From an optimization exercise on the open Yosys and OpenROAD flow, aimed at small area and a short achievable clock period; shortcuts taken in it are not production practice. At most, simulation tests tie the RTL to the original design; equivalence was not proved. Some runs may be left out. An edit can pass the tests and still lose a function that they never use. No functional check of the RTL was part of runs 2 to 5.

File: flow/design.v
module reg_N #(
	parameter NUMBER_OF_BITS = 12
)(
	reset, clk, D, Q
);
	input clk, reset;
	input [NUMBER_OF_BITS-1:0] D; 
	output [NUMBER_OF_BITS-1:0] Q;
	reg [NUMBER_OF_BITS-1:0] Q;
	always @ (posedge clk or posedge reset)
	if (reset==1)
	Q <= 0;
	else
	Q <= D;
endmodule 
module bin2comp #(
	parameter NUMBER_OF_BITS = 12
)(
	bin, inv_add
);
	input [NUMBER_OF_BITS-1:0]bin;
	output [NUMBER_OF_BITS-1:0]inv_add;
	assign	inv_add = bin[NUMBER_OF_BITS-1]?(~ bin +1'b1):bin;
endmodule
module boothEn (
    _y, _x, _2x, _neg
);
    input[2:0] _y;
    output _x, _2x, _neg;
    assign _x = _y[0] ^ _y[1];
    assign _2x = _y[2]?~(_y[1]|_y[0]):(_y[1]&_y[0]);
    assign _neg = _y[2];
endmodule
module boothEnNBits #(
    parameter NUMBER_OF_BITS = 12
)(
    _x, _y
);
    input [NUMBER_OF_BITS-1:0] _x;
    output [(NUMBER_OF_BITS/2)*3-1:0] _y;
    genvar i;
    generate 
        for(i=0;i<NUMBER_OF_BITS/2;i = i+1) begin
            if(i==0) 
                boothEn boothEncoder({_x[1:0],1'b0}, _y[2], _y[1], _y[0]);
            else 
                boothEn boothEncoder(_x[(i*2+1):(i*2-1)], _y[i*3+2], _y[i*3+1], _y[i*3]);
        end  
    endgenerate
endmodule
module ppGenNBits #(
    parameter NUMBER_OF_BITS = 12
)(
    _boothEn, _xin, _pp, _corBits
);
    input[(NUMBER_OF_BITS/2)*3-1:0] _boothEn;
    input[NUMBER_OF_BITS-1:0] _xin;
    output[(NUMBER_OF_BITS/2)*(NUMBER_OF_BITS+2):0] _pp;
    output[NUMBER_OF_BITS/2-1:0] _corBits;
    wire[(NUMBER_OF_BITS/2)*(NUMBER_OF_BITS+1)-1:0] _ppBuff;
    genvar i;
    generate
        for(i=0;i<NUMBER_OF_BITS/2;i=i+1) begin
            ppLineGenNBits #(NUMBER_OF_BITS) ppLine(_boothEn[(i+1)*3-1:i*3],_xin,_ppBuff[(i+1)*(NUMBER_OF_BITS+1)-1:i*(NUMBER_OF_BITS+1)]);
            if(i==0) begin
                assign _pp[NUMBER_OF_BITS+2:0] = {~_ppBuff[NUMBER_OF_BITS],_ppBuff[NUMBER_OF_BITS],_ppBuff[NUMBER_OF_BITS:0]};
            end
            else begin
                assign _pp[(i+1)*(NUMBER_OF_BITS+2):i*(NUMBER_OF_BITS+2)+1] = {1'b1,~_ppBuff[(i+1)*(NUMBER_OF_BITS+1)-1],_ppBuff[(i+1)*(NUMBER_OF_BITS+1)-2:i*(NUMBER_OF_BITS+1)]};
            end
            assign _corBits[i] = _boothEn[i*3];
        end
    endgenerate
endmodule
module ppLineGenNBits #(
    parameter NUMBER_OF_BITS = 12
)(
    _boothEn, _xin, _pp
);
    input[2:0] _boothEn;
    input[NUMBER_OF_BITS-1:0] _xin;
    output[NUMBER_OF_BITS:0] _pp;
    genvar i;
    generate
        for (i=0;i<=NUMBER_OF_BITS;i=i+1) begin
            if(i==NUMBER_OF_BITS)
                ppGenerator ppGen({2{_xin[i-1]}},_boothEn,_pp[i]);
            else begin
                if(i==0)
                    ppGenerator ppGen({_xin[i],1'b0},_boothEn,_pp[i]);
                else
                    ppGenerator ppGen(_xin[i:i-1],_boothEn,_pp[i]);
            end
        end
    endgenerate
endmodule
module ppGenerator(
    _xin, _be, _pp
);
    input[1:0] _xin;
    input[2:0] _be;
    output _pp;
    assign temp1 = _be[2] & _xin[1];
    assign temp2 = _be[1] & _xin[0];
    assign temp = temp1 | temp2;
    assign _pp = temp ^ _be[0];
endmodule
module full_adder(a, b, cin, cout, sum);
    input a, b, cin;
    output cout, sum;
    wire cout, sum;
    assign {cout, sum} = a + b + cin;
endmodule
module half_adder(a, b, c, s);
    input a, b;
    output c, s;
    wire c, s;
    assign {c, s} = a + b;
endmodule
module CSA_fa #(
    parameter bits = 4
)(
    a,b,cin,sum,cout
);
    input [bits-1:0] a, b, cin;
    output [bits-1:0] sum, cout;
    genvar i;
    generate
        for(i=0;i<bits;i=i+1) begin
            full_adder fa(a[i],b[i],cin[i],cout[i],sum[i]);
        end
    endgenerate
endmodule
module CSA_ha #(
    parameter bits = 4
)(
    a,b,sum,cout
);
    input [bits-1:0] a, b;
    output [bits-1:0] sum, cout;
    genvar i;
    generate
        for(i=0;i<bits;i=i+1) begin
            half_adder ha(a[i],b[i],cout[i],sum[i]);
        end
    endgenerate
endmodule
module ppCompressor_12(
    _PP, _Cor, _C, _S
);
    input[84:0] _PP;
    input[5:0] _Cor;
    output[23:0] _C, _S;
    wire[14:0] _pp0;
    wire[13:0] _pp1, _pp2, _pp3, _pp4, _pp5;
    assign _pp0 = _PP[14:0];
    assign _pp1 = _PP[28:15];
    assign _pp2 = _PP[42:29];
    assign _pp3 = _PP[56:43];
    assign _pp4 = _PP[70:57];
    assign _pp5 = _PP[84:71];
    wire[23:0] _r0, _r1, _r2, _r3, _r4, _r5, _rc;
    assign _r0 = {9'b0, _pp0};
    assign _r1 = {8'b0, _pp1, 2'b0};
    assign _r2 = {6'b0, _pp2, 4'b0};
    assign _r3 = {4'b0, _pp3, 6'b0};
    assign _r4 = {2'b0, _pp4, 8'b0};
    assign _r5 = {_pp5, 10'b0};
    assign _rc = {13'b0, _Cor[5], 1'b0, _Cor[4], 1'b0, _Cor[3], 1'b0, _Cor[2], 1'b0, _Cor[1], 1'b0, _Cor[0]};
    wire[23:0] _S11, _C11, _S12, _C12, _S21, _C21, _S31, _C31, _S41, _C41;
    CSA_fa #(24)   CSA_11(_r0, _r1, _r2, _S11, _C11);
    CSA_fa #(24)   CSA_12(_r3, _r4, _r5, _S12, _C12);
    CSA_fa #(24)   CSA_21(_S11, {_C11[22:0],1'b0}, _S12, _S21, _C21);
    CSA_fa #(24)   CSA_31(_S21, {_C21[22:0],1'b0}, {_C12[22:0],1'b0}, _S31, _C31);
    CSA_fa #(24)   CSA_41(_S31, {_C31[22:0],1'b0}, _rc, _S41, _C41);
    assign _C = {_C41[22:0],1'b0};
    assign _S = _S41;
endmodule
module cla_4bit(x, y , cin, sum, cout);
	input [3:0] x, y; 
	input cin;
	output [3:0] sum;
	output cout;
	wire [4:0] s;
	wire [3:0] p;   
	wire [3:0] g;   
	wire [4:0] c;   
	assign p[3:0] = x[3:0] ^ y[3:0];
	assign g[3:0] = x[3:0] & y[3:0];
	assign c[0] = cin;
	assign c[1] = g[0] | (p[0] & c[0]);
	assign c[2] = g[1] | (p[1] & g[0]) | (p[1] & p[0] & c[0]);
	assign c[3] = g[2] | (p[2] & g[1]) | (p[2] & p[1] & g[0])| (p[2] & p[1] & p[0] & c[0]);
	assign c[4] = g[3] | (p[3] & g[2]) | (p[3] & p[2] & g[1])| (p[3] & p[2] & p[1] & g[0])| (p[3] & p[2] & p[1] & p[0] & c[0]);
	assign s[4:0] = {1'b0, p[3:0]} ^ c[4:0];
	assign sum = s[3:0];
	assign cout = c[4];
endmodule
module cla_24bit(
    a, b , cin, sum, cout
);
    input[23:0] a,b;
    input cin;
    output[23:0] sum;
    output cout;
    wire [4:0] c;
    cla_4bit cla1(a[3:0],b[3:0],cin,sum[3:0],c[0]);
    cla_4bit cla2(a[7:4],b[7:4],c[0],sum[7:4],c[1]);
    cla_4bit cla3(a[11:8],b[11:8],c[1],sum[11:8],c[2]);
    cla_4bit cla4(a[15:12],b[15:12],c[2],sum[15:12],c[3]);
    cla_4bit cla5(a[19:16],b[19:16],c[3],sum[19:16],c[4]);
    cla_4bit cla6(a[23:20],b[23:20],c[4],sum[23:20],cout);
endmodule
module booth_recoded_multiplier(
    clk, reset, multiplicand, multiplier, prod
);
    input clk;       
    input reset;     
	input [11:0] multiplicand, multiplier;
	output [23:0] prod;
	wire [11:0] A, B, A_2comp, B_2comp;
	wire [17:0] enc_op;
	wire [5:0] cor_bit;
	wire [84:0] pp;
	wire [23:0] out_x, out_y, sum,sumBuf;
	wire sign;
	wire cout;
	reg_N #(12) reg12_00(reset, clk, multiplicand, A);
	reg_N #(12) reg12_01(reset, clk, multiplier, B);
	reg_N #(24) reg24_00(reset, clk, sum, prod);
	bin2comp #(12) bin00 (A, A_2comp);
	bin2comp #(12) bin01 (B, B_2comp);
	assign sign = A[11]^B[11]^A_2comp[11]^B_2comp[11];
	assign sum = sign ? (~sumBuf + 1'b1) : sumBuf;
    boothEnNBits #(12) booth_enc00(B_2comp, enc_op);
    ppGenNBits #(12) pp_gen00( enc_op, A_2comp, pp, cor_bit);
    ppCompressor_12 pp_comp( pp, cor_bit, out_x, out_y);
	cla_24bit cla00(out_x, out_y , 1'b0, sumBuf, cout);
endmodule
File: flow/run.sh
#!/bin/bash
# synth_recipe.tcl (not shown) runs the flow's synth.tcl, then flattens the netlist and writes it again
# the make line also repeats each setting of config.mk as NAME=value (left out here)
make -C /OpenROAD-flow-scripts/flow DESIGN_CONFIG=/design/flow/config.mk WORK_HOME=/design/flow/orfs CLKGATE_MAP_FILE= SYNTH_SCRIPT=/design/flow/synth_recipe.tcl finish
File: flow/config.mk
export PLATFORM = sky130hd
export DESIGN_NAME = booth_recoded_multiplier
export DESIGN_NICKNAME = booth_recoded_multiplier
export VERILOG_FILES = /design/flow/design.v
export SDC_FILE = /design/flow/constraint.sdc
export NUM_CORES = 4
export LEC_CHECK = 0
export CAP_MARGIN = 20
export CORE_MARGIN = 2
export CORE_UTILIZATION = 40
export SLEW_MARGIN = 20
File: flow/constraint.sdc
create_clock -name core_clock -period 8.5 [get_ports {clk}]
set_input_delay 1.7000 -clock core_clock [delete_from_list [all_inputs] [get_ports {clk}]]
set_output_delay 1.7000 -clock core_clock [all_outputs]
set_load 0.01 [all_outputs]
Fig. 1: run 1, power grid
Pins as bars on the die edge.
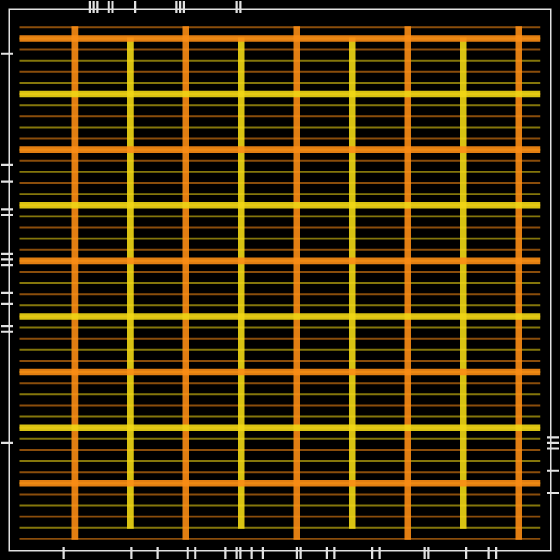
[VSS] orange
[VDD] yellow
met4 straps: 9
signal pins: 50

Fig. 2: run 1, placement by cell class
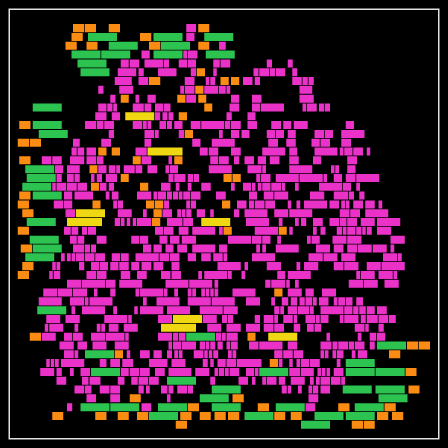
[all other logic] magenta | cells: 643
[other buffers and delay cells] orange | cells: 81
[clock drivers and dummy loads] yellow | cells: 8
[flip-flops] green | cells: 48
Site Rows: 46
sequential cell area share: 15.7%

==> flow_results.org, run 1 <==
** STA
- Minimum period implied by the final worst setup slack :: 7.97 ns
- Portion of the clock cycle consumed by the worst path in the final layout :: 93.8%
- Number of max-slew violations in the final report :: 0
- Final setup violation count :: 0
- Setup slack on the critical path of the routed design comes to 0.526 ns.
- The tightest hold path in the finished design has a slack of 0.850 ns.
- Number of hold violations in the final report :: 0

** Yosys
- Combinational family with the most area after synthesis :: adder cells
- Yosys mapped the design onto 65 distinct sky130hd cell types.
- In the synthesized netlist the dominant register cell turns out to be dfrtp_1.
- For this run, asynchronously set or reset flops after synthesis account for 100%.
- Sequential cells were found to cover 18.3% of the synthesized design area.
- Leading cell type by number of instances after synthesis :: xnor2_1
- Synthesis inferred 48 register bits.
- Compound-cell area share of the yosys netlist :: between 10% and 20%
- Number of instances in the synthesized netlist :: 733
- The synthesized design spends more area on one cell type than any other, namely dfrtp_1.
- Post-synth top area share :: approximately 18%
- Syn Nets :: slightly below 900
- Average cell area after synthesis :: 8.95 um2
- Synth Cell Area :: 6560 um2
- By area the synthesized netlist is led by dfrtp_1 18%, fa_1 15%, xnor2_1 13%, ha_1 12%, a22oi_1 5.7%.
- Yosys Warn Count :: 5

** GRT
- Met1 Usage GRT :: between 20% and 30%
- Vias in the first global route :: 5555
- Summed over all layers, the global routing overflow is 0.
- Layer carrying the most global-route usage :: met2
- The number of antenna violations at the first check in global routing was 0.
- For this run, the total global-route usage over all layers was measured as between 20% and 30%.
- Largest net degree at the start of global routing :: 49

** Routing
- Wire segments on met3 add up to about 780 um in the final route.
- Vias per std cell :: 5.60
- The highest metal layer carrying signal wires in the routed design is met4.
- Sum of routed wire segments on met1 :: ~7.6 mm
- Post-route antenna net violation count :: 0
- Number of detailed-routing iterations run before antenna repair :: 6
- After detailed routing, the number of remaining DRC violations is 0.
- The first routing iteration left 459 violations.
- After detailed routing, the average wire length per cell comes to 17.5 um.
- Total via count in the routed design :: around 5600
- The routed design has roughly 17 mm of wire.

** Floorplanning
- The design received a total of 216 well taps at floorplan.
- Once the floorplan was initialized, standard cells occupied 41.2% of the core.
- Width of the die :: 132 um
- The die covers 17400 um2.
- The core region is 15900 um2.

** CTS
- Buffer count from post-CTS setup fixing :: 0
- The later pin in the worst-skew pair is clocked with a latency of 0.31 ns.
- Number of buffers inserted during clock tree synthesis :: 5
- Total of hold buffers inserted after clock tree synthesis :: 0
- Sinks on the clock net :: 48
- Clock-pin slew was measured on the worst setup and hold paths at 0.07 ns.

** Cells and area
- Count of clock buffers in the final design :: 5
- There are 48 flip-flops and latches.
- After routing the design area is 7650 um2.
- Most common library cell in the layout ignoring fill and taps :: xnor2_1
- The repair_antennas step left the layout with diodes totalling 0.
- At the end of the flow the core is filled with cells to approximately half.
- Multi-input logic area :: 4960 um2
- The layout has just over 80 buffers outside the clock class.
- In the final layout, the share of cells above drive strength 1 is just under 8%.
- Count of non-filler cells in the finished layout :: 996
- Non-clock inverters in the final layout number 74.
- Ranked by total area, the top cell class in this layout is multi-input combinational cells.
- Registers with the highest flip-flop counts :: reg24_00.Q (24), reg12_00.Q (12), reg12_01.Q (12)
- Area taken by flip-flops and latches :: 1200 um2
- The area growth from synthesis to layout is 16.6%.
- After the last flow step, the layout net total stands at 917.
- Final-layout fill cell count :: 1525

** Setup path
- Logic depth of the worst setup path including buffers :: 26
- STA classifies the critical path endpoint as a register.
- In this design, the critical path's most frequently occurring cell is fa_1.
- Crit-path leading delay family :: adder cells
- Crit Path Max Fanout :: 17
- The startpoint identified for the worst register-to-register timing path is reg12_01.Q[3].
- Worst setup slack for register-to-register paths :: ~0.53 ns
- By startpoint and endpoint, the worst setup path is classified as reg -> reg.
- Critical path startpoint :: reg12_01.Q[3]
- At the worst endpoint, the required time is 8.69 ns.
- For this run, the slowest stage of the critical path takes 0.58 ns.
- The number of buffers and inverters on the critical path is 4.
- Worst setup path endpoint :: reg24_00.Q[23]
- In this run the critical register-to-register path is captured at reg24_00.Q[23].
- Counting cells, the worst reg-to-reg path comes to 26.
- Kind of start point of the critical path :: register

** Job
- The tool flagged a number of max-cap violations equal to 0.

** Min path
- For hold timing, the worst endpoint is reg24_00.Q[0].
- The worst hold path belongs to the class reg -> reg.
- Hold path startpoint :: reg12_01.Q[0]

** Placed design
- Placed insts :: about 990
- Once placement finished, the instance area stood at 7430 um2.
- Post-place setup slack :: 0.409 ns

** Outcome
- Status :: finished clean
Fig. 3: run 1, routed clock nets over the placement
Scale bar: 50 um.
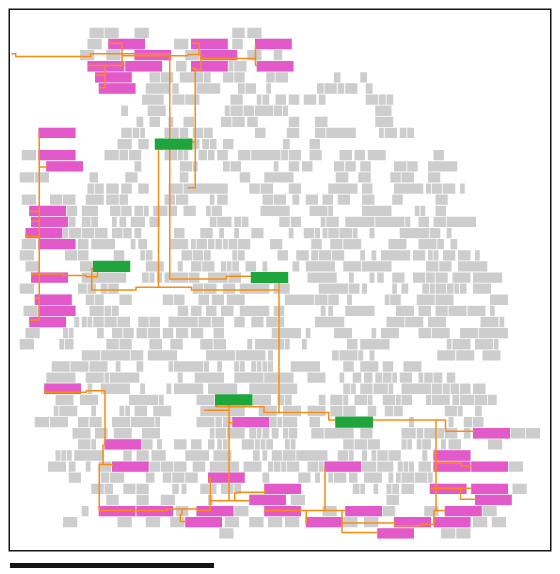
[flip-flops] magenta | count: 48
[cells driving clock nets] green | count: 5
[clock wires] orange | length: 769 um
flops lie: widely spread
routed clock nets: 6

==> run 2: a larger rewrite; changed files in full <==
==> flow/design.v <==
module booth_recoded_multiplier(clk, reset, multiplicand, multiplier, prod);
  input clk, reset;
  input [11:0] multiplicand, multiplier;
  output reg [23:0] prod;
  reg [11:0] A, B;
  wire [23:0] X, Y, P;
  wire hs1;
  wire hc2;
  wire fs3;
  wire fc4;
  wire hs5;
  wire hc6;
  wire fs7;
  wire fc8;
  wire fs9;
  wire fc10;
  wire hs11;
  wire hc12;
  wire fs13;
  wire fc14;
  wire fs15;
  wire fc16;
  wire fs17;
  wire fc18;
  wire hs19;
  wire hc20;
  wire fs21;
  wire fc22;
  wire fs23;
  wire fc24;
  wire fs25;
  wire fc26;
  wire fs27;
  wire fc28;
  wire hs29;
  wire hc30;
  wire fs31;
  wire fc32;
  wire fs33;
  wire fc34;
  wire fs35;
  wire fc36;
  wire fs37;
  wire fc38;
  wire fs39;
  wire fc40;
  wire fs41;
  wire fc42;
  wire fs43;
  wire fc44;
  wire fs45;
  wire fc46;
  wire fs47;
  wire fc48;
  wire fs49;
  wire fc50;
  wire hs51;
  wire hc52;
  wire fs53;
  wire fc54;
  wire fs55;
  wire fc56;
  wire fs57;
  wire fc58;
  wire fs59;
  wire fc60;
  wire fs61;
  wire fc62;
  wire fs63;
  wire fc64;
  wire hs65;
  wire hc66;
  wire fs67;
  wire fc68;
  wire fs69;
  wire fc70;
  wire fs71;
  wire fc72;
  wire fs73;
  wire fc74;
  wire fs75;
  wire fc76;
  wire fs77;
  wire fc78;
  wire fs79;
  wire fc80;
  wire hs81;
  wire hc82;
  wire fs83;
  wire fc84;
  wire fs85;
  wire fc86;
  wire fs87;
  wire fc88;
  wire fs89;
  wire fc90;
  wire fs91;
  wire fc92;
  wire fs93;
  wire fc94;
  wire fs95;
  wire fc96;
  wire fs97;
  wire fc98;
  wire hs99;
  wire hc100;
  wire fs101;
  wire fc102;
  wire fs103;
  wire fc104;
  wire fs105;
  wire fc106;
  wire fs107;
  wire fc108;
  wire fs109;
  wire fc110;
  wire fs111;
  wire fc112;
  wire fs113;
  wire fc114;
  wire fs115;
  wire fc116;
  wire fs117;
  wire fc118;
  wire hs119;
  wire hc120;
  wire fs121;
  wire fc122;
  wire fs123;
  wire fc124;
  wire fs125;
  wire fc126;
  wire fs127;
  wire fc128;
  wire fs129;
  wire fc130;
  wire fs131;
  wire fc132;
  wire fs133;
  wire fc134;
  wire fs135;
  wire fc136;
  wire fs137;
  wire fc138;
  wire fs139;
  wire fc140;
  wire fs141;
  wire fc142;
  wire fs143;
  wire fc144;
  wire fs145;
  wire fc146;
  wire fs147;
  wire fc148;
  wire fs149;
  wire fc150;
  wire fs151;
  wire fc152;
  wire fs153;
  wire fc154;
  wire fs155;
  wire fc156;
  wire fs157;
  wire fc158;
  wire fs159;
  wire fc160;
  wire fs161;
  wire fc162;
  wire fs163;
  wire fc164;
  wire fs165;
  wire fc166;
  wire fs167;
  wire fc168;
  wire fs169;
  wire fc170;
  wire fs171;
  wire fc172;
  wire fs173;
  wire fc174;
  wire fs175;
  wire fc176;
  wire fs177;
  wire fc178;
  wire fs179;
  wire fc180;
  wire fs181;
  wire fc182;
  wire fs183;
  wire fc184;
  wire fs185;
  wire fc186;
  wire fs187;
  wire fc188;
  wire fs189;
  wire fc190;
  wire fs191;
  wire fc192;
  wire fs193;
  wire fc194;
  wire fs195;
  wire fc196;
  wire fs197;
  wire fc198;
  wire fs199;
  wire fc200;
  wire fs201;
  wire fc202;
  wire fs203;
  wire fc204;
  wire fs205;
  wire fc206;
  wire fs207;
  wire fc208;
  wire fs209;
  wire fc210;
  wire fs211;
  wire fc212;
  wire fs213;
  wire fc214;
  wire fs215;
  wire fc216;
  wire fs217;
  wire fc218;
  wire fs219;
  wire fc220;
  wire fs221;
  wire fc222;
  wire fs223;
  wire fc224;
  wire fs225;
  wire fc226;
  wire fs227;
  wire fc228;
  wire fs229;
  wire fc230;
  ha uhs1 (.a((A[0] & B[1])), .b((A[1] & B[0])), .s(hs1), .c(hc2));
  fa ufs3 (.a((A[0] & B[2])), .b((A[1] & B[1])), .ci((A[2] & B[0])), .s(fs3), .co(fc4));
  ha uhs5 (.a(hc2), .b(fs3), .s(hs5), .c(hc6));
  fa ufs7 (.a((A[0] & B[3])), .b((A[1] & B[2])), .ci((A[2] & B[1])), .s(fs7), .co(fc8));
  fa ufs9 (.a((A[3] & B[0])), .b(fc4), .ci(fs7), .s(fs9), .co(fc10));
  ha uhs11 (.a(hc6), .b(fs9), .s(hs11), .c(hc12));
  fa ufs13 (.a((A[0] & B[4])), .b((A[1] & B[3])), .ci((A[2] & B[2])), .s(fs13), .co(fc14));
  fa ufs15 (.a((A[3] & B[1])), .b((A[4] & B[0])), .ci(fc8), .s(fs15), .co(fc16));
  fa ufs17 (.a(fs13), .b(fc10), .ci(fs15), .s(fs17), .co(fc18));
  ha uhs19 (.a(hc12), .b(fs17), .s(hs19), .c(hc20));
  fa ufs21 (.a((A[0] & B[5])), .b((A[1] & B[4])), .ci((A[2] & B[3])), .s(fs21), .co(fc22));
  fa ufs23 (.a((A[3] & B[2])), .b((A[4] & B[1])), .ci((A[5] & B[0])), .s(fs23), .co(fc24));
  fa ufs25 (.a(fc14), .b(fs21), .ci(fs23), .s(fs25), .co(fc26));
  fa ufs27 (.a(fc16), .b(fs25), .ci(fc18), .s(fs27), .co(fc28));
  ha uhs29 (.a(hc20), .b(fs27), .s(hs29), .c(hc30));
  fa ufs31 (.a((A[0] & B[6])), .b((A[1] & B[5])), .ci((A[2] & B[4])), .s(fs31), .co(fc32));
  fa ufs33 (.a((A[3] & B[3])), .b((A[4] & B[2])), .ci((A[5] & B[1])), .s(fs33), .co(fc34));
  fa ufs35 (.a((A[6] & B[0])), .b(fc22), .ci(fc24), .s(fs35), .co(fc36));
  fa ufs37 (.a(fs31), .b(fs33), .ci(fc26), .s(fs37), .co(fc38));
  fa ufs39 (.a(fs35), .b(fs37), .ci(fc28), .s(fs39), .co(fc40));
  fa ufs41 (.a((A[0] & B[7])), .b((A[1] & B[6])), .ci((A[2] & B[5])), .s(fs41), .co(fc42));
  fa ufs43 (.a((A[3] & B[4])), .b((A[4] & B[3])), .ci((A[5] & B[2])), .s(fs43), .co(fc44));
  fa ufs45 (.a((A[6] & B[1])), .b((A[7] & B[0])), .ci(fc32), .s(fs45), .co(fc46));
  fa ufs47 (.a(fc34), .b(fs41), .ci(fs43), .s(fs47), .co(fc48));
  fa ufs49 (.a(fc36), .b(fs45), .ci(fs47), .s(fs49), .co(fc50));
  ha uhs51 (.a(fc38), .b(fs49), .s(hs51), .c(hc52));
  fa ufs53 (.a((A[0] & B[8])), .b((A[1] & B[7])), .ci((A[2] & B[6])), .s(fs53), .co(fc54));
  fa ufs55 (.a((A[3] & B[5])), .b((A[4] & B[4])), .ci((A[5] & B[3])), .s(fs55), .co(fc56));
  fa ufs57 (.a((A[6] & B[2])), .b((A[7] & B[1])), .ci((A[8] & B[0])), .s(fs57), .co(fc58));
  fa ufs59 (.a(fc42), .b(fc44), .ci(fs53), .s(fs59), .co(fc60));
  fa ufs61 (.a(fs55), .b(fs57), .ci(fc46), .s(fs61), .co(fc62));
  fa ufs63 (.a(fc48), .b(fs59), .ci(fs61), .s(fs63), .co(fc64));
  ha uhs65 (.a(fc50), .b(hc52), .s(hs65), .c(hc66));
  fa ufs67 (.a((A[0] & B[9])), .b((A[1] & B[8])), .ci((A[2] & B[7])), .s(fs67), .co(fc68));
  fa ufs69 (.a((A[3] & B[6])), .b((A[4] & B[5])), .ci((A[5] & B[4])), .s(fs69), .co(fc70));
  fa ufs71 (.a((A[6] & B[3])), .b((A[7] & B[2])), .ci((A[8] & B[1])), .s(fs71), .co(fc72));
  fa ufs73 (.a((A[9] & B[0])), .b(fc54), .ci(fc56), .s(fs73), .co(fc74));
  fa ufs75 (.a(fc58), .b(fs67), .ci(fs69), .s(fs75), .co(fc76));
  fa ufs77 (.a(fs71), .b(fc60), .ci(fs73), .s(fs77), .co(fc78));
  fa ufs79 (.a(fs75), .b(fc62), .ci(fs77), .s(fs79), .co(fc80));
  ha uhs81 (.a(fc64), .b(fs79), .s(hs81), .c(hc82));
  fa ufs83 (.a((A[0] & B[10])), .b((A[1] & B[9])), .ci((A[2] & B[8])), .s(fs83), .co(fc84));
  fa ufs85 (.a((A[3] & B[7])), .b((A[4] & B[6])), .ci((A[5] & B[5])), .s(fs85), .co(fc86));
  fa ufs87 (.a((A[6] & B[4])), .b((A[7] & B[3])), .ci((A[8] & B[2])), .s(fs87), .co(fc88));
  fa ufs89 (.a((A[9] & B[1])), .b((A[10] & B[0])), .ci(fc68), .s(fs89), .co(fc90));
  fa ufs91 (.a(fc70), .b(fc72), .ci(fs83), .s(fs91), .co(fc92));
  fa ufs93 (.a(fs85), .b(fs87), .ci(fc74), .s(fs93), .co(fc94));
  fa ufs95 (.a(fc76), .b(fs89), .ci(fs91), .s(fs95), .co(fc96));
  fa ufs97 (.a(fs93), .b(fc78), .ci(fs95), .s(fs97), .co(fc98));
  ha uhs99 (.a(fc80), .b(fs97), .s(hs99), .c(hc100));
  fa ufs101 (.a(~(A[0] & B[11])), .b((A[1] & B[10])), .ci((A[2] & B[9])), .s(fs101), .co(fc102));
  fa ufs103 (.a((A[3] & B[8])), .b((A[4] & B[7])), .ci((A[5] & B[6])), .s(fs103), .co(fc104));
  fa ufs105 (.a((A[6] & B[5])), .b((A[7] & B[4])), .ci((A[8] & B[3])), .s(fs105), .co(fc106));
  fa ufs107 (.a((A[9] & B[2])), .b((A[10] & B[1])), .ci(~(A[11] & B[0])), .s(fs107), .co(fc108));
  fa ufs109 (.a(fc84), .b(fc86), .ci(fc88), .s(fs109), .co(fc110));
  fa ufs111 (.a(fs101), .b(fs103), .ci(fs105), .s(fs111), .co(fc112));
  fa ufs113 (.a(fs107), .b(fc90), .ci(fc92), .s(fs113), .co(fc114));
  fa ufs115 (.a(fs109), .b(fs111), .ci(fc94), .s(fs115), .co(fc116));
  fa ufs117 (.a(fs113), .b(fc96), .ci(fs115), .s(fs117), .co(fc118));
  ha uhs119 (.a(fc98), .b(hc100), .s(hs119), .c(hc120));
  fa ufs121 (.a(1'b1), .b(~(A[1] & B[11])), .ci((A[2] & B[10])), .s(fs121), .co(fc122));
  fa ufs123 (.a((A[3] & B[9])), .b((A[4] & B[8])), .ci((A[5] & B[7])), .s(fs123), .co(fc124));
  fa ufs125 (.a((A[6] & B[6])), .b((A[7] & B[5])), .ci((A[8] & B[4])), .s(fs125), .co(fc126));
  fa ufs127 (.a((A[9] & B[3])), .b((A[10] & B[2])), .ci(~(A[11] & B[1])), .s(fs127), .co(fc128));
  fa ufs129 (.a(fc102), .b(fc104), .ci(fc106), .s(fs129), .co(fc130));
  fa ufs131 (.a(fc108), .b(fs121), .ci(fs123), .s(fs131), .co(fc132));
  fa ufs133 (.a(fs125), .b(fs127), .ci(fc110), .s(fs133), .co(fc134));
  fa ufs135 (.a(fc112), .b(fs129), .ci(fs131), .s(fs135), .co(fc136));
  fa ufs137 (.a(fc114), .b(fs133), .ci(fs135), .s(fs137), .co(fc138));
  fa ufs139 (.a(fc116), .b(fs137), .ci(fc118), .s(fs139), .co(fc140));
  fa ufs141 (.a(~(A[2] & B[11])), .b((A[3] & B[10])), .ci((A[4] & B[9])), .s(fs141), .co(fc142));
  fa ufs143 (.a((A[5] & B[8])), .b((A[6] & B[7])), .ci((A[7] & B[6])), .s(fs143), .co(fc144));
  fa ufs145 (.a((A[8] & B[5])), .b((A[9] & B[4])), .ci((A[10] & B[3])), .s(fs145), .co(fc146));
  fa ufs147 (.a(~(A[11] & B[2])), .b(fc122), .ci(fc124), .s(fs147), .co(fc148));
  fa ufs149 (.a(fc126), .b(fc128), .ci(fs141), .s(fs149), .co(fc150));
  fa ufs151 (.a(fs143), .b(fs145), .ci(fc130), .s(fs151), .co(fc152));
  fa ufs153 (.a(fc132), .b(fs147), .ci(fs149), .s(fs153), .co(fc154));
  fa ufs155 (.a(fc134), .b(fs151), .ci(fc136), .s(fs155), .co(fc156));
  fa ufs157 (.a(fs153), .b(fc138), .ci(fs155), .s(fs157), .co(fc158));
  fa ufs159 (.a(~(A[3] & B[11])), .b((A[4] & B[10])), .ci((A[5] & B[9])), .s(fs159), .co(fc160));
  fa ufs161 (.a((A[6] & B[8])), .b((A[7] & B[7])), .ci((A[8] & B[6])), .s(fs161), .co(fc162));
  fa ufs163 (.a((A[9] & B[5])), .b((A[10] & B[4])), .ci(~(A[11] & B[3])), .s(fs163), .co(fc164));
  fa ufs165 (.a(fc142), .b(fc144), .ci(fc146), .s(fs165), .co(fc166));
  fa ufs167 (.a(fs159), .b(fs161), .ci(fs163), .s(fs167), .co(fc168));
  fa ufs169 (.a(fc148), .b(fc150), .ci(fs165), .s(fs169), .co(fc170));
  fa ufs171 (.a(fs167), .b(fc152), .ci(fc154), .s(fs171), .co(fc172));
  fa ufs173 (.a(fs169), .b(fc156), .ci(fs171), .s(fs173), .co(fc174));
  fa ufs175 (.a(~(A[4] & B[11])), .b((A[5] & B[10])), .ci((A[6] & B[9])), .s(fs175), .co(fc176));
  fa ufs177 (.a((A[7] & B[8])), .b((A[8] & B[7])), .ci((A[9] & B[6])), .s(fs177), .co(fc178));
  fa ufs179 (.a((A[10] & B[5])), .b(~(A[11] & B[4])), .ci(fc160), .s(fs179), .co(fc180));
  fa ufs181 (.a(fc162), .b(fc164), .ci(fs175), .s(fs181), .co(fc182));
  fa ufs183 (.a(fs177), .b(fc166), .ci(fc168), .s(fs183), .co(fc184));
  fa ufs185 (.a(fs179), .b(fs181), .ci(fc170), .s(fs185), .co(fc186));
  fa ufs187 (.a(fs183), .b(fc172), .ci(fs185), .s(fs187), .co(fc188));
  fa ufs189 (.a(~(A[5] & B[11])), .b((A[6] & B[10])), .ci((A[7] & B[9])), .s(fs189), .co(fc190));
  fa ufs191 (.a((A[8] & B[8])), .b((A[9] & B[7])), .ci((A[10] & B[6])), .s(fs191), .co(fc192));
  fa ufs193 (.a(~(A[11] & B[5])), .b(fc176), .ci(fc178), .s(fs193), .co(fc194));
  fa ufs195 (.a(fs189), .b(fs191), .ci(fc180), .s(fs195), .co(fc196));
  fa ufs197 (.a(fc182), .b(fs193), .ci(fc184), .s(fs197), .co(fc198));
  fa ufs199 (.a(fs195), .b(fc186), .ci(fs197), .s(fs199), .co(fc200));
  fa ufs201 (.a(~(A[6] & B[11])), .b((A[7] & B[10])), .ci((A[8] & B[9])), .s(fs201), .co(fc202));
  fa ufs203 (.a((A[9] & B[8])), .b((A[10] & B[7])), .ci(~(A[11] & B[6])), .s(fs203), .co(fc204));
  fa ufs205 (.a(fc190), .b(fc192), .ci(fs201), .s(fs205), .co(fc206));
  fa ufs207 (.a(fs203), .b(fc194), .ci(fs205), .s(fs207), .co(fc208));
  fa ufs209 (.a(fc196), .b(fs207), .ci(fc198), .s(fs209), .co(fc210));
  fa ufs211 (.a(~(A[7] & B[11])), .b((A[8] & B[10])), .ci((A[9] & B[9])), .s(fs211), .co(fc212));
  fa ufs213 (.a((A[10] & B[8])), .b(~(A[11] & B[7])), .ci(fc202), .s(fs213), .co(fc214));
  fa ufs215 (.a(fc204), .b(fs211), .ci(fc206), .s(fs215), .co(fc216));
  fa ufs217 (.a(fs213), .b(fs215), .ci(fc208), .s(fs217), .co(fc218));
  fa ufs219 (.a(~(A[8] & B[11])), .b((A[9] & B[10])), .ci((A[10] & B[9])), .s(fs219), .co(fc220));
  fa ufs221 (.a(~(A[11] & B[8])), .b(fc212), .ci(fs219), .s(fs221), .co(fc222));
  fa ufs223 (.a(fc214), .b(fs221), .ci(fc216), .s(fs223), .co(fc224));
  fa ufs225 (.a(~(A[9] & B[11])), .b((A[10] & B[10])), .ci(~(A[11] & B[9])), .s(fs225), .co(fc226));
  fa ufs227 (.a(fc220), .b(fs225), .ci(fc222), .s(fs227), .co(fc228));
  fa ufs229 (.a(~(A[10] & B[11])), .b(~(A[11] & B[10])), .ci(fc226), .s(fs229), .co(fc230));
  assign X = {1'b1, (A[11] & B[11]), fc228, fc224, fc218, fc210, fc200, fc188, fc174, fc158, fc140, hc120, fs117, hc82, hc66, fs63, fc40, hc30, hs29, hs19, hs11, hs5, hs1, (A[0] & B[0])};
  assign Y = {1'b0, fc230, fs229, fs227, fs223, fs217, fs209, fs199, fs187, fs173, fs157, fs139, hs119, hs99, hs81, hs65, hs51, fs39, 1'b0, 1'b0, 1'b0, 1'b0, 1'b0, 1'b0};
  assign P = X + Y;
  always @(posedge clk or posedge reset)
    if (reset) begin A <= 12'd0; B <= 12'd0; prod <= 24'd0; end
    else begin A <= multiplicand; B <= multiplier; prod <= P; end
endmodule
module fa(input a, input b, input ci, output s, output co);
  assign s = a ^ b ^ ci;
  assign co = (a & b) | (ci & (a ^ b));
endmodule
module ha(input a, input b, output s, output c);
  assign s = a ^ b;
  assign c = a & b;
endmodule
==> flow/config.mk <==
export PLATFORM = sky130hd
export DESIGN_NAME = booth_recoded_multiplier
export DESIGN_NICKNAME = booth_recoded_multiplier
export VERILOG_FILES = /design/flow/design.v
export SDC_FILE = /design/flow/constraint.sdc
export NUM_CORES = 4
export LEC_CHECK = 0
export CAP_MARGIN = 20
export CORE_MARGIN = 2
export CORE_UTILIZATION = 40
export SLEW_MARGIN = 20
export SYNTH_HIERARCHICAL = 1
export SYNTH_MINIMUM_KEEP_SIZE = 0
Fig. 4: run 2, power grid
Pins as bars on the die edge.
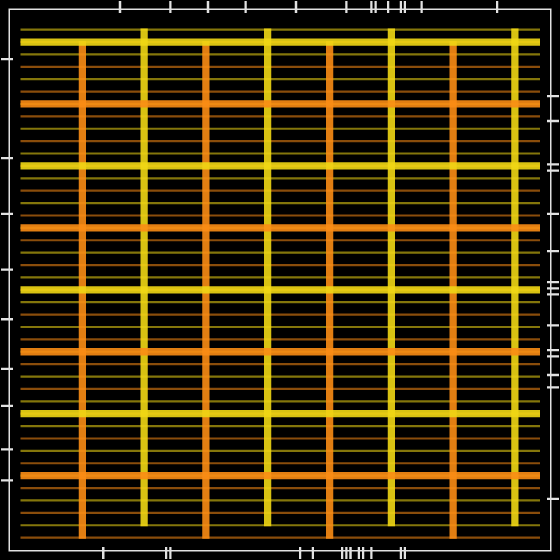
[VSS] orange
[VDD] yellow
met5 straps: 8
met4 straps: 8
die extent in y: 119 um
CORE AREA: 12700 um2

Fig. 5: run 2, routed clock nets over the placement
Scale bar: 20 um.
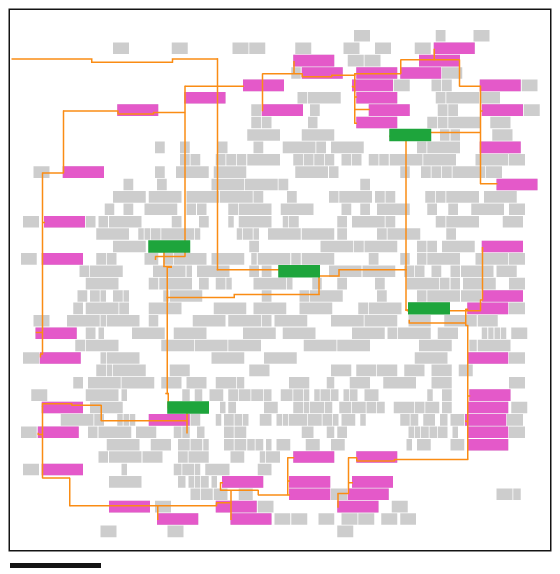
[clock wires] orange | length: 777 um
[cells driving clock nets] green | count: 5
[flip-flops] magenta | count: 48
routed clock nets: 6
worst clock skew on the final layout: 0.00931 ns
worst skew pair latency: 0.30 ns

==> flow_results.org, run 2 <==
** Outcome
- Status :: finished clean

** Setup path
- The worst register-to-register path ends at prod[18].
- Crit Path Max Fanout :: 12
- Delay of the slowest critical-path stage :: 0.53 ns
- The cell family contributing the most delay on the critical path is adder cells.
- Logic depth of the worst setup path including buffers :: 14
- Critical path startpoint :: B[3]
- For the worst flop-to-flop path, the logic depth is 14.
- The startpoint identified for the worst register-to-register timing path is B[3].
- Worst setup path endpoint :: prod[18]
- Worst setup slack for register-to-register paths :: 3.66 ns

** Routing
- Sum of routed wire segments on met1 :: 4.75 mm
- Highest routed metal layer :: met4
- Initial DRC Count :: 201
- The detail route stage leaves a number of antenna-violating nets equal to 0.
- Wire length after detailed routing :: 11.5 mm
- Met3 WL :: approximately 540 um
- Using the TritonRoute via totals, the vias-per-cell ratio works out to 5.12.
- DRC violations left :: 0
- Number of detailed-routing iterations run before antenna repair :: 4
- The routed layout has roughly 3400 vias.

** Min path
- The startpoint identified for the worst hold timing path is A[0].
- The path class of the tightest hold or removal check is reg -> reg.
- For hold timing, the worst endpoint is prod[0].

** STA
- Counting I/O delays and the setup requirement, the final critical path takes ~4.8 ns.
- Hold WS :: ~0.77 ns
- Setup violations remaining at the end of the flow were counted as 0.
- Of the available clock period, the critical path in the final layout requires around 57%.
- The count of endpoints failing hold in the final timing report is 0.

** Cells and area
- Seq_cells :: between 40 and 50
- Cells fill a little under half of the core in the end.
- After routing the design area is 6010 um2.
- Across the whole layout, storage elements account for 1200 um2.
- The repair_antennas step left the layout with diodes totalling 0.
- The non-clock inverters instantiated in the layout total 7.
- Cells with a size suffix above 1 make up 2.87% of the layout.
- Count of clock buffers in the final design :: 6
- The area growth from synthesis to layout is 14.5%.
- Final-layout fill cell count :: 1187
- Non-Clock Buffer Count :: 49
- By area, multi-input combinational cells come first.
- Number of nets at the end of the flow :: 646
- The largest registers in the layout are prod (24), A (12), B (12).
- Across the whole layout, storage elements make up 20.0% of the cell area.
- Leaving out fill and tap cells, the most frequent cell in the layout is and2_1.

** CTS
- CTS saw 48 sinks.
- Number of buffers inserted during clock tree synthesis :: 5
- After clock tree synthesis, the clock-pin slew on the worst setup and hold paths is 0.07 ns.
- Buffers added to address setup during post-CTS repair amount to 0.

** Placed design
- Post-place setup slack :: 3.69 ns
- Summing all placed instances gives a cell area of 5860 um2.

** GRT
- For met1 alone, demand over resource in global routing was 22.6%.
- In the global route stage, overall resource usage came out at 17.6%.
- Entering global routing, the biggest net connects ~50 pins.
- Antenna violations before repair :: 0
- Residual overflow from global routing :: 0

** Yosys
- Combinational family with the most area after synthesis :: adder cells
- Among all cell types in the netlist, the one instantiated most often is and2_1.
- Cell type with the largest total area after synthesis :: fa_1
- The number of nets in the synthesized netlist is 615.
- Number of instances in the synthesized netlist :: 456
- The top cell type by area accounts for 40.4% of the synthesized area.
- Average cell area after synthesis :: approximately 12 um2
- Count of distinct cell types in the synthesized netlist :: 38
- Yosys reg bits :: 48
- Synth Cell Area :: 5250 um2

** Job
- Reported max-cap violation count :: 0

** Floorplanning
- Number of well taps :: 172
- Width of the die :: 119 um
- Site Rows :: 41
Fig. 6: run 2, placement by cell class
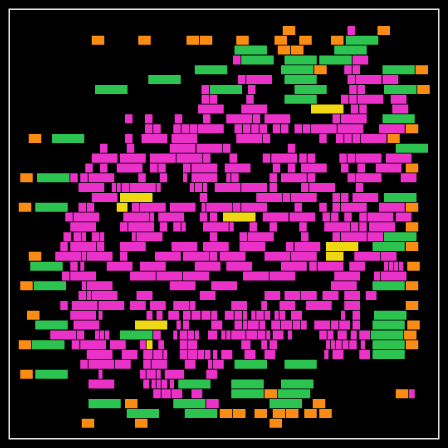
[flip-flops] green | cells: 48
[all other logic] magenta | cells: 383
[clock drivers and dummy loads] yellow | cells: 8
[other buffers and delay cells] orange | cells: 49

## Run 3: files that changed since run 2, shown whole
==> flow/design.v <==
module booth_recoded_multiplier(clk, reset, multiplicand, multiplier, prod);
  input clk, reset;
  input [11:0] multiplicand, multiplier;
  output reg [23:0] prod;
  reg [11:0] A, B;
  wire [23:0] X, Y, P;
  wire p1;
  wire p2;
  wire p3;
  wire p4;
  wire p5;
  wire p6;
  wire p7;
  wire p8;
  wire p9;
  wire p10;
  wire p11;
  wire p12;
  wire p13;
  wire p14;
  wire p15;
  wire p16;
  wire p17;
  wire p18;
  wire p19;
  wire p20;
  wire p21;
  wire p22;
  wire p23;
  wire p24;
  wire p25;
  wire p26;
  wire p27;
  wire p28;
  wire p29;
  wire p30;
  wire p31;
  wire p32;
  wire p33;
  wire p34;
  wire p35;
  wire p36;
  wire p37;
  wire p38;
  wire p39;
  wire p40;
  wire p41;
  wire p42;
  wire p43;
  wire p44;
  wire p45;
  wire p46;
  wire p47;
  wire p48;
  wire p49;
  wire p50;
  wire p51;
  wire p52;
  wire p53;
  wire p54;
  wire p55;
  wire p56;
  wire p57;
  wire p58;
  wire p59;
  wire p60;
  wire p61;
  wire p62;
  wire p63;
  wire p64;
  wire p65;
  wire p66;
  wire p67;
  wire p68;
  wire p69;
  wire p70;
  wire p71;
  wire p72;
  wire p73;
  wire p74;
  wire p75;
  wire p76;
  wire p77;
  wire p78;
  wire p79;
  wire p80;
  wire p81;
  wire p82;
  wire p83;
  wire p84;
  wire p85;
  wire p86;
  wire p87;
  wire p88;
  wire p89;
  wire p90;
  wire p91;
  wire p92;
  wire p93;
  wire p94;
  wire p95;
  wire p96;
  wire p97;
  wire p98;
  wire p99;
  wire p100;
  wire p101;
  wire p102;
  wire p103;
  wire p104;
  wire p105;
  wire p106;
  wire p107;
  wire p108;
  wire p109;
  wire p110;
  wire p111;
  wire p112;
  wire p113;
  wire p114;
  wire p115;
  wire p116;
  wire p117;
  wire p118;
  wire p119;
  wire p120;
  wire p121;
  wire p122;
  wire p123;
  wire p124;
  wire p125;
  wire p126;
  wire p127;
  wire p128;
  wire p129;
  wire p130;
  wire p131;
  wire p132;
  wire p133;
  wire p134;
  wire p135;
  wire p136;
  wire p137;
  wire p138;
  wire p139;
  wire p140;
  wire p141;
  wire p142;
  wire p143;
  wire p144;
  wire hs145;
  wire hc146;
  wire fs147;
  wire fc148;
  wire hs149;
  wire hc150;
  wire fs151;
  wire fc152;
  wire fs153;
  wire fc154;
  wire hs155;
  wire hc156;
  wire fs157;
  wire fc158;
  wire fs159;
  wire fc160;
  wire fs161;
  wire fc162;
  wire hs163;
  wire hc164;
  wire fs165;
  wire fc166;
  wire fs167;
  wire fc168;
  wire fs169;
  wire fc170;
  wire fs171;
  wire fc172;
  wire hs173;
  wire hc174;
  wire fs175;
  wire fc176;
  wire fs177;
  wire fc178;
  wire fs179;
  wire fc180;
  wire fs181;
  wire fc182;
  wire fs183;
  wire fc184;
  wire fs185;
  wire fc186;
  wire fs187;
  wire fc188;
  wire fs189;
  wire fc190;
  wire fs191;
  wire fc192;
  wire fs193;
  wire fc194;
  wire hs195;
  wire hc196;
  wire fs197;
  wire fc198;
  wire fs199;
  wire fc200;
  wire fs201;
  wire fc202;
  wire fs203;
  wire fc204;
  wire fs205;
  wire fc206;
  wire fs207;
  wire fc208;
  wire hs209;
  wire hc210;
  wire fs211;
  wire fc212;
  wire fs213;
  wire fc214;
  wire fs215;
  wire fc216;
  wire fs217;
  wire fc218;
  wire fs219;
  wire fc220;
  wire fs221;
  wire fc222;
  wire fs223;
  wire fc224;
  wire hs225;
  wire hc226;
  wire fs227;
  wire fc228;
  wire fs229;
  wire fc230;
  wire fs231;
  wire fc232;
  wire fs233;
  wire fc234;
  wire fs235;
  wire fc236;
  wire fs237;
  wire fc238;
  wire fs239;
  wire fc240;
  wire fs241;
  wire fc242;
  wire hs243;
  wire hc244;
  wire fs245;
  wire fc246;
  wire fs247;
  wire fc248;
  wire fs249;
  wire fc250;
  wire fs251;
  wire fc252;
  wire fs253;
  wire fc254;
  wire fs255;
  wire fc256;
  wire fs257;
  wire fc258;
  wire fs259;
  wire fc260;
  wire fs261;
  wire fc262;
  wire hs263;
  wire hc264;
  wire ks265;
  wire kc266;
  wire fs267;
  wire fc268;
  wire fs269;
  wire fc270;
  wire fs271;
  wire fc272;
  wire fs273;
  wire fc274;
  wire fs275;
  wire fc276;
  wire fs277;
  wire fc278;
  wire fs279;
  wire fc280;
  wire fs281;
  wire fc282;
  wire fs283;
  wire fc284;
  wire fs285;
  wire fc286;
  wire fs287;
  wire fc288;
  wire fs289;
  wire fc290;
  wire fs291;
  wire fc292;
  wire fs293;
  wire fc294;
  wire fs295;
  wire fc296;
  wire fs297;
  wire fc298;
  wire fs299;
  wire fc300;
  wire fs301;
  wire fc302;
  wire fs303;
  wire fc304;
  wire fs305;
  wire fc306;
  wire fs307;
  wire fc308;
  wire fs309;
  wire fc310;
  wire fs311;
  wire fc312;
  wire fs313;
  wire fc314;
  wire fs315;
  wire fc316;
  wire fs317;
  wire fc318;
  wire fs319;
  wire fc320;
  wire fs321;
  wire fc322;
  wire fs323;
  wire fc324;
  wire fs325;
  wire fc326;
  wire fs327;
  wire fc328;
  wire fs329;
  wire fc330;
  wire fs331;
  wire fc332;
  wire fs333;
  wire fc334;
  wire fs335;
  wire fc336;
  wire fs337;
  wire fc338;
  wire fs339;
  wire fc340;
  wire fs341;
  wire fc342;
  wire fs343;
  wire fc344;
  wire fs345;
  wire fc346;
  wire fs347;
  wire fc348;
  wire fs349;
  wire fc350;
  wire fs351;
  wire fc352;
  wire fs353;
  wire fc354;
  wire fs355;
  wire fc356;
  wire fs357;
  wire fc358;
  wire fs359;
  wire fc360;
  wire fs361;
  wire fc362;
  wire fs363;
  wire fc364;
  wire fs365;
  wire fc366;
  wire fs367;
  wire fc368;
  wire fs369;
  wire fc370;
  wire fs371;
  wire fc372;
  wire fs373;
  wire fc374;
  assign p1 = ~(A[0] & B[0]);
  assign p2 = ~(A[0] & B[1]);
  assign p3 = ~(A[0] & B[2]);
  assign p4 = ~(A[0] & B[3]);
  assign p5 = ~(A[0] & B[4]);
  assign p6 = ~(A[0] & B[5]);
  assign p7 = ~(A[0] & B[6]);
  assign p8 = ~(A[0] & B[7]);
  assign p9 = ~(A[0] & B[8]);
  assign p10 = ~(A[0] & B[9]);
  assign p11 = ~(A[0] & B[10]);
  assign p12 = (A[0] & B[11]);
  assign p13 = ~(A[1] & B[0]);
  assign p14 = ~(A[1] & B[1]);
  assign p15 = ~(A[1] & B[2]);
  assign p16 = ~(A[1] & B[3]);
  assign p17 = ~(A[1] & B[4]);
  assign p18 = ~(A[1] & B[5]);
  assign p19 = ~(A[1] & B[6]);
  assign p20 = ~(A[1] & B[7]);
  assign p21 = ~(A[1] & B[8]);
  assign p22 = ~(A[1] & B[9]);
  assign p23 = ~(A[1] & B[10]);
  assign p24 = (A[1] & B[11]);
  assign p25 = ~(A[2] & B[0]);
  assign p26 = ~(A[2] & B[1]);
  assign p27 = ~(A[2] & B[2]);
  assign p28 = ~(A[2] & B[3]);
  assign p29 = ~(A[2] & B[4]);
  assign p30 = ~(A[2] & B[5]);
  assign p31 = ~(A[2] & B[6]);
  assign p32 = ~(A[2] & B[7]);
  assign p33 = ~(A[2] & B[8]);
  assign p34 = ~(A[2] & B[9]);
  assign p35 = ~(A[2] & B[10]);
  assign p36 = (A[2] & B[11]);
  assign p37 = ~(A[3] & B[0]);
  assign p38 = ~(A[3] & B[1]);
  assign p39 = ~(A[3] & B[2]);
  assign p40 = ~(A[3] & B[3]);
  assign p41 = ~(A[3] & B[4]);
  assign p42 = ~(A[3] & B[5]);
  assign p43 = ~(A[3] & B[6]);
  assign p44 = ~(A[3] & B[7]);
  assign p45 = ~(A[3] & B[8]);
  assign p46 = ~(A[3] & B[9]);
  assign p47 = ~(A[3] & B[10]);
  assign p48 = (A[3] & B[11]);
  assign p49 = ~(A[4] & B[0]);
  assign p50 = ~(A[4] & B[1]);
  assign p51 = ~(A[4] & B[2]);
  assign p52 = ~(A[4] & B[3]);
  assign p53 = ~(A[4] & B[4]);
  assign p54 = ~(A[4] & B[5]);
  assign p55 = ~(A[4] & B[6]);
  assign p56 = ~(A[4] & B[7]);
  assign p57 = ~(A[4] & B[8]);
  assign p58 = ~(A[4] & B[9]);
  assign p59 = ~(A[4] & B[10]);
  assign p60 = (A[4] & B[11]);
  assign p61 = ~(A[5] & B[0]);
  assign p62 = ~(A[5] & B[1]);
  assign p63 = ~(A[5] & B[2]);
  assign p64 = ~(A[5] & B[3]);
  assign p65 = ~(A[5] & B[4]);
  assign p66 = ~(A[5] & B[5]);
  assign p67 = ~(A[5] & B[6]);
  assign p68 = ~(A[5] & B[7]);
  assign p69 = ~(A[5] & B[8]);
  assign p70 = ~(A[5] & B[9]);
  assign p71 = ~(A[5] & B[10]);
  assign p72 = (A[5] & B[11]);
  assign p73 = ~(A[6] & B[0]);
  assign p74 = ~(A[6] & B[1]);
  assign p75 = ~(A[6] & B[2]);
  assign p76 = ~(A[6] & B[3]);
  assign p77 = ~(A[6] & B[4]);
  assign p78 = ~(A[6] & B[5]);
  assign p79 = ~(A[6] & B[6]);
  assign p80 = ~(A[6] & B[7]);
  assign p81 = ~(A[6] & B[8]);
  assign p82 = ~(A[6] & B[9]);
  assign p83 = ~(A[6] & B[10]);
  assign p84 = (A[6] & B[11]);
  assign p85 = ~(A[7] & B[0]);
  assign p86 = ~(A[7] & B[1]);
  assign p87 = ~(A[7] & B[2]);
  assign p88 = ~(A[7] & B[3]);
  assign p89 = ~(A[7] & B[4]);
  assign p90 = ~(A[7] & B[5]);
  assign p91 = ~(A[7] & B[6]);
  assign p92 = ~(A[7] & B[7]);
  assign p93 = ~(A[7] & B[8]);
  assign p94 = ~(A[7] & B[9]);
  assign p95 = ~(A[7] & B[10]);
  assign p96 = (A[7] & B[11]);
  assign p97 = ~(A[8] & B[0]);
  assign p98 = ~(A[8] & B[1]);
  assign p99 = ~(A[8] & B[2]);
  assign p100 = ~(A[8] & B[3]);
  assign p101 = ~(A[8] & B[4]);
  assign p102 = ~(A[8] & B[5]);
  assign p103 = ~(A[8] & B[6]);
  assign p104 = ~(A[8] & B[7]);
  assign p105 = ~(A[8] & B[8]);
  assign p106 = ~(A[8] & B[9]);
  assign p107 = ~(A[8] & B[10]);
  assign p108 = (A[8] & B[11]);
  assign p109 = ~(A[9] & B[0]);
  assign p110 = ~(A[9] & B[1]);
  assign p111 = ~(A[9] & B[2]);
  assign p112 = ~(A[9] & B[3]);
  assign p113 = ~(A[9] & B[4]);
  assign p114 = ~(A[9] & B[5]);
  assign p115 = ~(A[9] & B[6]);
  assign p116 = ~(A[9] & B[7]);
  assign p117 = ~(A[9] & B[8]);
  assign p118 = ~(A[9] & B[9]);
  assign p119 = ~(A[9] & B[10]);
  assign p120 = (A[9] & B[11]);
  assign p121 = ~(A[10] & B[0]);
  assign p122 = ~(A[10] & B[1]);
  assign p123 = ~(A[10] & B[2]);
  assign p124 = ~(A[10] & B[3]);
  assign p125 = ~(A[10] & B[4]);
  assign p126 = ~(A[10] & B[5]);
  assign p127 = ~(A[10] & B[6]);
  assign p128 = ~(A[10] & B[7]);
  assign p129 = ~(A[10] & B[8]);
  assign p130 = ~(A[10] & B[9]);
  assign p131 = ~(A[10] & B[10]);
  assign p132 = (A[10] & B[11]);
  assign p133 = (A[11] & B[0]);
  assign p134 = (A[11] & B[1]);
  assign p135 = (A[11] & B[2]);
  assign p136 = (A[11] & B[3]);
  assign p137 = (A[11] & B[4]);
  assign p138 = (A[11] & B[5]);
  assign p139 = (A[11] & B[6]);
  assign p140 = (A[11] & B[7]);
  assign p141 = (A[11] & B[8]);
  assign p142 = (A[11] & B[9]);
  assign p143 = (A[11] & B[10]);
  assign p144 = ~(A[11] & B[11]);
  assign hs145 = ~(p2 ^ p13);
  assign hc146 = p2 | p13;
  fa ufs147 (.a(p3), .b(p14), .ci(p25), .s(fs147), .co(fc148));
  assign hs149 = ~(hc146 ^ fs147);
  assign hc150 = hc146 | fs147;
  fa ufs151 (.a(p4), .b(p15), .ci(p26), .s(fs151), .co(fc152));
  fa ufs153 (.a(p37), .b(fc148), .ci(fs151), .s(fs153), .co(fc154));
  assign hs155 = ~(hc150 ^ fs153);
  assign hc156 = hc150 | fs153;
  fa ufs157 (.a(p5), .b(p16), .ci(p27), .s(fs157), .co(fc158));
  fa ufs159 (.a(p38), .b(p49), .ci(fc152), .s(fs159), .co(fc160));
  fa ufs161 (.a(fs157), .b(fc154), .ci(fs159), .s(fs161), .co(fc162));
  assign hs163 = ~(hc156 ^ fs161);
  assign hc164 = hc156 | fs161;
  fa ufs165 (.a(p6), .b(p17), .ci(p28), .s(fs165), .co(fc166));
  fa ufs167 (.a(p39), .b(p50), .ci(p61), .s(fs167), .co(fc168));
  fa ufs169 (.a(fc158), .b(fs165), .ci(fs167), .s(fs169), .co(fc170));
  fa ufs171 (.a(fc160), .b(fs169), .ci(fc162), .s(fs171), .co(fc172));
  assign hs173 = ~(hc164 ^ fs171);
  assign hc174 = hc164 | fs171;
  fa ufs175 (.a(p7), .b(p18), .ci(p29), .s(fs175), .co(fc176));
  fa ufs177 (.a(p40), .b(p51), .ci(p62), .s(fs177), .co(fc178));
  fa ufs179 (.a(p73), .b(fc166), .ci(fc168), .s(fs179), .co(fc180));
  fa ufs181 (.a(fs175), .b(fs177), .ci(fc170), .s(fs181), .co(fc182));
  fa ufs183 (.a(fs179), .b(fs181), .ci(fc172), .s(fs183), .co(fc184));
  fa ufs185 (.a(p8), .b(p19), .ci(p30), .s(fs185), .co(fc186));
  fa ufs187 (.a(p41), .b(p52), .ci(p63), .s(fs187), .co(fc188));
  fa ufs189 (.a(p74), .b(p85), .ci(fc176), .s(fs189), .co(fc190));
  fa ufs191 (.a(fc178), .b(fs185), .ci(fs187), .s(fs191), .co(fc192));
  fa ufs193 (.a(fc180), .b(fs189), .ci(fs191), .s(fs193), .co(fc194));
  assign hs195 = ~(fc182 ^ fs193);
  assign hc196 = fc182 | fs193;
  fa ufs197 (.a(p9), .b(p20), .ci(p31), .s(fs197), .co(fc198));
  fa ufs199 (.a(p42), .b(p53), .ci(p64), .s(fs199), .co(fc200));
  fa ufs201 (.a(p75), .b(p86), .ci(p97), .s(fs201), .co(fc202));
  fa ufs203 (.a(fc186), .b(fc188), .ci(fs197), .s(fs203), .co(fc204));
  fa ufs205 (.a(fs199), .b(fs201), .ci(fc190), .s(fs205), .co(fc206));
  fa ufs207 (.a(fc192), .b(fs203), .ci(fs205), .s(fs207), .co(fc208));
  assign hs209 = ~(fc194 ^ hc196);
  assign hc210 = fc194 | hc196;
  fa ufs211 (.a(p10), .b(p21), .ci(p32), .s(fs211), .co(fc212));
  fa ufs213 (.a(p43), .b(p54), .ci(p65), .s(fs213), .co(fc214));
  fa ufs215 (.a(p76), .b(p87), .ci(p98), .s(fs215), .co(fc216));
  fa ufs217 (.a(p109), .b(fc198), .ci(fc200), .s(fs217), .co(fc218));
  fa ufs219 (.a(fc202), .b(fs211), .ci(fs213), .s(fs219), .co(fc220));
  fa ufs221 (.a(fs215), .b(fc204), .ci(fs217), .s(fs221), .co(fc222));
  fa ufs223 (.a(fs219), .b(fc206), .ci(fs221), .s(fs223), .co(fc224));
  assign hs225 = ~(fc208 ^ fs223);
  assign hc226 = fc208 | fs223;
  fa ufs227 (.a(p11), .b(p22), .ci(p33), .s(fs227), .co(fc228));
  fa ufs229 (.a(p44), .b(p55), .ci(p66), .s(fs229), .co(fc230));
  fa ufs231 (.a(p77), .b(p88), .ci(p99), .s(fs231), .co(fc232));
  fa ufs233 (.a(p110), .b(p121), .ci(fc212), .s(fs233), .co(fc234));
  fa ufs235 (.a(fc214), .b(fc216), .ci(fs227), .s(fs235), .co(fc236));
  fa ufs237 (.a(fs229), .b(fs231), .ci(fc218), .s(fs237), .co(fc238));
  fa ufs239 (.a(fc220), .b(fs233), .ci(fs235), .s(fs239), .co(fc240));
  fa ufs241 (.a(fs237), .b(fc222), .ci(fs239), .s(fs241), .co(fc242));
  assign hs243 = ~(fc224 ^ fs241);
  assign hc244 = fc224 | fs241;
  fa ufs245 (.a(p12), .b(p23), .ci(p34), .s(fs245), .co(fc246));
  fa ufs247 (.a(p45), .b(p56), .ci(p67), .s(fs247), .co(fc248));
  fa ufs249 (.a(p78), .b(p89), .ci(p100), .s(fs249), .co(fc250));
  fa ufs251 (.a(p111), .b(p122), .ci(p133), .s(fs251), .co(fc252));
  fa ufs253 (.a(fc228), .b(fc230), .ci(fc232), .s(fs253), .co(fc254));
  fa ufs255 (.a(fs245), .b(fs247), .ci(fs249), .s(fs255), .co(fc256));
  fa ufs257 (.a(fs251), .b(fc234), .ci(fc236), .s(fs257), .co(fc258));
  fa ufs259 (.a(fs253), .b(fs255), .ci(fc238), .s(fs259), .co(fc260));
  fa ufs261 (.a(fs257), .b(fc240), .ci(fs259), .s(fs261), .co(fc262));
  assign hs263 = ~(fc242 ^ hc244);
  assign hc264 = fc242 | hc244;
  ha uks265 (.a(p24), .b(p35), .s(ks265), .c(kc266));
  fa ufs267 (.a(p46), .b(p57), .ci(p68), .s(fs267), .co(fc268));
  fa ufs269 (.a(p79), .b(p90), .ci(p101), .s(fs269), .co(fc270));
  fa ufs271 (.a(p112), .b(p123), .ci(p134), .s(fs271), .co(fc272));
  fa ufs273 (.a(ks265), .b(fc246), .ci(fc248), .s(fs273), .co(fc274));
  fa ufs275 (.a(fc250), .b(fc252), .ci(fs267), .s(fs275), .co(fc276));
  fa ufs277 (.a(fs269), .b(fs271), .ci(fc254), .s(fs277), .co(fc278));
  fa ufs279 (.a(fc256), .b(fs273), .ci(fs275), .s(fs279), .co(fc280));
  fa ufs281 (.a(fc258), .b(fs277), .ci(fs279), .s(fs281), .co(fc282));
  fa ufs283 (.a(fc260), .b(fs281), .ci(fc262), .s(fs283), .co(fc284));
  fa ufs285 (.a(p36), .b(p47), .ci(p58), .s(fs285), .co(fc286));
  fa ufs287 (.a(p69), .b(p80), .ci(p91), .s(fs287), .co(fc288));
  fa ufs289 (.a(p102), .b(p113), .ci(p124), .s(fs289), .co(fc290));
  fa ufs291 (.a(p135), .b(kc266), .ci(fc268), .s(fs291), .co(fc292));
  fa ufs293 (.a(fc270), .b(fc272), .ci(fs285), .s(fs293), .co(fc294));
  fa ufs295 (.a(fs287), .b(fs289), .ci(fc274), .s(fs295), .co(fc296));
  fa ufs297 (.a(fc276), .b(fs291), .ci(fs293), .s(fs297), .co(fc298));
  fa ufs299 (.a(fc278), .b(fs295), .ci(fc280), .s(fs299), .co(fc300));
  fa ufs301 (.a(fs297), .b(fc282), .ci(fs299), .s(fs301), .co(fc302));
  fa ufs303 (.a(p48), .b(p59), .ci(p70), .s(fs303), .co(fc304));
  fa ufs305 (.a(p81), .b(p92), .ci(p103), .s(fs305), .co(fc306));
  fa ufs307 (.a(p114), .b(p125), .ci(p136), .s(fs307), .co(fc308));
  fa ufs309 (.a(fc286), .b(fc288), .ci(fc290), .s(fs309), .co(fc310));
  fa ufs311 (.a(fs303), .b(fs305), .ci(fs307), .s(fs311), .co(fc312));
  fa ufs313 (.a(fc292), .b(fc294), .ci(fs309), .s(fs313), .co(fc314));
  fa ufs315 (.a(fs311), .b(fc296), .ci(fc298), .s(fs315), .co(fc316));
  fa ufs317 (.a(fs313), .b(fc300), .ci(fs315), .s(fs317), .co(fc318));
  fa ufs319 (.a(p60), .b(p71), .ci(p82), .s(fs319), .co(fc320));
  fa ufs321 (.a(p93), .b(p104), .ci(p115), .s(fs321), .co(fc322));
  fa ufs323 (.a(p126), .b(p137), .ci(fc304), .s(fs323), .co(fc324));
  fa ufs325 (.a(fc306), .b(fc308), .ci(fs319), .s(fs325), .co(fc326));
  fa ufs327 (.a(fs321), .b(fc310), .ci(fc312), .s(fs327), .co(fc328));
  fa ufs329 (.a(fs323), .b(fs325), .ci(fc314), .s(fs329), .co(fc330));
  fa ufs331 (.a(fs327), .b(fc316), .ci(fs329), .s(fs331), .co(fc332));
  fa ufs333 (.a(p72), .b(p83), .ci(p94), .s(fs333), .co(fc334));
  fa ufs335 (.a(p105), .b(p116), .ci(p127), .s(fs335), .co(fc336));
  fa ufs337 (.a(p138), .b(fc320), .ci(fc322), .s(fs337), .co(fc338));
  fa ufs339 (.a(fs333), .b(fs335), .ci(fc324), .s(fs339), .co(fc340));
  fa ufs341 (.a(fc326), .b(fs337), .ci(fc328), .s(fs341), .co(fc342));
  fa ufs343 (.a(fs339), .b(fc330), .ci(fs341), .s(fs343), .co(fc344));
  fa ufs345 (.a(p84), .b(p95), .ci(p106), .s(fs345), .co(fc346));
  fa ufs347 (.a(p117), .b(p128), .ci(p139), .s(fs347), .co(fc348));
  fa ufs349 (.a(fc334), .b(fc336), .ci(fs345), .s(fs349), .co(fc350));
  fa ufs351 (.a(fs347), .b(fc338), .ci(fs349), .s(fs351), .co(fc352));
  fa ufs353 (.a(fc340), .b(fs351), .ci(fc342), .s(fs353), .co(fc354));
  fa ufs355 (.a(p96), .b(p107), .ci(p118), .s(fs355), .co(fc356));
  fa ufs357 (.a(p129), .b(p140), .ci(fc346), .s(fs357), .co(fc358));
  fa ufs359 (.a(fc348), .b(fs355), .ci(fc350), .s(fs359), .co(fc360));
  fa ufs361 (.a(fs357), .b(fs359), .ci(fc352), .s(fs361), .co(fc362));
  fa ufs363 (.a(p108), .b(p119), .ci(p130), .s(fs363), .co(fc364));
  fa ufs365 (.a(p141), .b(fc356), .ci(fs363), .s(fs365), .co(fc366));
  fa ufs367 (.a(fc358), .b(fs365), .ci(fc360), .s(fs367), .co(fc368));
  fa ufs369 (.a(p120), .b(p131), .ci(p142), .s(fs369), .co(fc370));
  fa ufs371 (.a(fc364), .b(fs369), .ci(fc366), .s(fs371), .co(fc372));
  fa ufs373 (.a(p132), .b(p143), .ci(fc370), .s(fs373), .co(fc374));
  assign X = {1'b1, p144, fc372, fc368, fc362, fc354, fc344, fc332, fc318, fc302, fc284, hc264, fs261, hc226, hc210, fs207, fc184, hc174, hs173, hs163, hs155, hs149, hs145, p1};
  assign Y = {1'b1, fc374, fs373, fs371, fs367, fs361, fs353, fs343, fs331, fs317, fs301, fs283, hs263, hs243, hs225, hs209, hs195, fs183, 1'b1, 1'b1, 1'b1, 1'b1, 1'b1, 1'b1};
  assign P = (~(X + Y + 24'd1)) ^ 24'h800000;
  always @(posedge clk or posedge reset)
    if (reset) begin A <= 12'd0; B <= 12'd0; prod <= 24'd0; end
    else begin A <= multiplicand; B <= multiplier; prod <= P; end
endmodule
module fa(input a, input b, input ci, output s, output co);
  assign s = a ^ b ^ ci;
  assign co = (a & b) | (ci & (a ^ b));
endmodule
module ha(input a, input b, output s, output c);
  assign s = a ^ b;
  assign c = a & b;
endmodule
Fig. 7: run 3, placement view
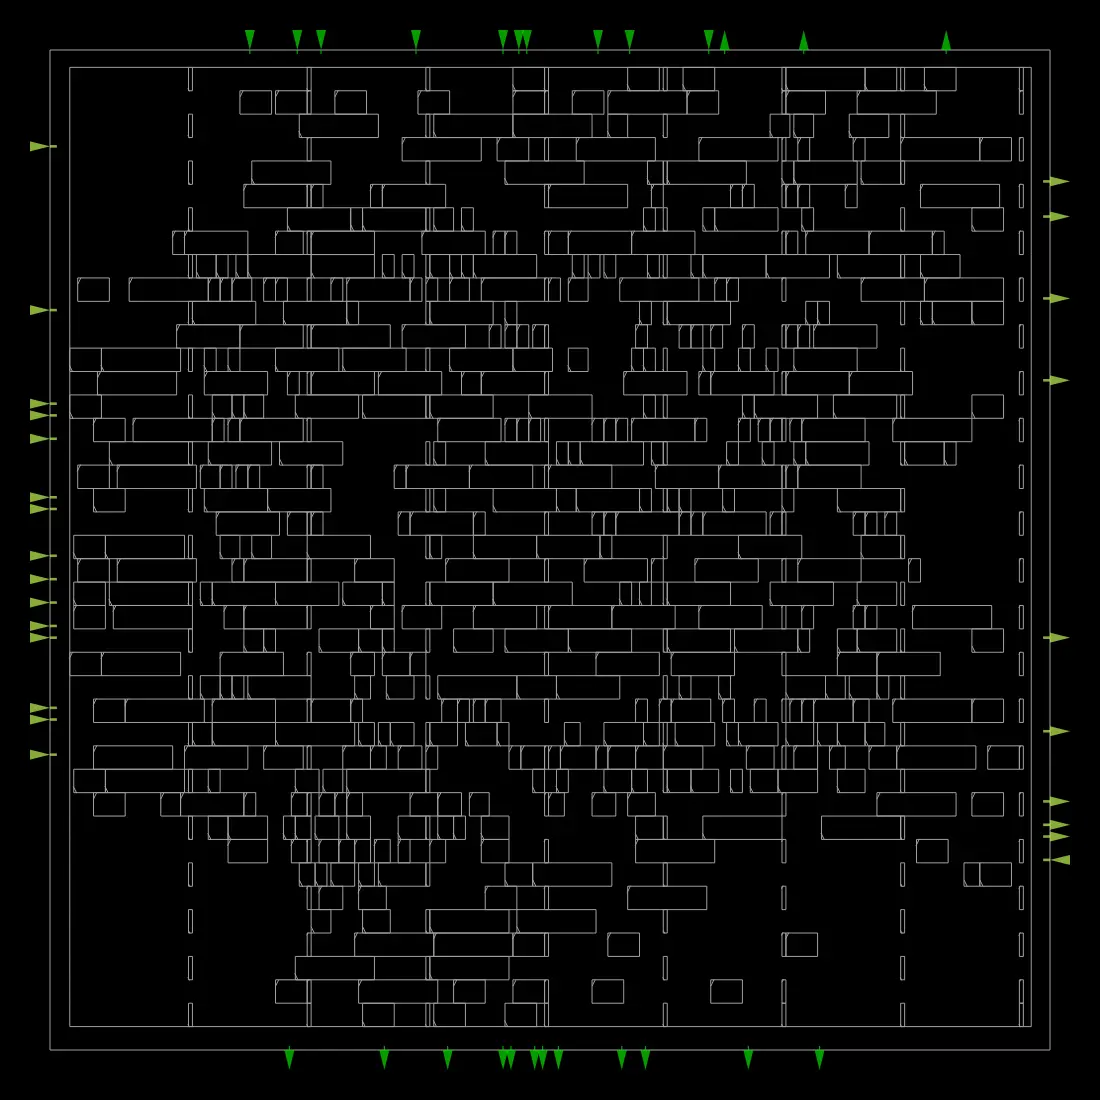
seq_cells: 48
number of well taps: 172
final-layout fill cell count: 1152

Fig. 8: run 3, routed clock nets over the placement
Scale bar: 20 um.
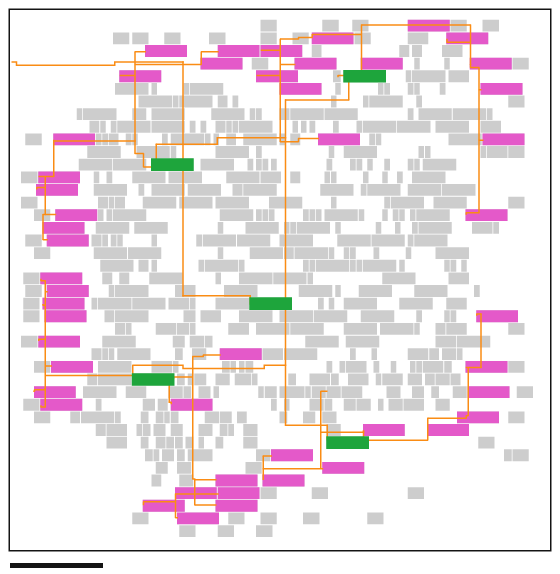
[clock wires] orange | length: 790 um
[cells driving clock nets] green | count: 5
[flip-flops] magenta | count: 48
routed clock nets: 6
flops lie: widely spread

Fig. 9: run 3, power grid
Pins as bars on the die edge.
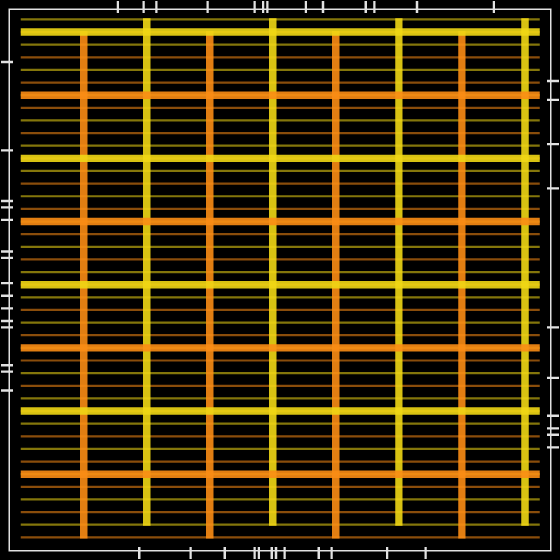
[VDD] yellow
[VSS] orange
met1 rails: 42
met5 straps: 8
met4 straps: 8
signal pins: 50
rows: 41

==> flow_results.org, run 3 <==
** Cells and area
- Proportion of layout cells with a drive suffix above 1 :: 4.01%
- The largest registers in the layout are prod (24), A (12), B (12).
- Leaving out filler cells and counting taps, the final layout contains between 600 and 700.
- Commonest non-fill, non-tap cells in the layout :: 129 x nand2_1, 105 x fa_1, 49 x clkdlybuf4s50_1, 48 x dfrtp_1, 28 x ha_1
- From synthesis to final layout, the design area changed by 15.2%.
- Area taken by flip-flops and latches :: 1200 um2
- Most flop-heavy register :: prod
- Non-clock buffers in the final layout number ~50.
- Final antenna diode count :: 0
- Multi-input logic area :: 3660 um2
- In the final design database the tool counted 657 nets.
- Among all cell classes, the greatest summed area belongs to multi-input combinational cells.
- Multi-input combinational cells in the finished layout were counted as 370.
- Layout Utilization :: 46.6%
- Sequential cells make up 20.7% of the cell area.
- In the final layout, non-clock buffers account for 8.45% of the cell area.
- Largest register FFs :: 24
- Non-clock inverters in the final layout number 24.
- After layout, the clock buffer instance count stands at 5.
- Multi-input combinational area share :: between 60 and 70%
- The finished cells cover 5810 um2.
- Clock tree buffers and inverters occupy roughly 2.5% of the routed design's cell area.
- Leaving out fill and tap cells, the most frequent cell in the layout is nand2_1.

** STA
- Number of max-slew violations in the final report :: 0
- Minimum period implied by the final worst setup slack :: 4.82 ns
- Final WS setup :: 3.68 ns
- Setup total negative slack on the finished layout was measured at 0 ns.
- Headroom to the max-slew limit came out at 43.2%.
- After layout, the worst path uses 56.8% of the clock period.
- Setup repair after global routing missed its margin :: false
- Hold WS :: 0.743 ns
- At the pin with the least slew margin, the transition time is around 0.85 ns.
- The count of endpoints failing hold in the final timing report is 0.
- Maximum clock frequency :: between 200 and 250 MHz
- Setup violations remaining at the end of the flow were counted as 0.
- Worst clock skew on the final layout :: 0.00577 ns

** Yosys
- Compound-cell area share of the yosys netlist :: 6.40%
- Post-synth EDFFs :: 0
- Count of distinct cell types in the synthesized netlist :: 34
- Post-synthesis mux area share :: 0%
- XOR/XNOR Fraction of Synth Area :: 2.43%
- Averaged over all synthesized cells, the footprint is 10.8 um2.
- Post-synth top area share :: approximately two fifths
- Synth Area in Adders :: 48.6%
- Cell type with the largest total area after synthesis :: fa_1
- Synth Cell Area :: 5040 um2
- Summing the areas of all and, or, nand and nor instances in the mapped netlist gives 15.1% of the synthesized area.
- For this run, the register share of the synthesized area comes to 23.8%.
- Post-synth top cells :: 129 x nand2_1, 105 x fa_1, 48 x dfrtp_1, 28 x ha_1, 25 x and2_1
- Yosys printed 7 warnings.
- Most used flip-flop cell after synthesis :: dfrtp_1
- FFs w/ async S/R, synth :: 100%
- By area, the combinational part of the netlist is dominated by adder cells.
- Sorting the synthesized cells by area gives the leading types as fa_1 42%, dfrtp_1 24%, nand2_1 9.6%, ha_1 6.9%, and2_1 3.1%.
- Synthesis inferred 48 register bits.
- The number of nets in the synthesized netlist is roughly 630.
- The most common cell in the synthesized netlist is nand2_1.
- Number of instances in the synthesized netlist :: about 470

** GRT
- For this run, global-route usage on met1 was measured as 21.5%.
- Vias in the first global route :: 3483
- Layer carrying the most global-route usage :: met2
- Residual overflow from global routing :: 0
- Grt met3 use :: 3.68%
- The number of antenna violations at the first check in global routing is 0.
- For met2 alone, demand over resource in global routing was between 20% and 30%.
- First-pass GRT wire length :: 17.3 mm
- GRT Overall Usage :: 17.1%
- Entering global routing, the biggest net connects 49 pins.

** CTS
- Worst skew pair latency :: 0.31 ns
- After clock tree synthesis, the setup repair step added 0 buffers.
- Number of H-tree branching levels :: 2
- In this run the deepest clock path goes through 2 buffers.
- Number of instances resized during post-cts repair :: 0
- Clk root buf :: clkbuf_16
- TritonCTS clock tree :: done
- Clock slew at the register clock pins of the worst setup and hold paths :: 0.07 ns
- Clock tree synthesis inserted a total of 5 buffers.
- Buffers inserted to repair hold after CTS numbered 0.
- Sinks on the clock net :: 48

** Setup path
- Critical path startpoint :: B[2]
- Delay of the slowest critical-path stage :: 0.62 ns
- The critical path runs through a total of 15 cells.
- In this run the worst path has a maximum fanout of 12.
- Worst setup path endpoint :: prod[20]
- Data arrives at the worst endpoint at 5.01 ns.
- Most frequent CP cell :: fa_1
- Required time at the endpoint of the critical path :: 8.69 ns
- Counting cells, the worst reg-to-reg path comes to 15.
- On the critical path, the stage with the largest delay is an instance of dfrtp_1.
- Reg-to-reg critical path startpoint :: B[2]
- STA classifies the critical path endpoint as a register.
- Setup slack on the worst reg-to-reg path comes out at 3.68 ns.
- Crit-path leading delay family :: adder cells
- Buf+Inv Stages, Crit Path :: 1
- By startpoint and endpoint, the worst setup path is classified as reg -> reg.
- CP Cell Sequence :: nand2_1 > fa_1 > fa_1 > fa_1 > fa_1 > fa_1 > inv_1 > ha_1 > fa_1 > nand2b_1 > a21oi_2 > o211ai_1 > o31ai_1 > a21oi_1 > xor2_1
- In this run the critical register-to-register path is captured at prod[20].
- Kind of start point of the critical path :: register

** Floorplanning
- Once the floorplan was initialized, standard cells occupied 40.4% of the core.
- Die extent in y :: roughly 120 um
- In this run the horizontal extent of the chip is roughly 120 um.
- CORE AREA :: roughly 12000 um2
- The initialized floorplan defines between 40 and 50 standard-cell rows.
- Pin placement for this block handled 50 I/O pins.
- The die covers 13500 um2.

** Routing
- The detailed router put a total of between 4 and 5 mm of wire on met1.
- Vias per std cell :: 5.01
- Wires add up to 10.6 mm.
- Number of detailed-routing iterations run before antenna repair :: 4
- Met2 WL post-DR :: 5.58 mm
- After detailed routing, the number of remaining DRC violations is 0.
- Initial DRC Count :: 105
- The detailed router placed 3359 vias in this run.
- The detailed router used layers up to and including met4.
- Met3 WL :: 547 um
- Avg WL per Cell :: 15.9 um
- The count of nets left with antenna violations once routing finished came out at 0.

** Min path
- Hold Path Depth :: 1
- Hold path startpoint :: A[0]
- The path with the worst hold slack has its endpoint at prod[0].
- In this run the worst hold path is classified as reg -> reg.

** Placed design
- HPWL reported at the end of detailed placement :: 8.25 mm
- After detailed placement, the design holds a cell count of about 660.
- Placer Congestion :: 0.877
- OpenSTA, run right after detailed placement, puts the worst setup slack at 3.69 ns.
- # port buffers :: 49
- Area post-placement :: 5660 um2

** Outcome
- The flow ran to the end and the layout has no timing, DRC or antenna violations.

** Job
- Reported max-cap violation count :: 0
Fig. 10: run 3, placement by cell class
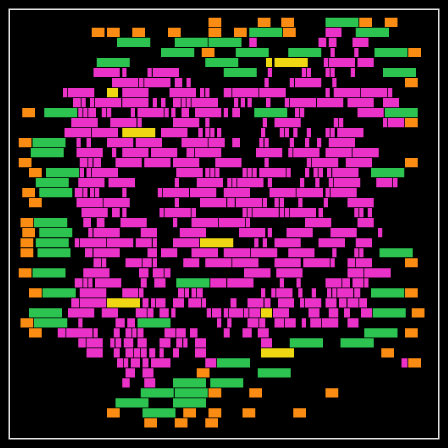

## Run 4: what changed since run 3
--- a/flow/config.mk
+++ b/flow/config.mk
@@ -7,7 +7,8 @@
 export LEC_CHECK = 0
 export CAP_MARGIN = 20
 export CORE_MARGIN = 2
-export CORE_UTILIZATION = 40
+export CORE_UTILIZATION = 60
+export SETUP_SLACK_MARGIN = 4.0
 export SLEW_MARGIN = 20
 export SYNTH_HIERARCHICAL = 1
 export SYNTH_MINIMUM_KEEP_SIZE = 0
Fig. 11: run 4, placement by cell class
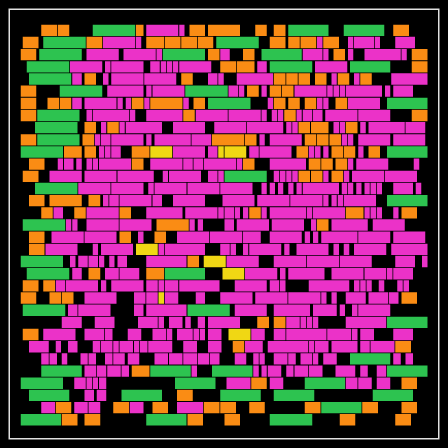
[clock drivers and dummy loads] yellow | cells: 8
[all other logic] magenta | cells: 394
[other buffers and delay cells] orange | cells: 129
[flip-flops] green | cells: 48
Layout Utilization: 81.2%
Site Rows: 33
sequential cell area share: 18.5%
design area: 6640 um2

Fig. 12: run 4, routed clock nets over the placement
Scale bar: 20 um.
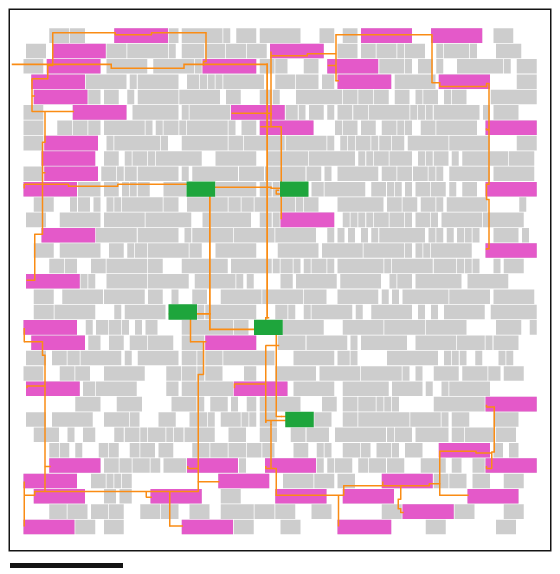
[cells driving clock nets] green | count: 5
[clock wires] orange | length: 692 um
[flip-flops] magenta | count: 48
routed clock nets: 6
flops lie: widely spread
worst clock skew on the final layout: 0.00520 ns

==> flow_results.org, run 4 <==
** GRT
- Vias in the first global route :: 3946
- First-pass GRT wire length :: ~19 mm
- Met1 Usage GRT :: between 30% and 40%
- The number of antenna violations at the first check in global routing was 0.
- Global routing used 4.98% of the available met3 tracks.
- Largest net degree at the start of global routing :: 49

** CTS
- CTS Buffer Depth :: 2
- Clock slew at the register clock pins of the worst setup and hold paths :: 0.09 ns
- Number of buffers inserted during clock tree synthesis :: 5
- The number of setup buffers added after CTS is 50.
- CTS placed an instance of clkbuf_8 at the clock tree root.
- Total of hold buffers inserted after clock tree synthesis :: 0
- TritonCTS built the clock tree.
- Number of instances resized during post-cts repair :: 41

** Routing
- Number of detailed-routing iterations run before antenna repair :: 5
- Vias per std cell :: 5.73
- Total via count in the routed design :: 3916
- Post-route antenna net violation count :: 0
- Avg WL per Cell :: 19.1 um
- For this run, design rule violations remaining after detail routing come to 0.
- Met2 WL post-DR :: 6.93 mm
- Highest routed metal layer :: met4

** STA
- Setup repair after global routing missed its margin :: true
- Counting I/O delays and the setup requirement, the final critical path takes 4.49 ns.
- Portion of the clock cycle consumed by the worst path in the final layout :: between 50% and 60%
- The tightest hold path in the finished design has a slack of 0.602 ns.
- Final WS setup :: 4.01 ns
- Final setup violation count :: 0
- Maximum clock frequency :: 223 MHz

** Setup path
- In this run the critical register-to-register path is launched from B[9].
- Crit-path leading delay family :: adder cells
- Kind of end point of the critical path :: register
- The largest single stage delay on the critical path is ~0.6 ns.
- Critical path startpoint :: B[9]
- Across all register-to-register paths, the minimum setup slack is 4.01 ns.
- Most frequent CP cell :: fa_1
- FF-to-FF path depth :: 13
- Worst setup path endpoint :: prod[21]
- STA classifies the critical path startpoint as a register.

** Yosys
- Most used flip-flop cell after synthesis :: dfrtp_1
- Compound-cell area share of the yosys netlist :: 6.40%
- Synth Area in Simple Gates :: 15.1%
- Post-synthesis mux area share :: 0%
- XOR/XNOR Fraction of Synth Area :: under 10%
- By area the synthesized netlist is led by fa_1 42%, dfrtp_1 24%, nand2_1 9.6%, ha_1 6.9%, and2_1 3.1%.
- Of the total synthesized cell area, the portion taken by full adders, half adders and majority gates is 48.6%.
- Number of instances in the synthesized netlist :: 466
- FFs w/ async S/R, synth :: 100%
- The synthesized design contains 0 enable-type register cells.
- Yosys mapped the design onto 34 distinct sky130hd cell types.
- After synthesis the netlist holds a flip-flop and latch count of 48.
- After synthesis, the largest family of logic cells by area is adder cells.
- Yosys Warn Count :: 7
- The share of the Yosys chip area taken by registers is 23.8%.
- Of the post-synthesis cell area, the dominant cell type holds 41.7%.
- The biggest area contributor in the post-synthesis netlist is fa_1.

** Cells and area
- 0 antenna diodes ended up in the layout.
- Non-clock buffering takes up 17.8% of total cell area after layout.
- Counting flops per register, the top entry is prod.
- Cells with a size suffix above 1 make up 30.4% of the layout.
- Multi-input gates account for 59.0% of the area.
- Seq_cells :: 48
- Summing all multi-input logic gate instances after layout gives 3920 um2.
- Registers with the highest flip-flop counts :: prod (24), A (12), B (12)
- The final layout contains approximately 740 nets.
- By area, multi-input combinational cells come first.
- Number of combinational gates with multiple inputs :: 370
- Counting the clock-network buffers in the layout gives 8.
- Largest register FFs :: 24

** Placed design
- Once placement completed, the tool counted placed cells totaling 596.
- At the end of routability-driven placement, the weighted congestion stood at between 0.8 and 0.9.
- # port buffers :: between 40 and 50
- The placed instances occupy a cell area of 5570 um2.
- HPWL reported at the end of detailed placement :: 8.14 mm

** Min path
- The min-delay analysis places its worst path in the category reg -> reg.

** Floorplanning
- The floorplan step set the die height to about 96 um.
- Width of the die :: 95.7 um
- Initial standard-cell utilization of the core :: between 60 and 70%
- The floorplan step defined a die boundary enclosing 9150 um2.

** Outcome
- Status :: finished clean
Fig. 13: run 4, placement view
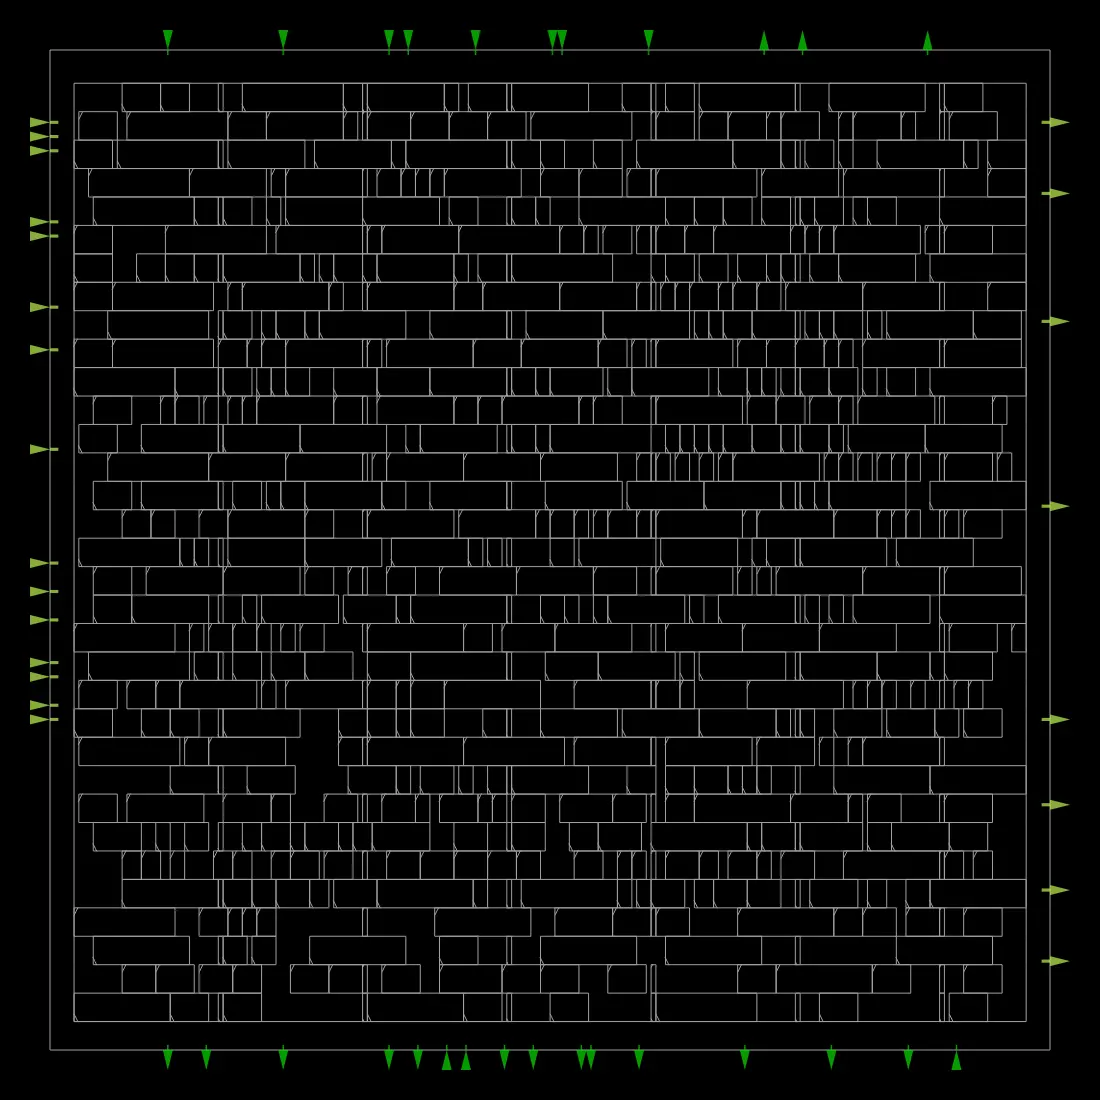
count of non-filler cells in the finished layout: 684
CORE AREA: 8180 um2
final-layout fill cell count: 476
number of well taps: 105

## Run 5: what changed since run 4
==> flow/flow/run.sh (new file) <==
#!/bin/bash
# Standard layout, with each port buffered by the smallest buffer instead of the default.
set -euo pipefail
export BUFFER_PORTS_ARGS="-buffer_cell sky130_fd_sc_hd__buf_1"
bash standard.sh > flow_make.log 2>&1
==> flow/standard.sh (new file) <==
#!/bin/bash
# synth_recipe.tcl (not shown) runs the flow's synth.tcl, then flattens the netlist and writes it again
# the make line also repeats each setting of config.mk as NAME=value (left out here)
make -C /OpenROAD-flow-scripts/flow DESIGN_CONFIG=/design/flow/config.mk WORK_HOME=/design/flow/orfs CLKGATE_MAP_FILE= SYNTH_SCRIPT=/design/flow/synth_recipe.tcl "${@:-finish}"
--- a/flow/config.mk
+++ b/flow/config.mk
@@ -7,8 +7,7 @@
 export LEC_CHECK = 0
 export CAP_MARGIN = 20
 export CORE_MARGIN = 2
-export CORE_UTILIZATION = 60
-export SETUP_SLACK_MARGIN = 4.0
+export CORE_UTILIZATION = 70
 export SLEW_MARGIN = 20
 export SYNTH_HIERARCHICAL = 1
 export SYNTH_MINIMUM_KEEP_SIZE = 0
removed: flow/run.sh
Fig. 14: run 5, placement view
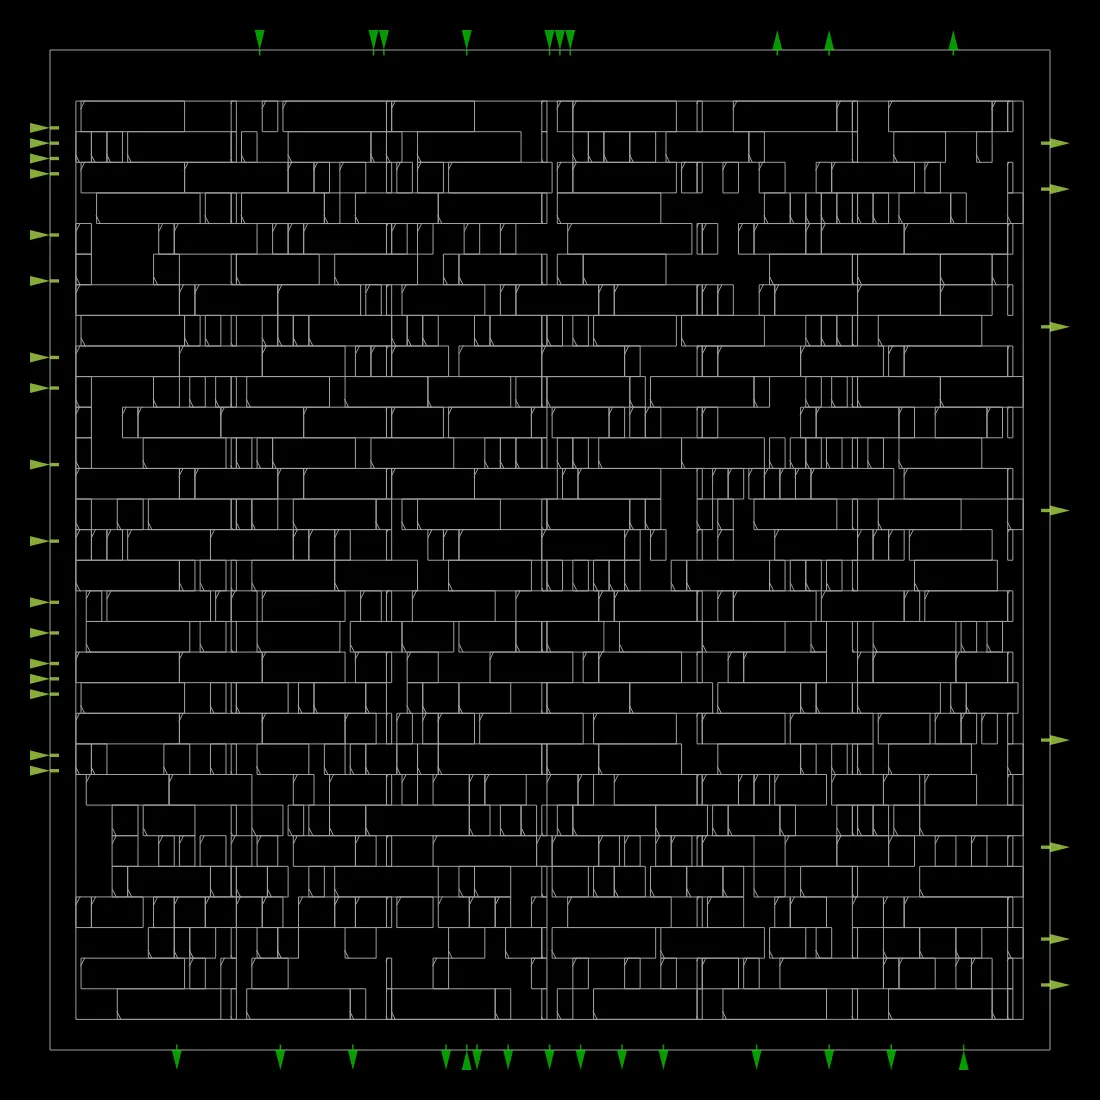
sequential cell area share: 22.4%
number of well taps: 96

Fig. 15: run 5, placement by cell class
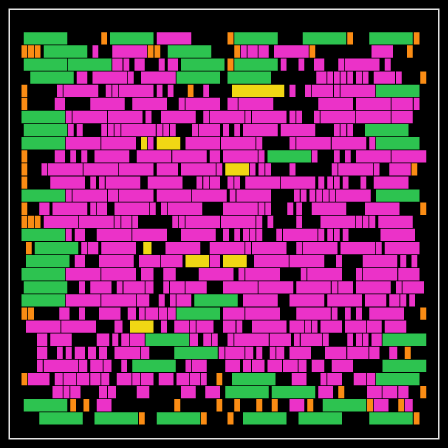
[other buffers and delay cells] orange | cells: 49
[all other logic] magenta | cells: 394
[flip-flops] green | cells: 48
[clock drivers and dummy loads] yellow | cells: 8

==> flow_results.org, run 5 <==
** Setup path
- The critical path crosses 14 cells after its start point.
- Required time at the endpoint of the critical path :: 8.68 ns
- CP Cell Sequence :: nand2_1 > fa_1 > fa_1 > fa_1 > fa_1 > fa_1 > fa_1 > ha_1 > a21o_1 > a21oi_1 > nand3b_1 > o21ai_2 > o21ai_1 > xnor2_1
- For the worst flop-to-flop path, the logic depth is 14.
- In this design, the stage delay of the slowest critical-path cell is 0.68 ns.
- Buf+Inv Stages, Crit Path :: 0
- Worst setup slack for register-to-register paths :: 3.63 ns
- Arrival time of the worst setup path :: 5.05 ns
- Along the worst path, the maximum fanout reaches 12.
- Among the stages of the critical path, the cell type that occurs most often is fa_1.

** Yosys
- Count of distinct cell types in the synthesized netlist :: 34
- The synthesized design devotes to its leading area cell type 41.7% of total area.
- Post-synth top cells :: 129 x nand2_1, 105 x fa_1, 48 x dfrtp_1, 28 x ha_1, 25 x and2_1
- Number of instances in the synthesized netlist :: ~470
- FFs w/ async S/R, synth :: 100%
- Most used flip-flop cell after synthesis :: dfrtp_1
- Compound-cell area share of the yosys netlist :: ~6.4%
- Of the synthesized area, sequential elements account for between 20% and 30%.
- Combinational family with the most area after synthesis :: adder cells
- After synthesis the cells add up to about 5000 um2.
- Cell type with the largest total area after synthesis :: fa_1
- Summing the areas of all and, or, nand and nor instances in the mapped netlist gives ~15% of the synthesized area.
- Post-synth EDFFs :: 0

** Routing
- Post-route antenna net violation count :: 0
- After detailed routing, the met2 layer carries ~5.6 mm of wire.
- Sum of routed wire segments on met1 :: 4.00 mm
- Number of detailed-routing iterations run before antenna repair :: 6
- Using the TritonRoute via totals, the vias-per-cell ratio works out to 5.87.
- The first routing iteration left ~270 violations.
- The routed design uses 707 um of met3 wire.
- Highest routed metal layer :: met4
- For this block, the via count after detailed routing is 3491.

** STA
- The final-report max-slew violation count is 0.
- In the post-route analysis, the smallest setup slack over all paths is 3.63 ns.
- Final setup violation count :: 0
- The count of endpoints failing hold in the final timing report was 0.
- Portion of the clock cycle consumed by the worst path in the final layout :: approximately 57%
- Headroom to the max-slew limit came out at 44.7%.
- Setup repair after global routing missed its margin :: false

** Min path
- The worst hold path belongs to the class reg -> reg.
- Hold Path Depth :: 1
- Hold path startpoint :: A[0]

** Floorplanning
- Die ar. :: 7900 um2
- After floorplanning, the core was sized to cover between 6000 and 7000 um2.
- The initialized floorplan defines 30 standard-cell rows.
- Die extent in y :: just under 90 um

** Cells and area
- Seq_cells :: 48
- Of all the cell area in the finished design, the clock network holds roughly 2.0%.
- Registers with the highest flip-flop counts :: prod (24), A (12), B (12)
- Area taken by flip-flops and latches :: between 1000 and 1500 um2
- Layout Utilization :: approximately four fifths
- Largest register FFs :: 24
- The plain and repair buffers instantiated in the layout total 49.
- Count of non-filler cells in the finished layout :: between 500 and 600
- The layout has 6 clock buffers.
- Leaving out the clock tree, the finished layout contains an inverter count of 24.
- Final-layout fill cell count :: 463
- Portion of the layout cell area used by non-clock buffers :: about 3.4%
- Most flop-heavy register :: prod
- Dominant class by area :: multi-input combinational cells
- Design area :: 5360 um2
- Final antenna diode count :: 0

** CTS
- The tree is rooted in a clkbuf_8.
- The clock passes through at most 2 buffers.
- TritonCTS built the clock tree.
- Number of H-tree branching levels :: 2
- Clock slew at the register clock pins of the worst setup and hold paths :: 0.09 ns
- Worst skew pair latency :: 0.30 ns
- Total of hold buffers inserted after clock tree synthesis :: 0
- Sinks on the clock net :: 48
- Buffer count from post-CTS setup fixing :: 0

** Placed design
- Placed insts :: 587
- The count of buffers added on input and output ports is approximately 50.
- Post-place setup slack :: around 3.7 ns
- The congestion estimate from routability-driven global placement came to 0.881.

** GRT
- Met1 Usage GRT :: 38.1%
- GR Layer Usage met2 :: 49.9%
- First-pass GRT wire length :: 16.9 mm
- After global routing, the most crowded layer is met2.
- Vias in the first global route :: 3643

** Outcome
- The flow ran to the end and the layout has no timing, DRC or antenna violations.

** Job
- Across the run, the number of max-cap violations was 0.
Fig. 16: run 5, clock routing
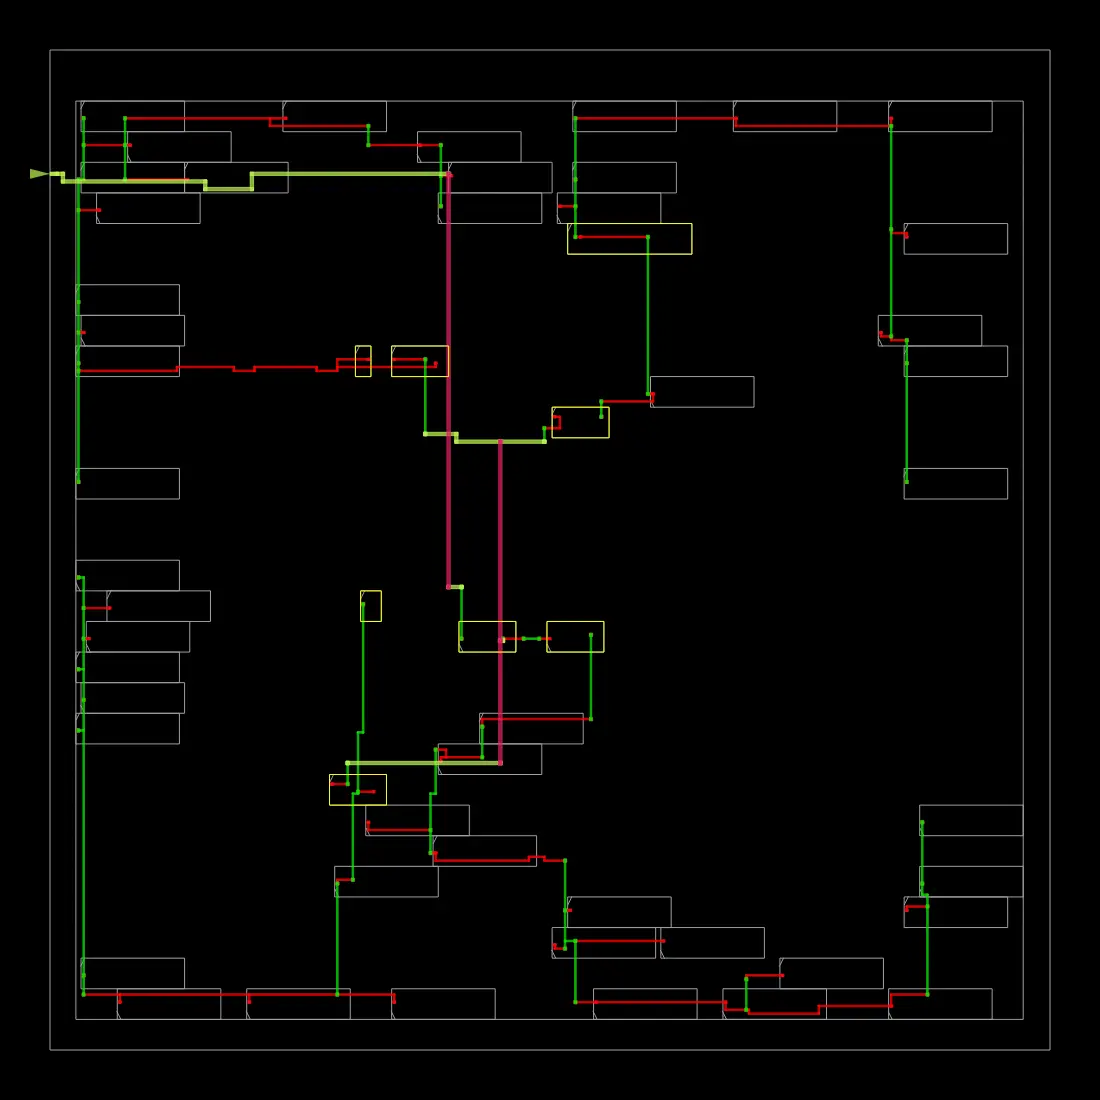
number of buffers inserted during clock tree synthesis: 5
worst clock skew on the final layout: 0.00757 ns

## Run 6: what changed since run 5
--- a/flow/design.v
+++ b/flow/design.v
@@ -651,8 +651,10 @@
   assign Y = {1'b1, fc374, fs373, fs371, fs367, fs361, fs353, fs343, fs331, fs317, fs301, fs283, hs263, hs243, hs225, hs209, hs195, fs183, 1'b1, 1'b1, 1'b1, 1'b1, 1'b1, 1'b1};
   assign P = (~(X + Y + 24'd1)) ^ 24'h800000;
   always @(posedge clk or posedge reset)
-    if (reset) begin A <= 12'd0; B <= 12'd0; prod <= 24'd0; end
-    else begin A <= multiplicand; B <= multiplier; prod <= P; end
+    if (reset) begin A <= 12'd0; prod <= 24'd0; end
+    else begin A <= multiplicand; prod <= P; end
+  always @(posedge clk)
+    B <= multiplier;
 endmodule
 module fa(input a, input b, input ci, output s, output co);
   assign s = a ^ b ^ ci;
==> flow/flow/run.sh (replaced) <==
#!/bin/bash
# Standard layout, with each port buffered by the smallest buffer, and no dummy clock loads.
set -euo pipefail
export BUFFER_PORTS_ARGS="-buffer_cell sky130_fd_sc_hd__buf_1"
export CTS_ARGS="-sink_clustering_enable -repair_clock_nets -dont_use_dummy_load"
bash standard.sh > flow_make.log 2>&1
Fig. 17: run 6, placement view
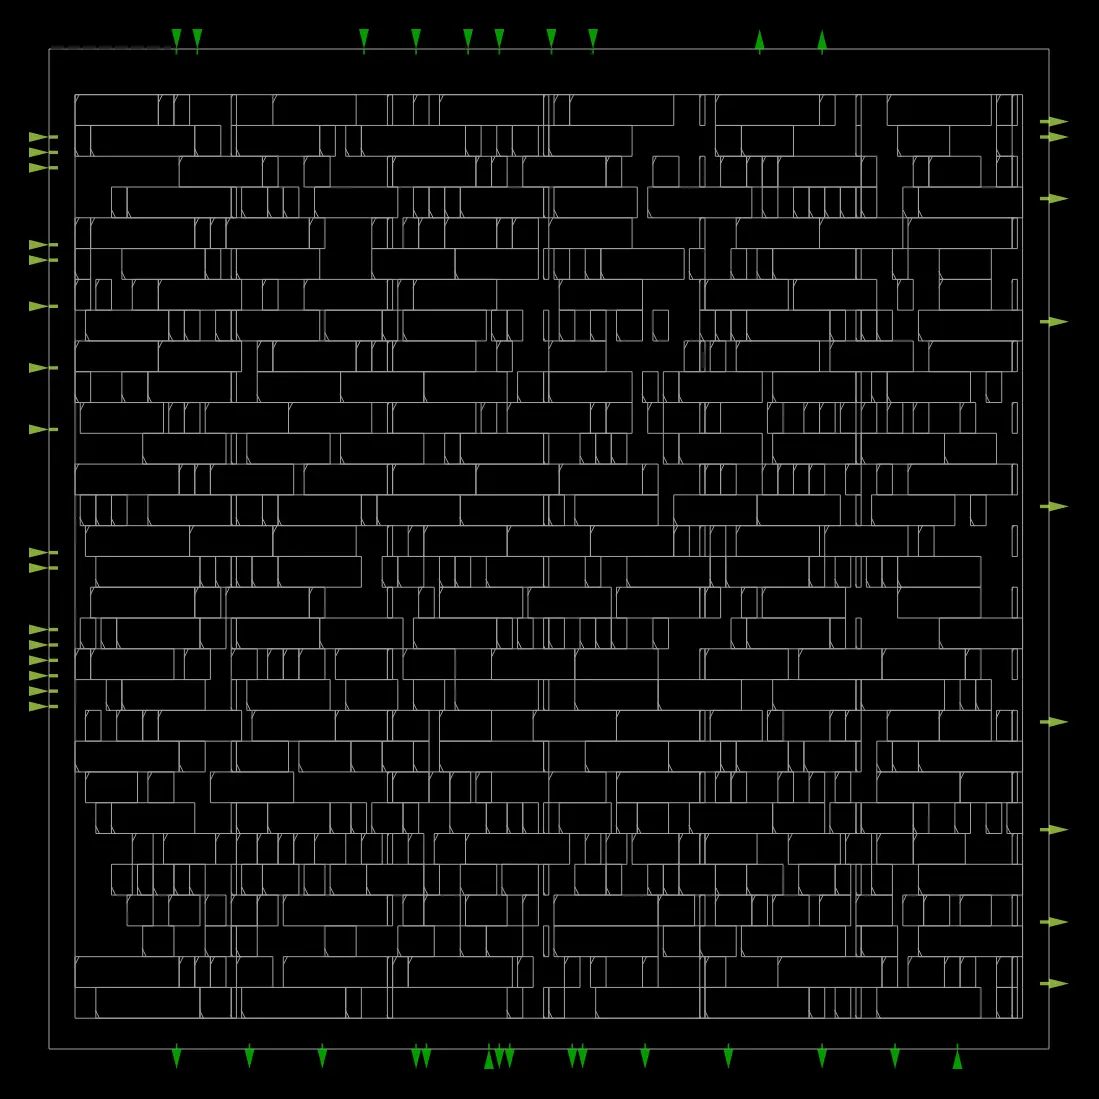
Layout Utilization: 77.2%
count of non-filler cells in the finished layout: 593

Fig. 18: run 6, clock routing
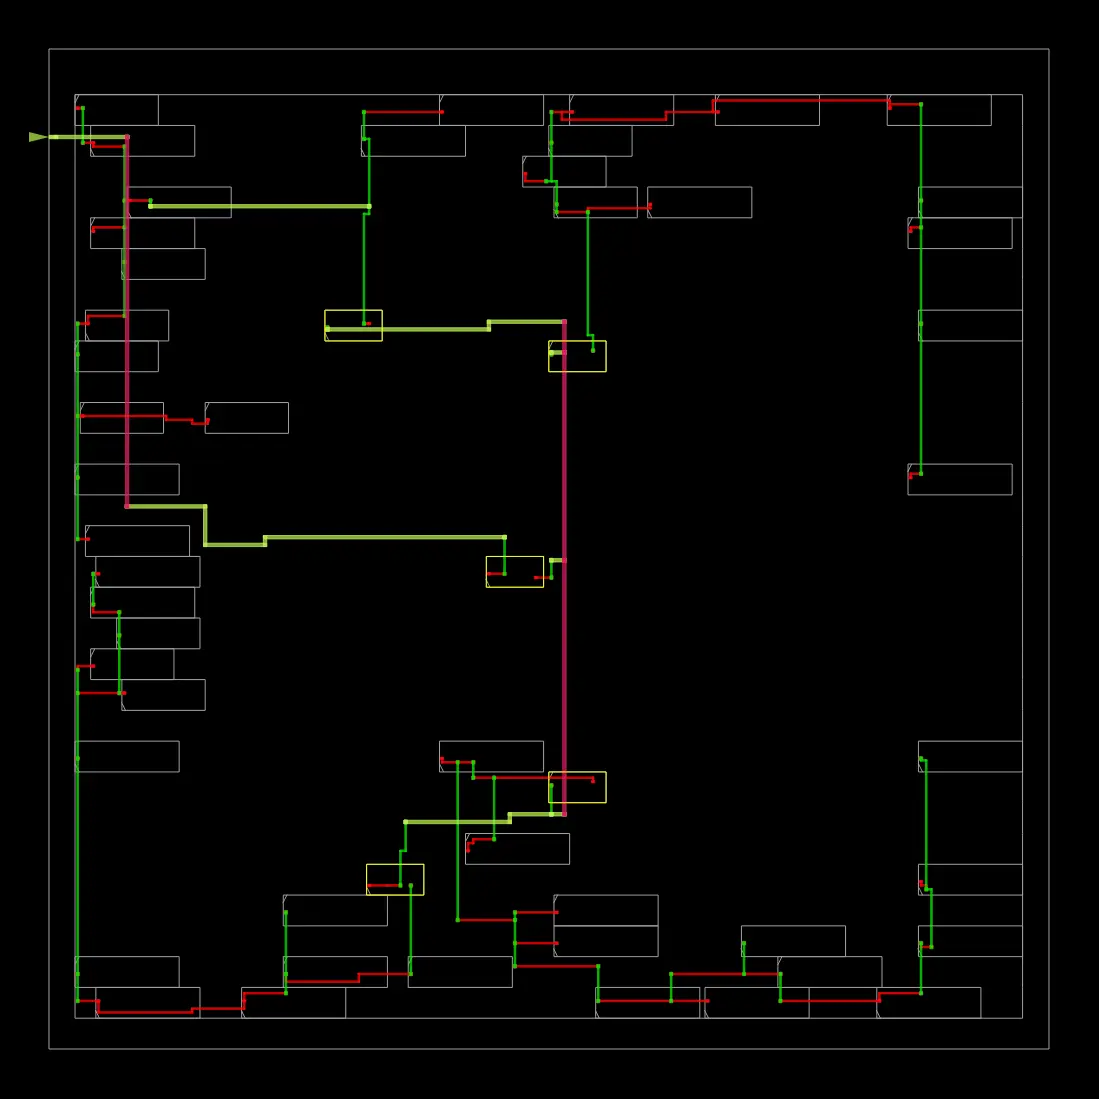
sinks on the clock net: 48
worst clock skew on the final layout: 0.0106 ns
count of clock buffers in the final design: 5

==> flow_results.org, run 6 <==
** Setup path
- Crit Path Max Fanout :: 12
- In this design, the stage delay of the slowest critical-path cell is 0.70 ns.
- For the worst setup path, the data arrival time is about 5.1 ns.
- Worst setup path endpoint :: prod[21]
- Kind of end point of the critical path :: register
- Buf+Inv Stages, Crit Path :: 0
- Logic depth of the worst setup path including buffers :: 13
- Crit path max-delay cell type :: dfxtp_1
- Crit-path leading delay family :: adder cells
- Kind of start point of the critical path :: register
- Endpoint of the most critical register-to-register path :: prod[21]
- STA puts the critical path data required time at 8.67 ns.
- Among the stages of the critical path, the cell type that occurs most often is fa_1.
- Worst setup slack for register-to-register paths :: 3.57 ns
- The signal on the critical path passes through nand2_1 > fa_1 > fa_1 > fa_1 > fa_1 > fa_1 > ha_1 > a21o_1 > a21oi_1 > nand3b_1 > o21ai_2 > or3_1 > nand4_1.
- FF-to-FF path depth :: 13
- Tracing the worst setup path back leads to its startpoint at B[7].
- The startpoint identified for the worst register-to-register timing path is B[7].
- Critical path start-end classification :: reg -> reg

** Routing
- For this block, wires on met1 add up to between 4 and 5 mm.
- Total via count in the routed design :: 3480
- The routed design has between 10 and 15 mm of wire.
- Post-route antenna net violation count :: 0
- DRC violations left :: 0
- Highest routed metal layer :: met4
- After detailed routing, the average wire length per cell comes to 18.0 um.
- The first TritonRoute pass finished after 5 iterations.
- Met3 WL :: 663 um
- Met2 WL post-DR :: 5.48 mm
- Vias per std cell :: 5.87
- After the first detailed-routing iteration, the DRC count stood at slightly above 200.

** Yosys
- Synth Cell Area :: roughly 5000 um2
- Most used flip-flop cell after synthesis :: dfrtp_1
- The largest total area in the synthesized netlist belongs to fa_1.
- Compound-cell area share of the yosys netlist :: approximately 6.5%
- Sequential share of the synthesized area :: about 23%
- Synth Area in Adders :: a little under 50%
- In this run the mean area of a mapped cell was 10.7 um2.
- Syn Nets :: 625
- In the post-synthesis netlist, the cell with the most instances is nand2_1.
- Post-synth EDFFs :: 0
- For this run, asynchronously set or reset flops after synthesis account for 75.0%.
- Cell types occupying the most area after synthesis :: fa_1 42%, dfrtp_1 18%, nand2_1 9.7%, ha_1 7.0%, dfxtp_1 4.8%
- Count of distinct cell types in the synthesized netlist :: 35
- During synthesis, Yosys emitted a total of 7 warnings.
- Combinational family with the most area after synthesis :: adder cells
- Number of instances in the synthesized netlist :: 466
- The top cell type by area accounts for between 40 and 50% of the synthesized area.
- By count the netlist is led by 129 x nand2_1, 105 x fa_1, 36 x dfrtp_1, 28 x ha_1, 25 x and2_1.
- Of the total synthesized cell area, the portion taken by XOR and XNOR cells is 2.46%.
- Synthesis inferred 48 register bits.
- Synth Area in Simple Gates :: between 10% and 20%
- Post-synthesis mux area share :: 0%

** STA
- For the pin with the worst max-slew slack, the measured transition is slightly below 0.6 ns.
- Minimum period implied by the final worst setup slack :: 4.93 ns
- Dividing the final minimum period by the clock period gives 58.0%.
- Setup repair after global routing missed its margin :: false
- Final setup violation count :: 0
- The final-report max-slew violation count was 0.
- The count of endpoints failing hold in the final timing report is 0.
- Hold WS :: 0.699 ns
- Final WS setup :: about 3.6 ns
- Adding up every negative setup slack in the final design gives 0 ns.
- Timing would allow up to 203 MHz.
- Worst max-slew margin expressed relative to the limit :: 60.2%

** Cells and area
- The register with the most flip-flops in the layout has 24 of them.
- From synthesis to final layout, the design area changed by 5.83%.
- prod holds more flip-flops than any other register.
- Registers represent a cell area share of 21.6%.
- Of all the cell area in the finished design, non-clock buffers hold 3.63%.
- In the final layout, clock buffers and inverters account for 1.31% of the cell area.
- Area taken by flip-flops and latches :: about 1100 um2
- Registers with the highest flip-flop counts :: prod (24), A (12), B (12)
- Number of combinational gates with multiple inputs :: 370
- Multi-input logic area :: ~3700 um2
- Proportion of layout cells with a drive suffix above 1 :: between 3 and 4%
- Final antenna diode count :: 0
- Leaving out the clock tree, the finished layout contains a buffer count of 50.
- Design area :: ~5300 um2
- Multi-input combinational area share :: between 60% and 70%
- Sequential cells placed in the final layout were counted as 48.
- The library cell used most frequently in the layout, excluding fill and tap cells, is nand2_1.
- Non-clock inverters :: 24
- By area, multi-input combinational cells come first.
- Leaving out fill and tap cells, the most frequent cells in the layout are 129 x nand2_1, 105 x fa_1, 49 x buf_1, 36 x dfrtp_1, 28 x ha_1.
- For this run, the post-layout net count is between 600 and 700.
- Final-layout fill cell count :: roughly 500

** CTS
- CTS Buffer Depth :: 2
- TritonCTS created 5 clock buffers.
- Clock latency on the worst-skew pair, taken at its later pin, is 0.30 ns.
- Number of instances resized during post-cts repair :: 0
- Number of H-tree branching levels :: 2
- Clock slew at the register clock pins of the worst setup and hold paths :: 0.08 ns
- Post-CTS timing repair inserted 0 buffers for setup.
- TritonCTS clock tree :: done
- Clk root buf :: clkbuf_8
- Total of hold buffers inserted after clock tree synthesis :: 0

** Floorplanning
- Initial standard-cell utilization of the core :: 72.9%
- Die ar. :: around 8000 um2
- In this run the count of I/O pins placed on the die edge is 50.
- Site Rows :: 30
- CORE AREA :: approximately 7000 um2
- Number of well taps :: 96
- Die extent in y :: 88.4 um
- Measured along the x axis, the die boundary spans 88.4 um.

** GRT
- Global routing used a little under a third of the available tracks.
- Layer carrying the most global-route usage :: met2
- The number of antenna violations at the first check in global routing is 0.
- Entering global routing, the biggest net connects 37 pins.
- Residual overflow from global routing :: 0
- Global routing used 38.8% of the available met1 tracks.
- For met3 alone, demand over resource in global routing was 5.13%.
- The number of global-route vias before repair is 3882.
- GR Layer Usage met2 :: 52.2%
- The first global-routing pass estimated 17.7 mm of wire.

** Placed design
- The number of placed instances, taps included, is between 500 and 600.
- Once detailed placement completed, the half-perimeter wirelength came to between 8 and 9 mm.
- Timing analysis after detailed placement gives a worst setup slack of 3.66 ns.
- Routability-driven placement finished with a final weighted congestion of 0.851.
- Once placement finished, the instance area stood at 5200 um2.
- # port buffers :: 49

** Min path
- In this run the most critical hold path is launched from B[0].
- Hold/Removal Path Class :: reg -> reg
- Hold Path Depth :: 1
- The worst hold path terminates at prod[0].

** Outcome
- Status :: finished clean

** Job
- The tool flagged a number of max-cap violations equal to 0.
Fig. 19: run 6, routed clock nets over the placement
Scale bar: 20 um.
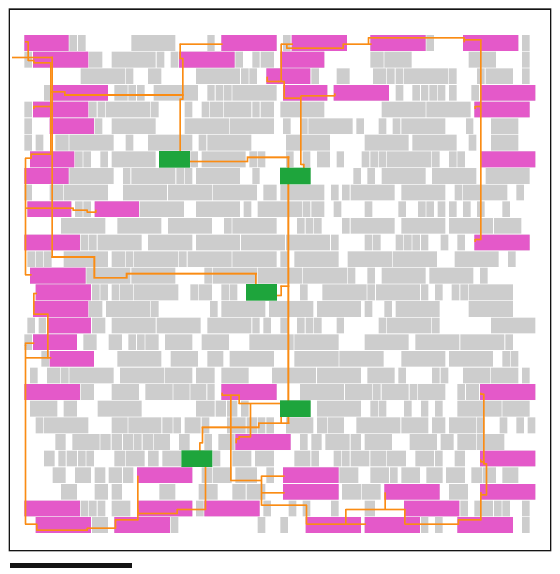
[cells driving clock nets] green | count: 5
[clock wires] orange | length: 623 um
[flip-flops] magenta | count: 48
routed clock nets: 6


## Gallery

Clock routing.
picture 1
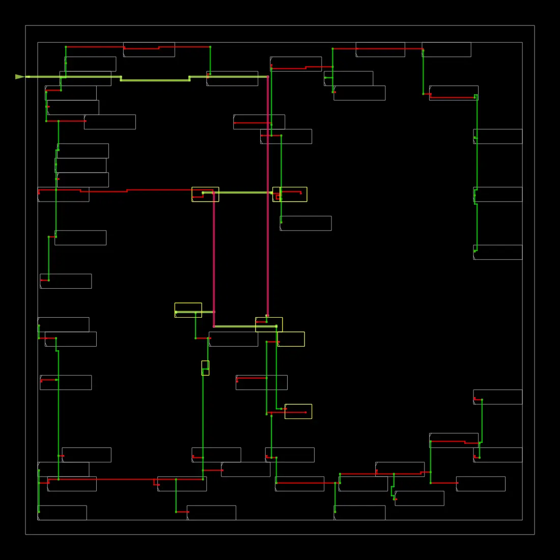
picture 2
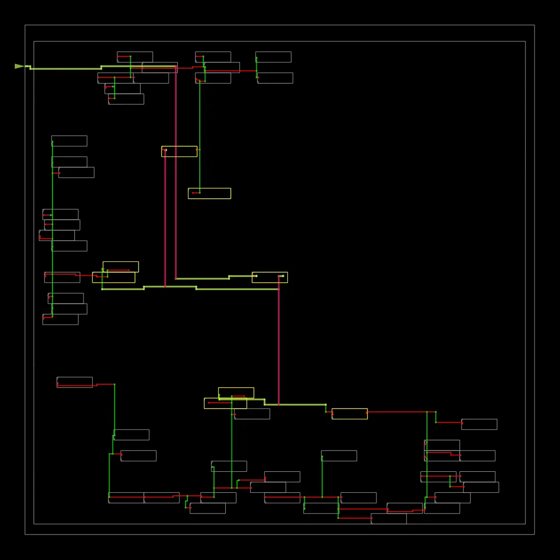
picture 3
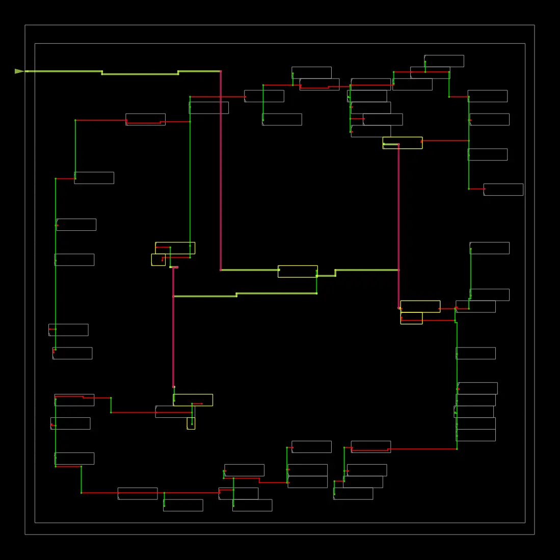
picture 4
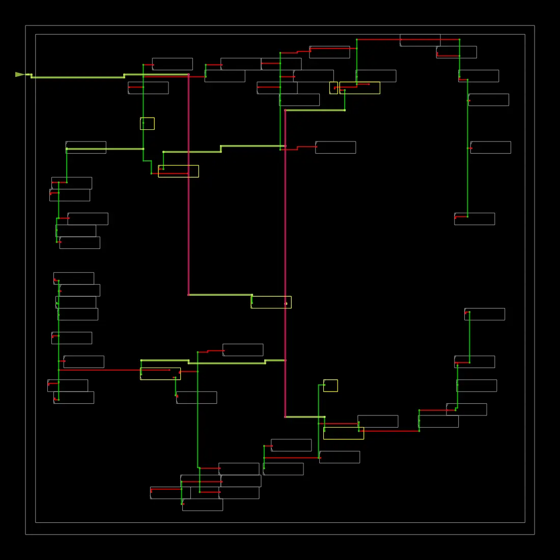
picture 4 -> run 3
picture 3 -> run 2
picture 2 -> run 1
picture 1 -> run 4


## Gallery

Signal wires by layer.
Plate I
Scale bar: 20 um.
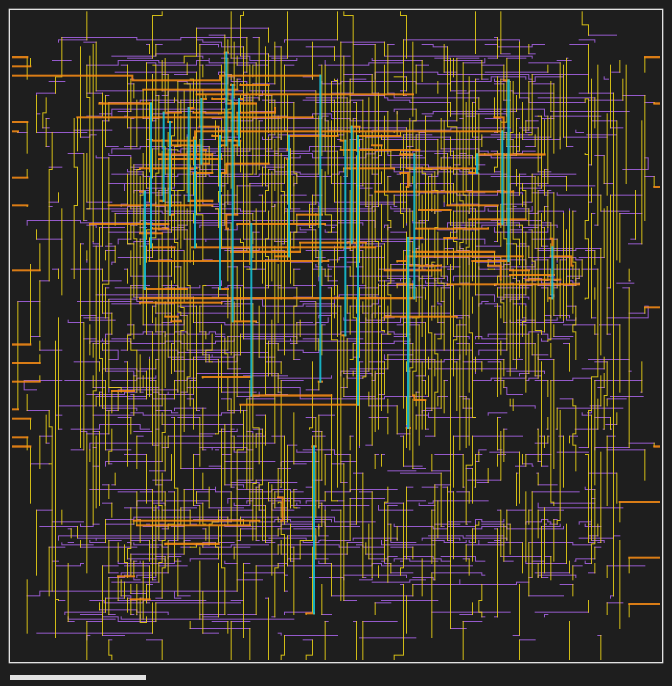
Plate II
Scale bar: 50 um.
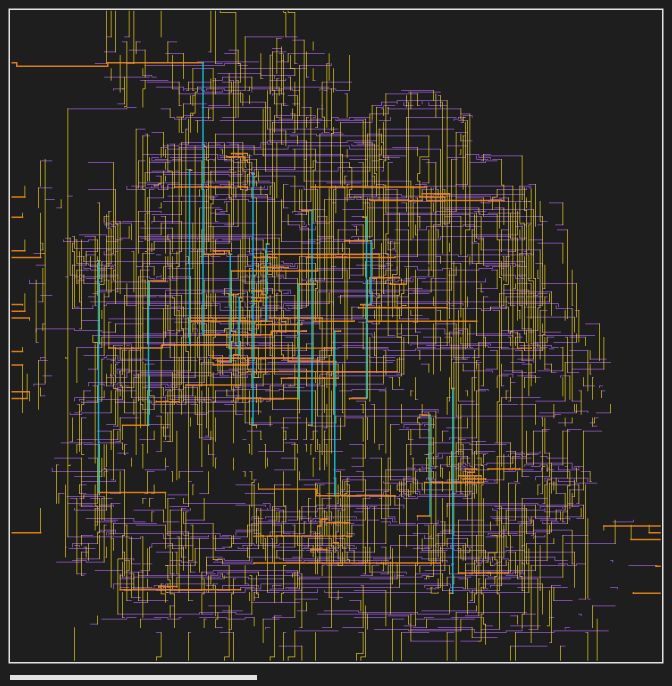
Plate III
Scale bar: 20 um.
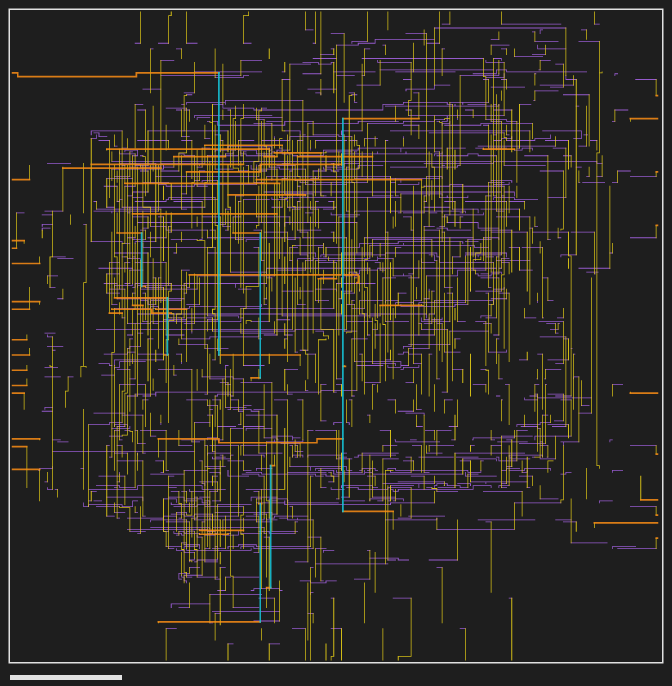
Plate IV
Scale bar: 20 um.
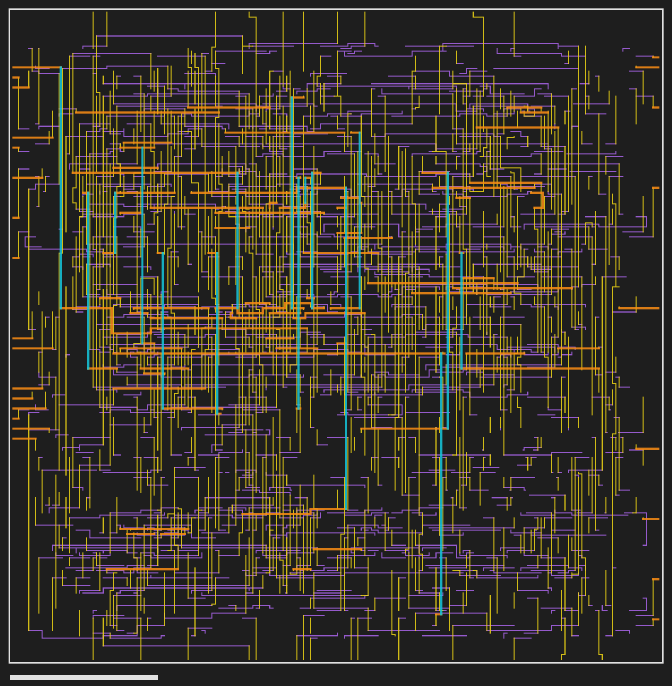
Plate V
Scale bar: 20 um.
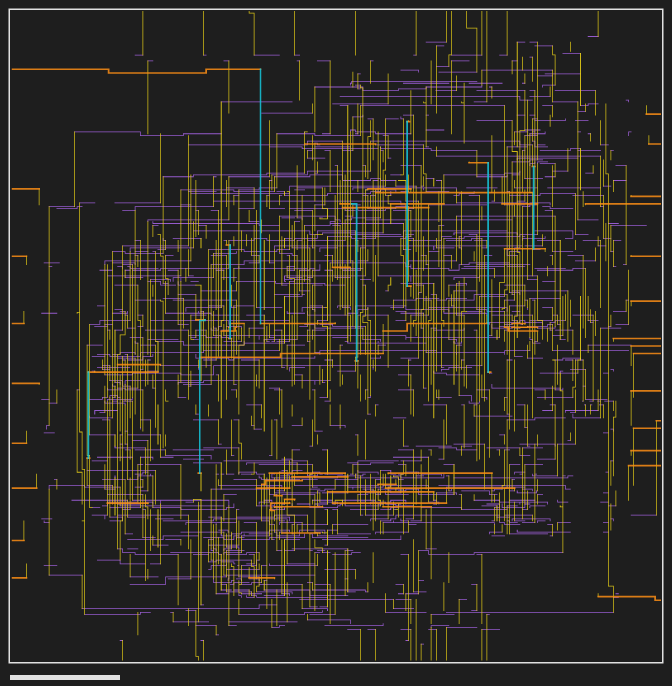
Plate II is run 1.
Plate I is run 4.
Plate V is run 2.
Plate IV is run 6.
Plate III is run 3.
- smallest die: Plate IV
- most wire: Plate II

Key to Plate I:
[met2] yellow | wire length: 6930 um
[met3] orange | wire length: 846 um
[met4] cyan | wire length: 475 um
[met1] purple | wire length: 4820 um

-- re-timing with driven ports --
How much do the figures lean on ideal ports? The routed layouts below were timed once more, with nothing changed but the port constraints. Step 1 assumes that a clkbuf_16 drives the clock port and a buf_2 every other input. Step 2 adds t to the input delays and takes it off the output delays; t is the mean of the earliest and latest rising clock arrival at the registers after step 1. Input paths then give back, and output paths get back, about the clock's delay inside the block. Three values: ideal ports, drivers, drivers and shift; two values: the first two.
| run | t, ns | setup slack, ns | worst setup path after step 2 | worst register clock-pin slew, ns | worst slew at a driven data input, ns |
|---|---|---|---|---|---|
| run 1 | 0.342 | 0.526 / 0.526 / 0.526 | register to register | 0.07 / 0.07 | 0.04 |
| run 2 | 0.335 | 3.660 / 3.660 / 3.660 | register to register | 0.07 / 0.07 | 0.03 |
| run 3 | 0.342 | 3.676 / 3.676 / 3.676 | register to register | 0.07 / 0.07 | 0.03 |
| run 4 | 0.335 | 4.014 / 4.014 / 4.014 | register to register | 0.09 / 0.09 | 0.03 |
| run 5 | 0.329 | 3.632 / 3.632 / 3.632 | register to register | 0.09 / 0.09 | 0.03 |
| run 6 | 0.332 | 3.570 / 3.570 / 3.570 | register to register | 0.09 / 0.09 | 0.05 |
After both steps setup and hold are still met in every run listed.
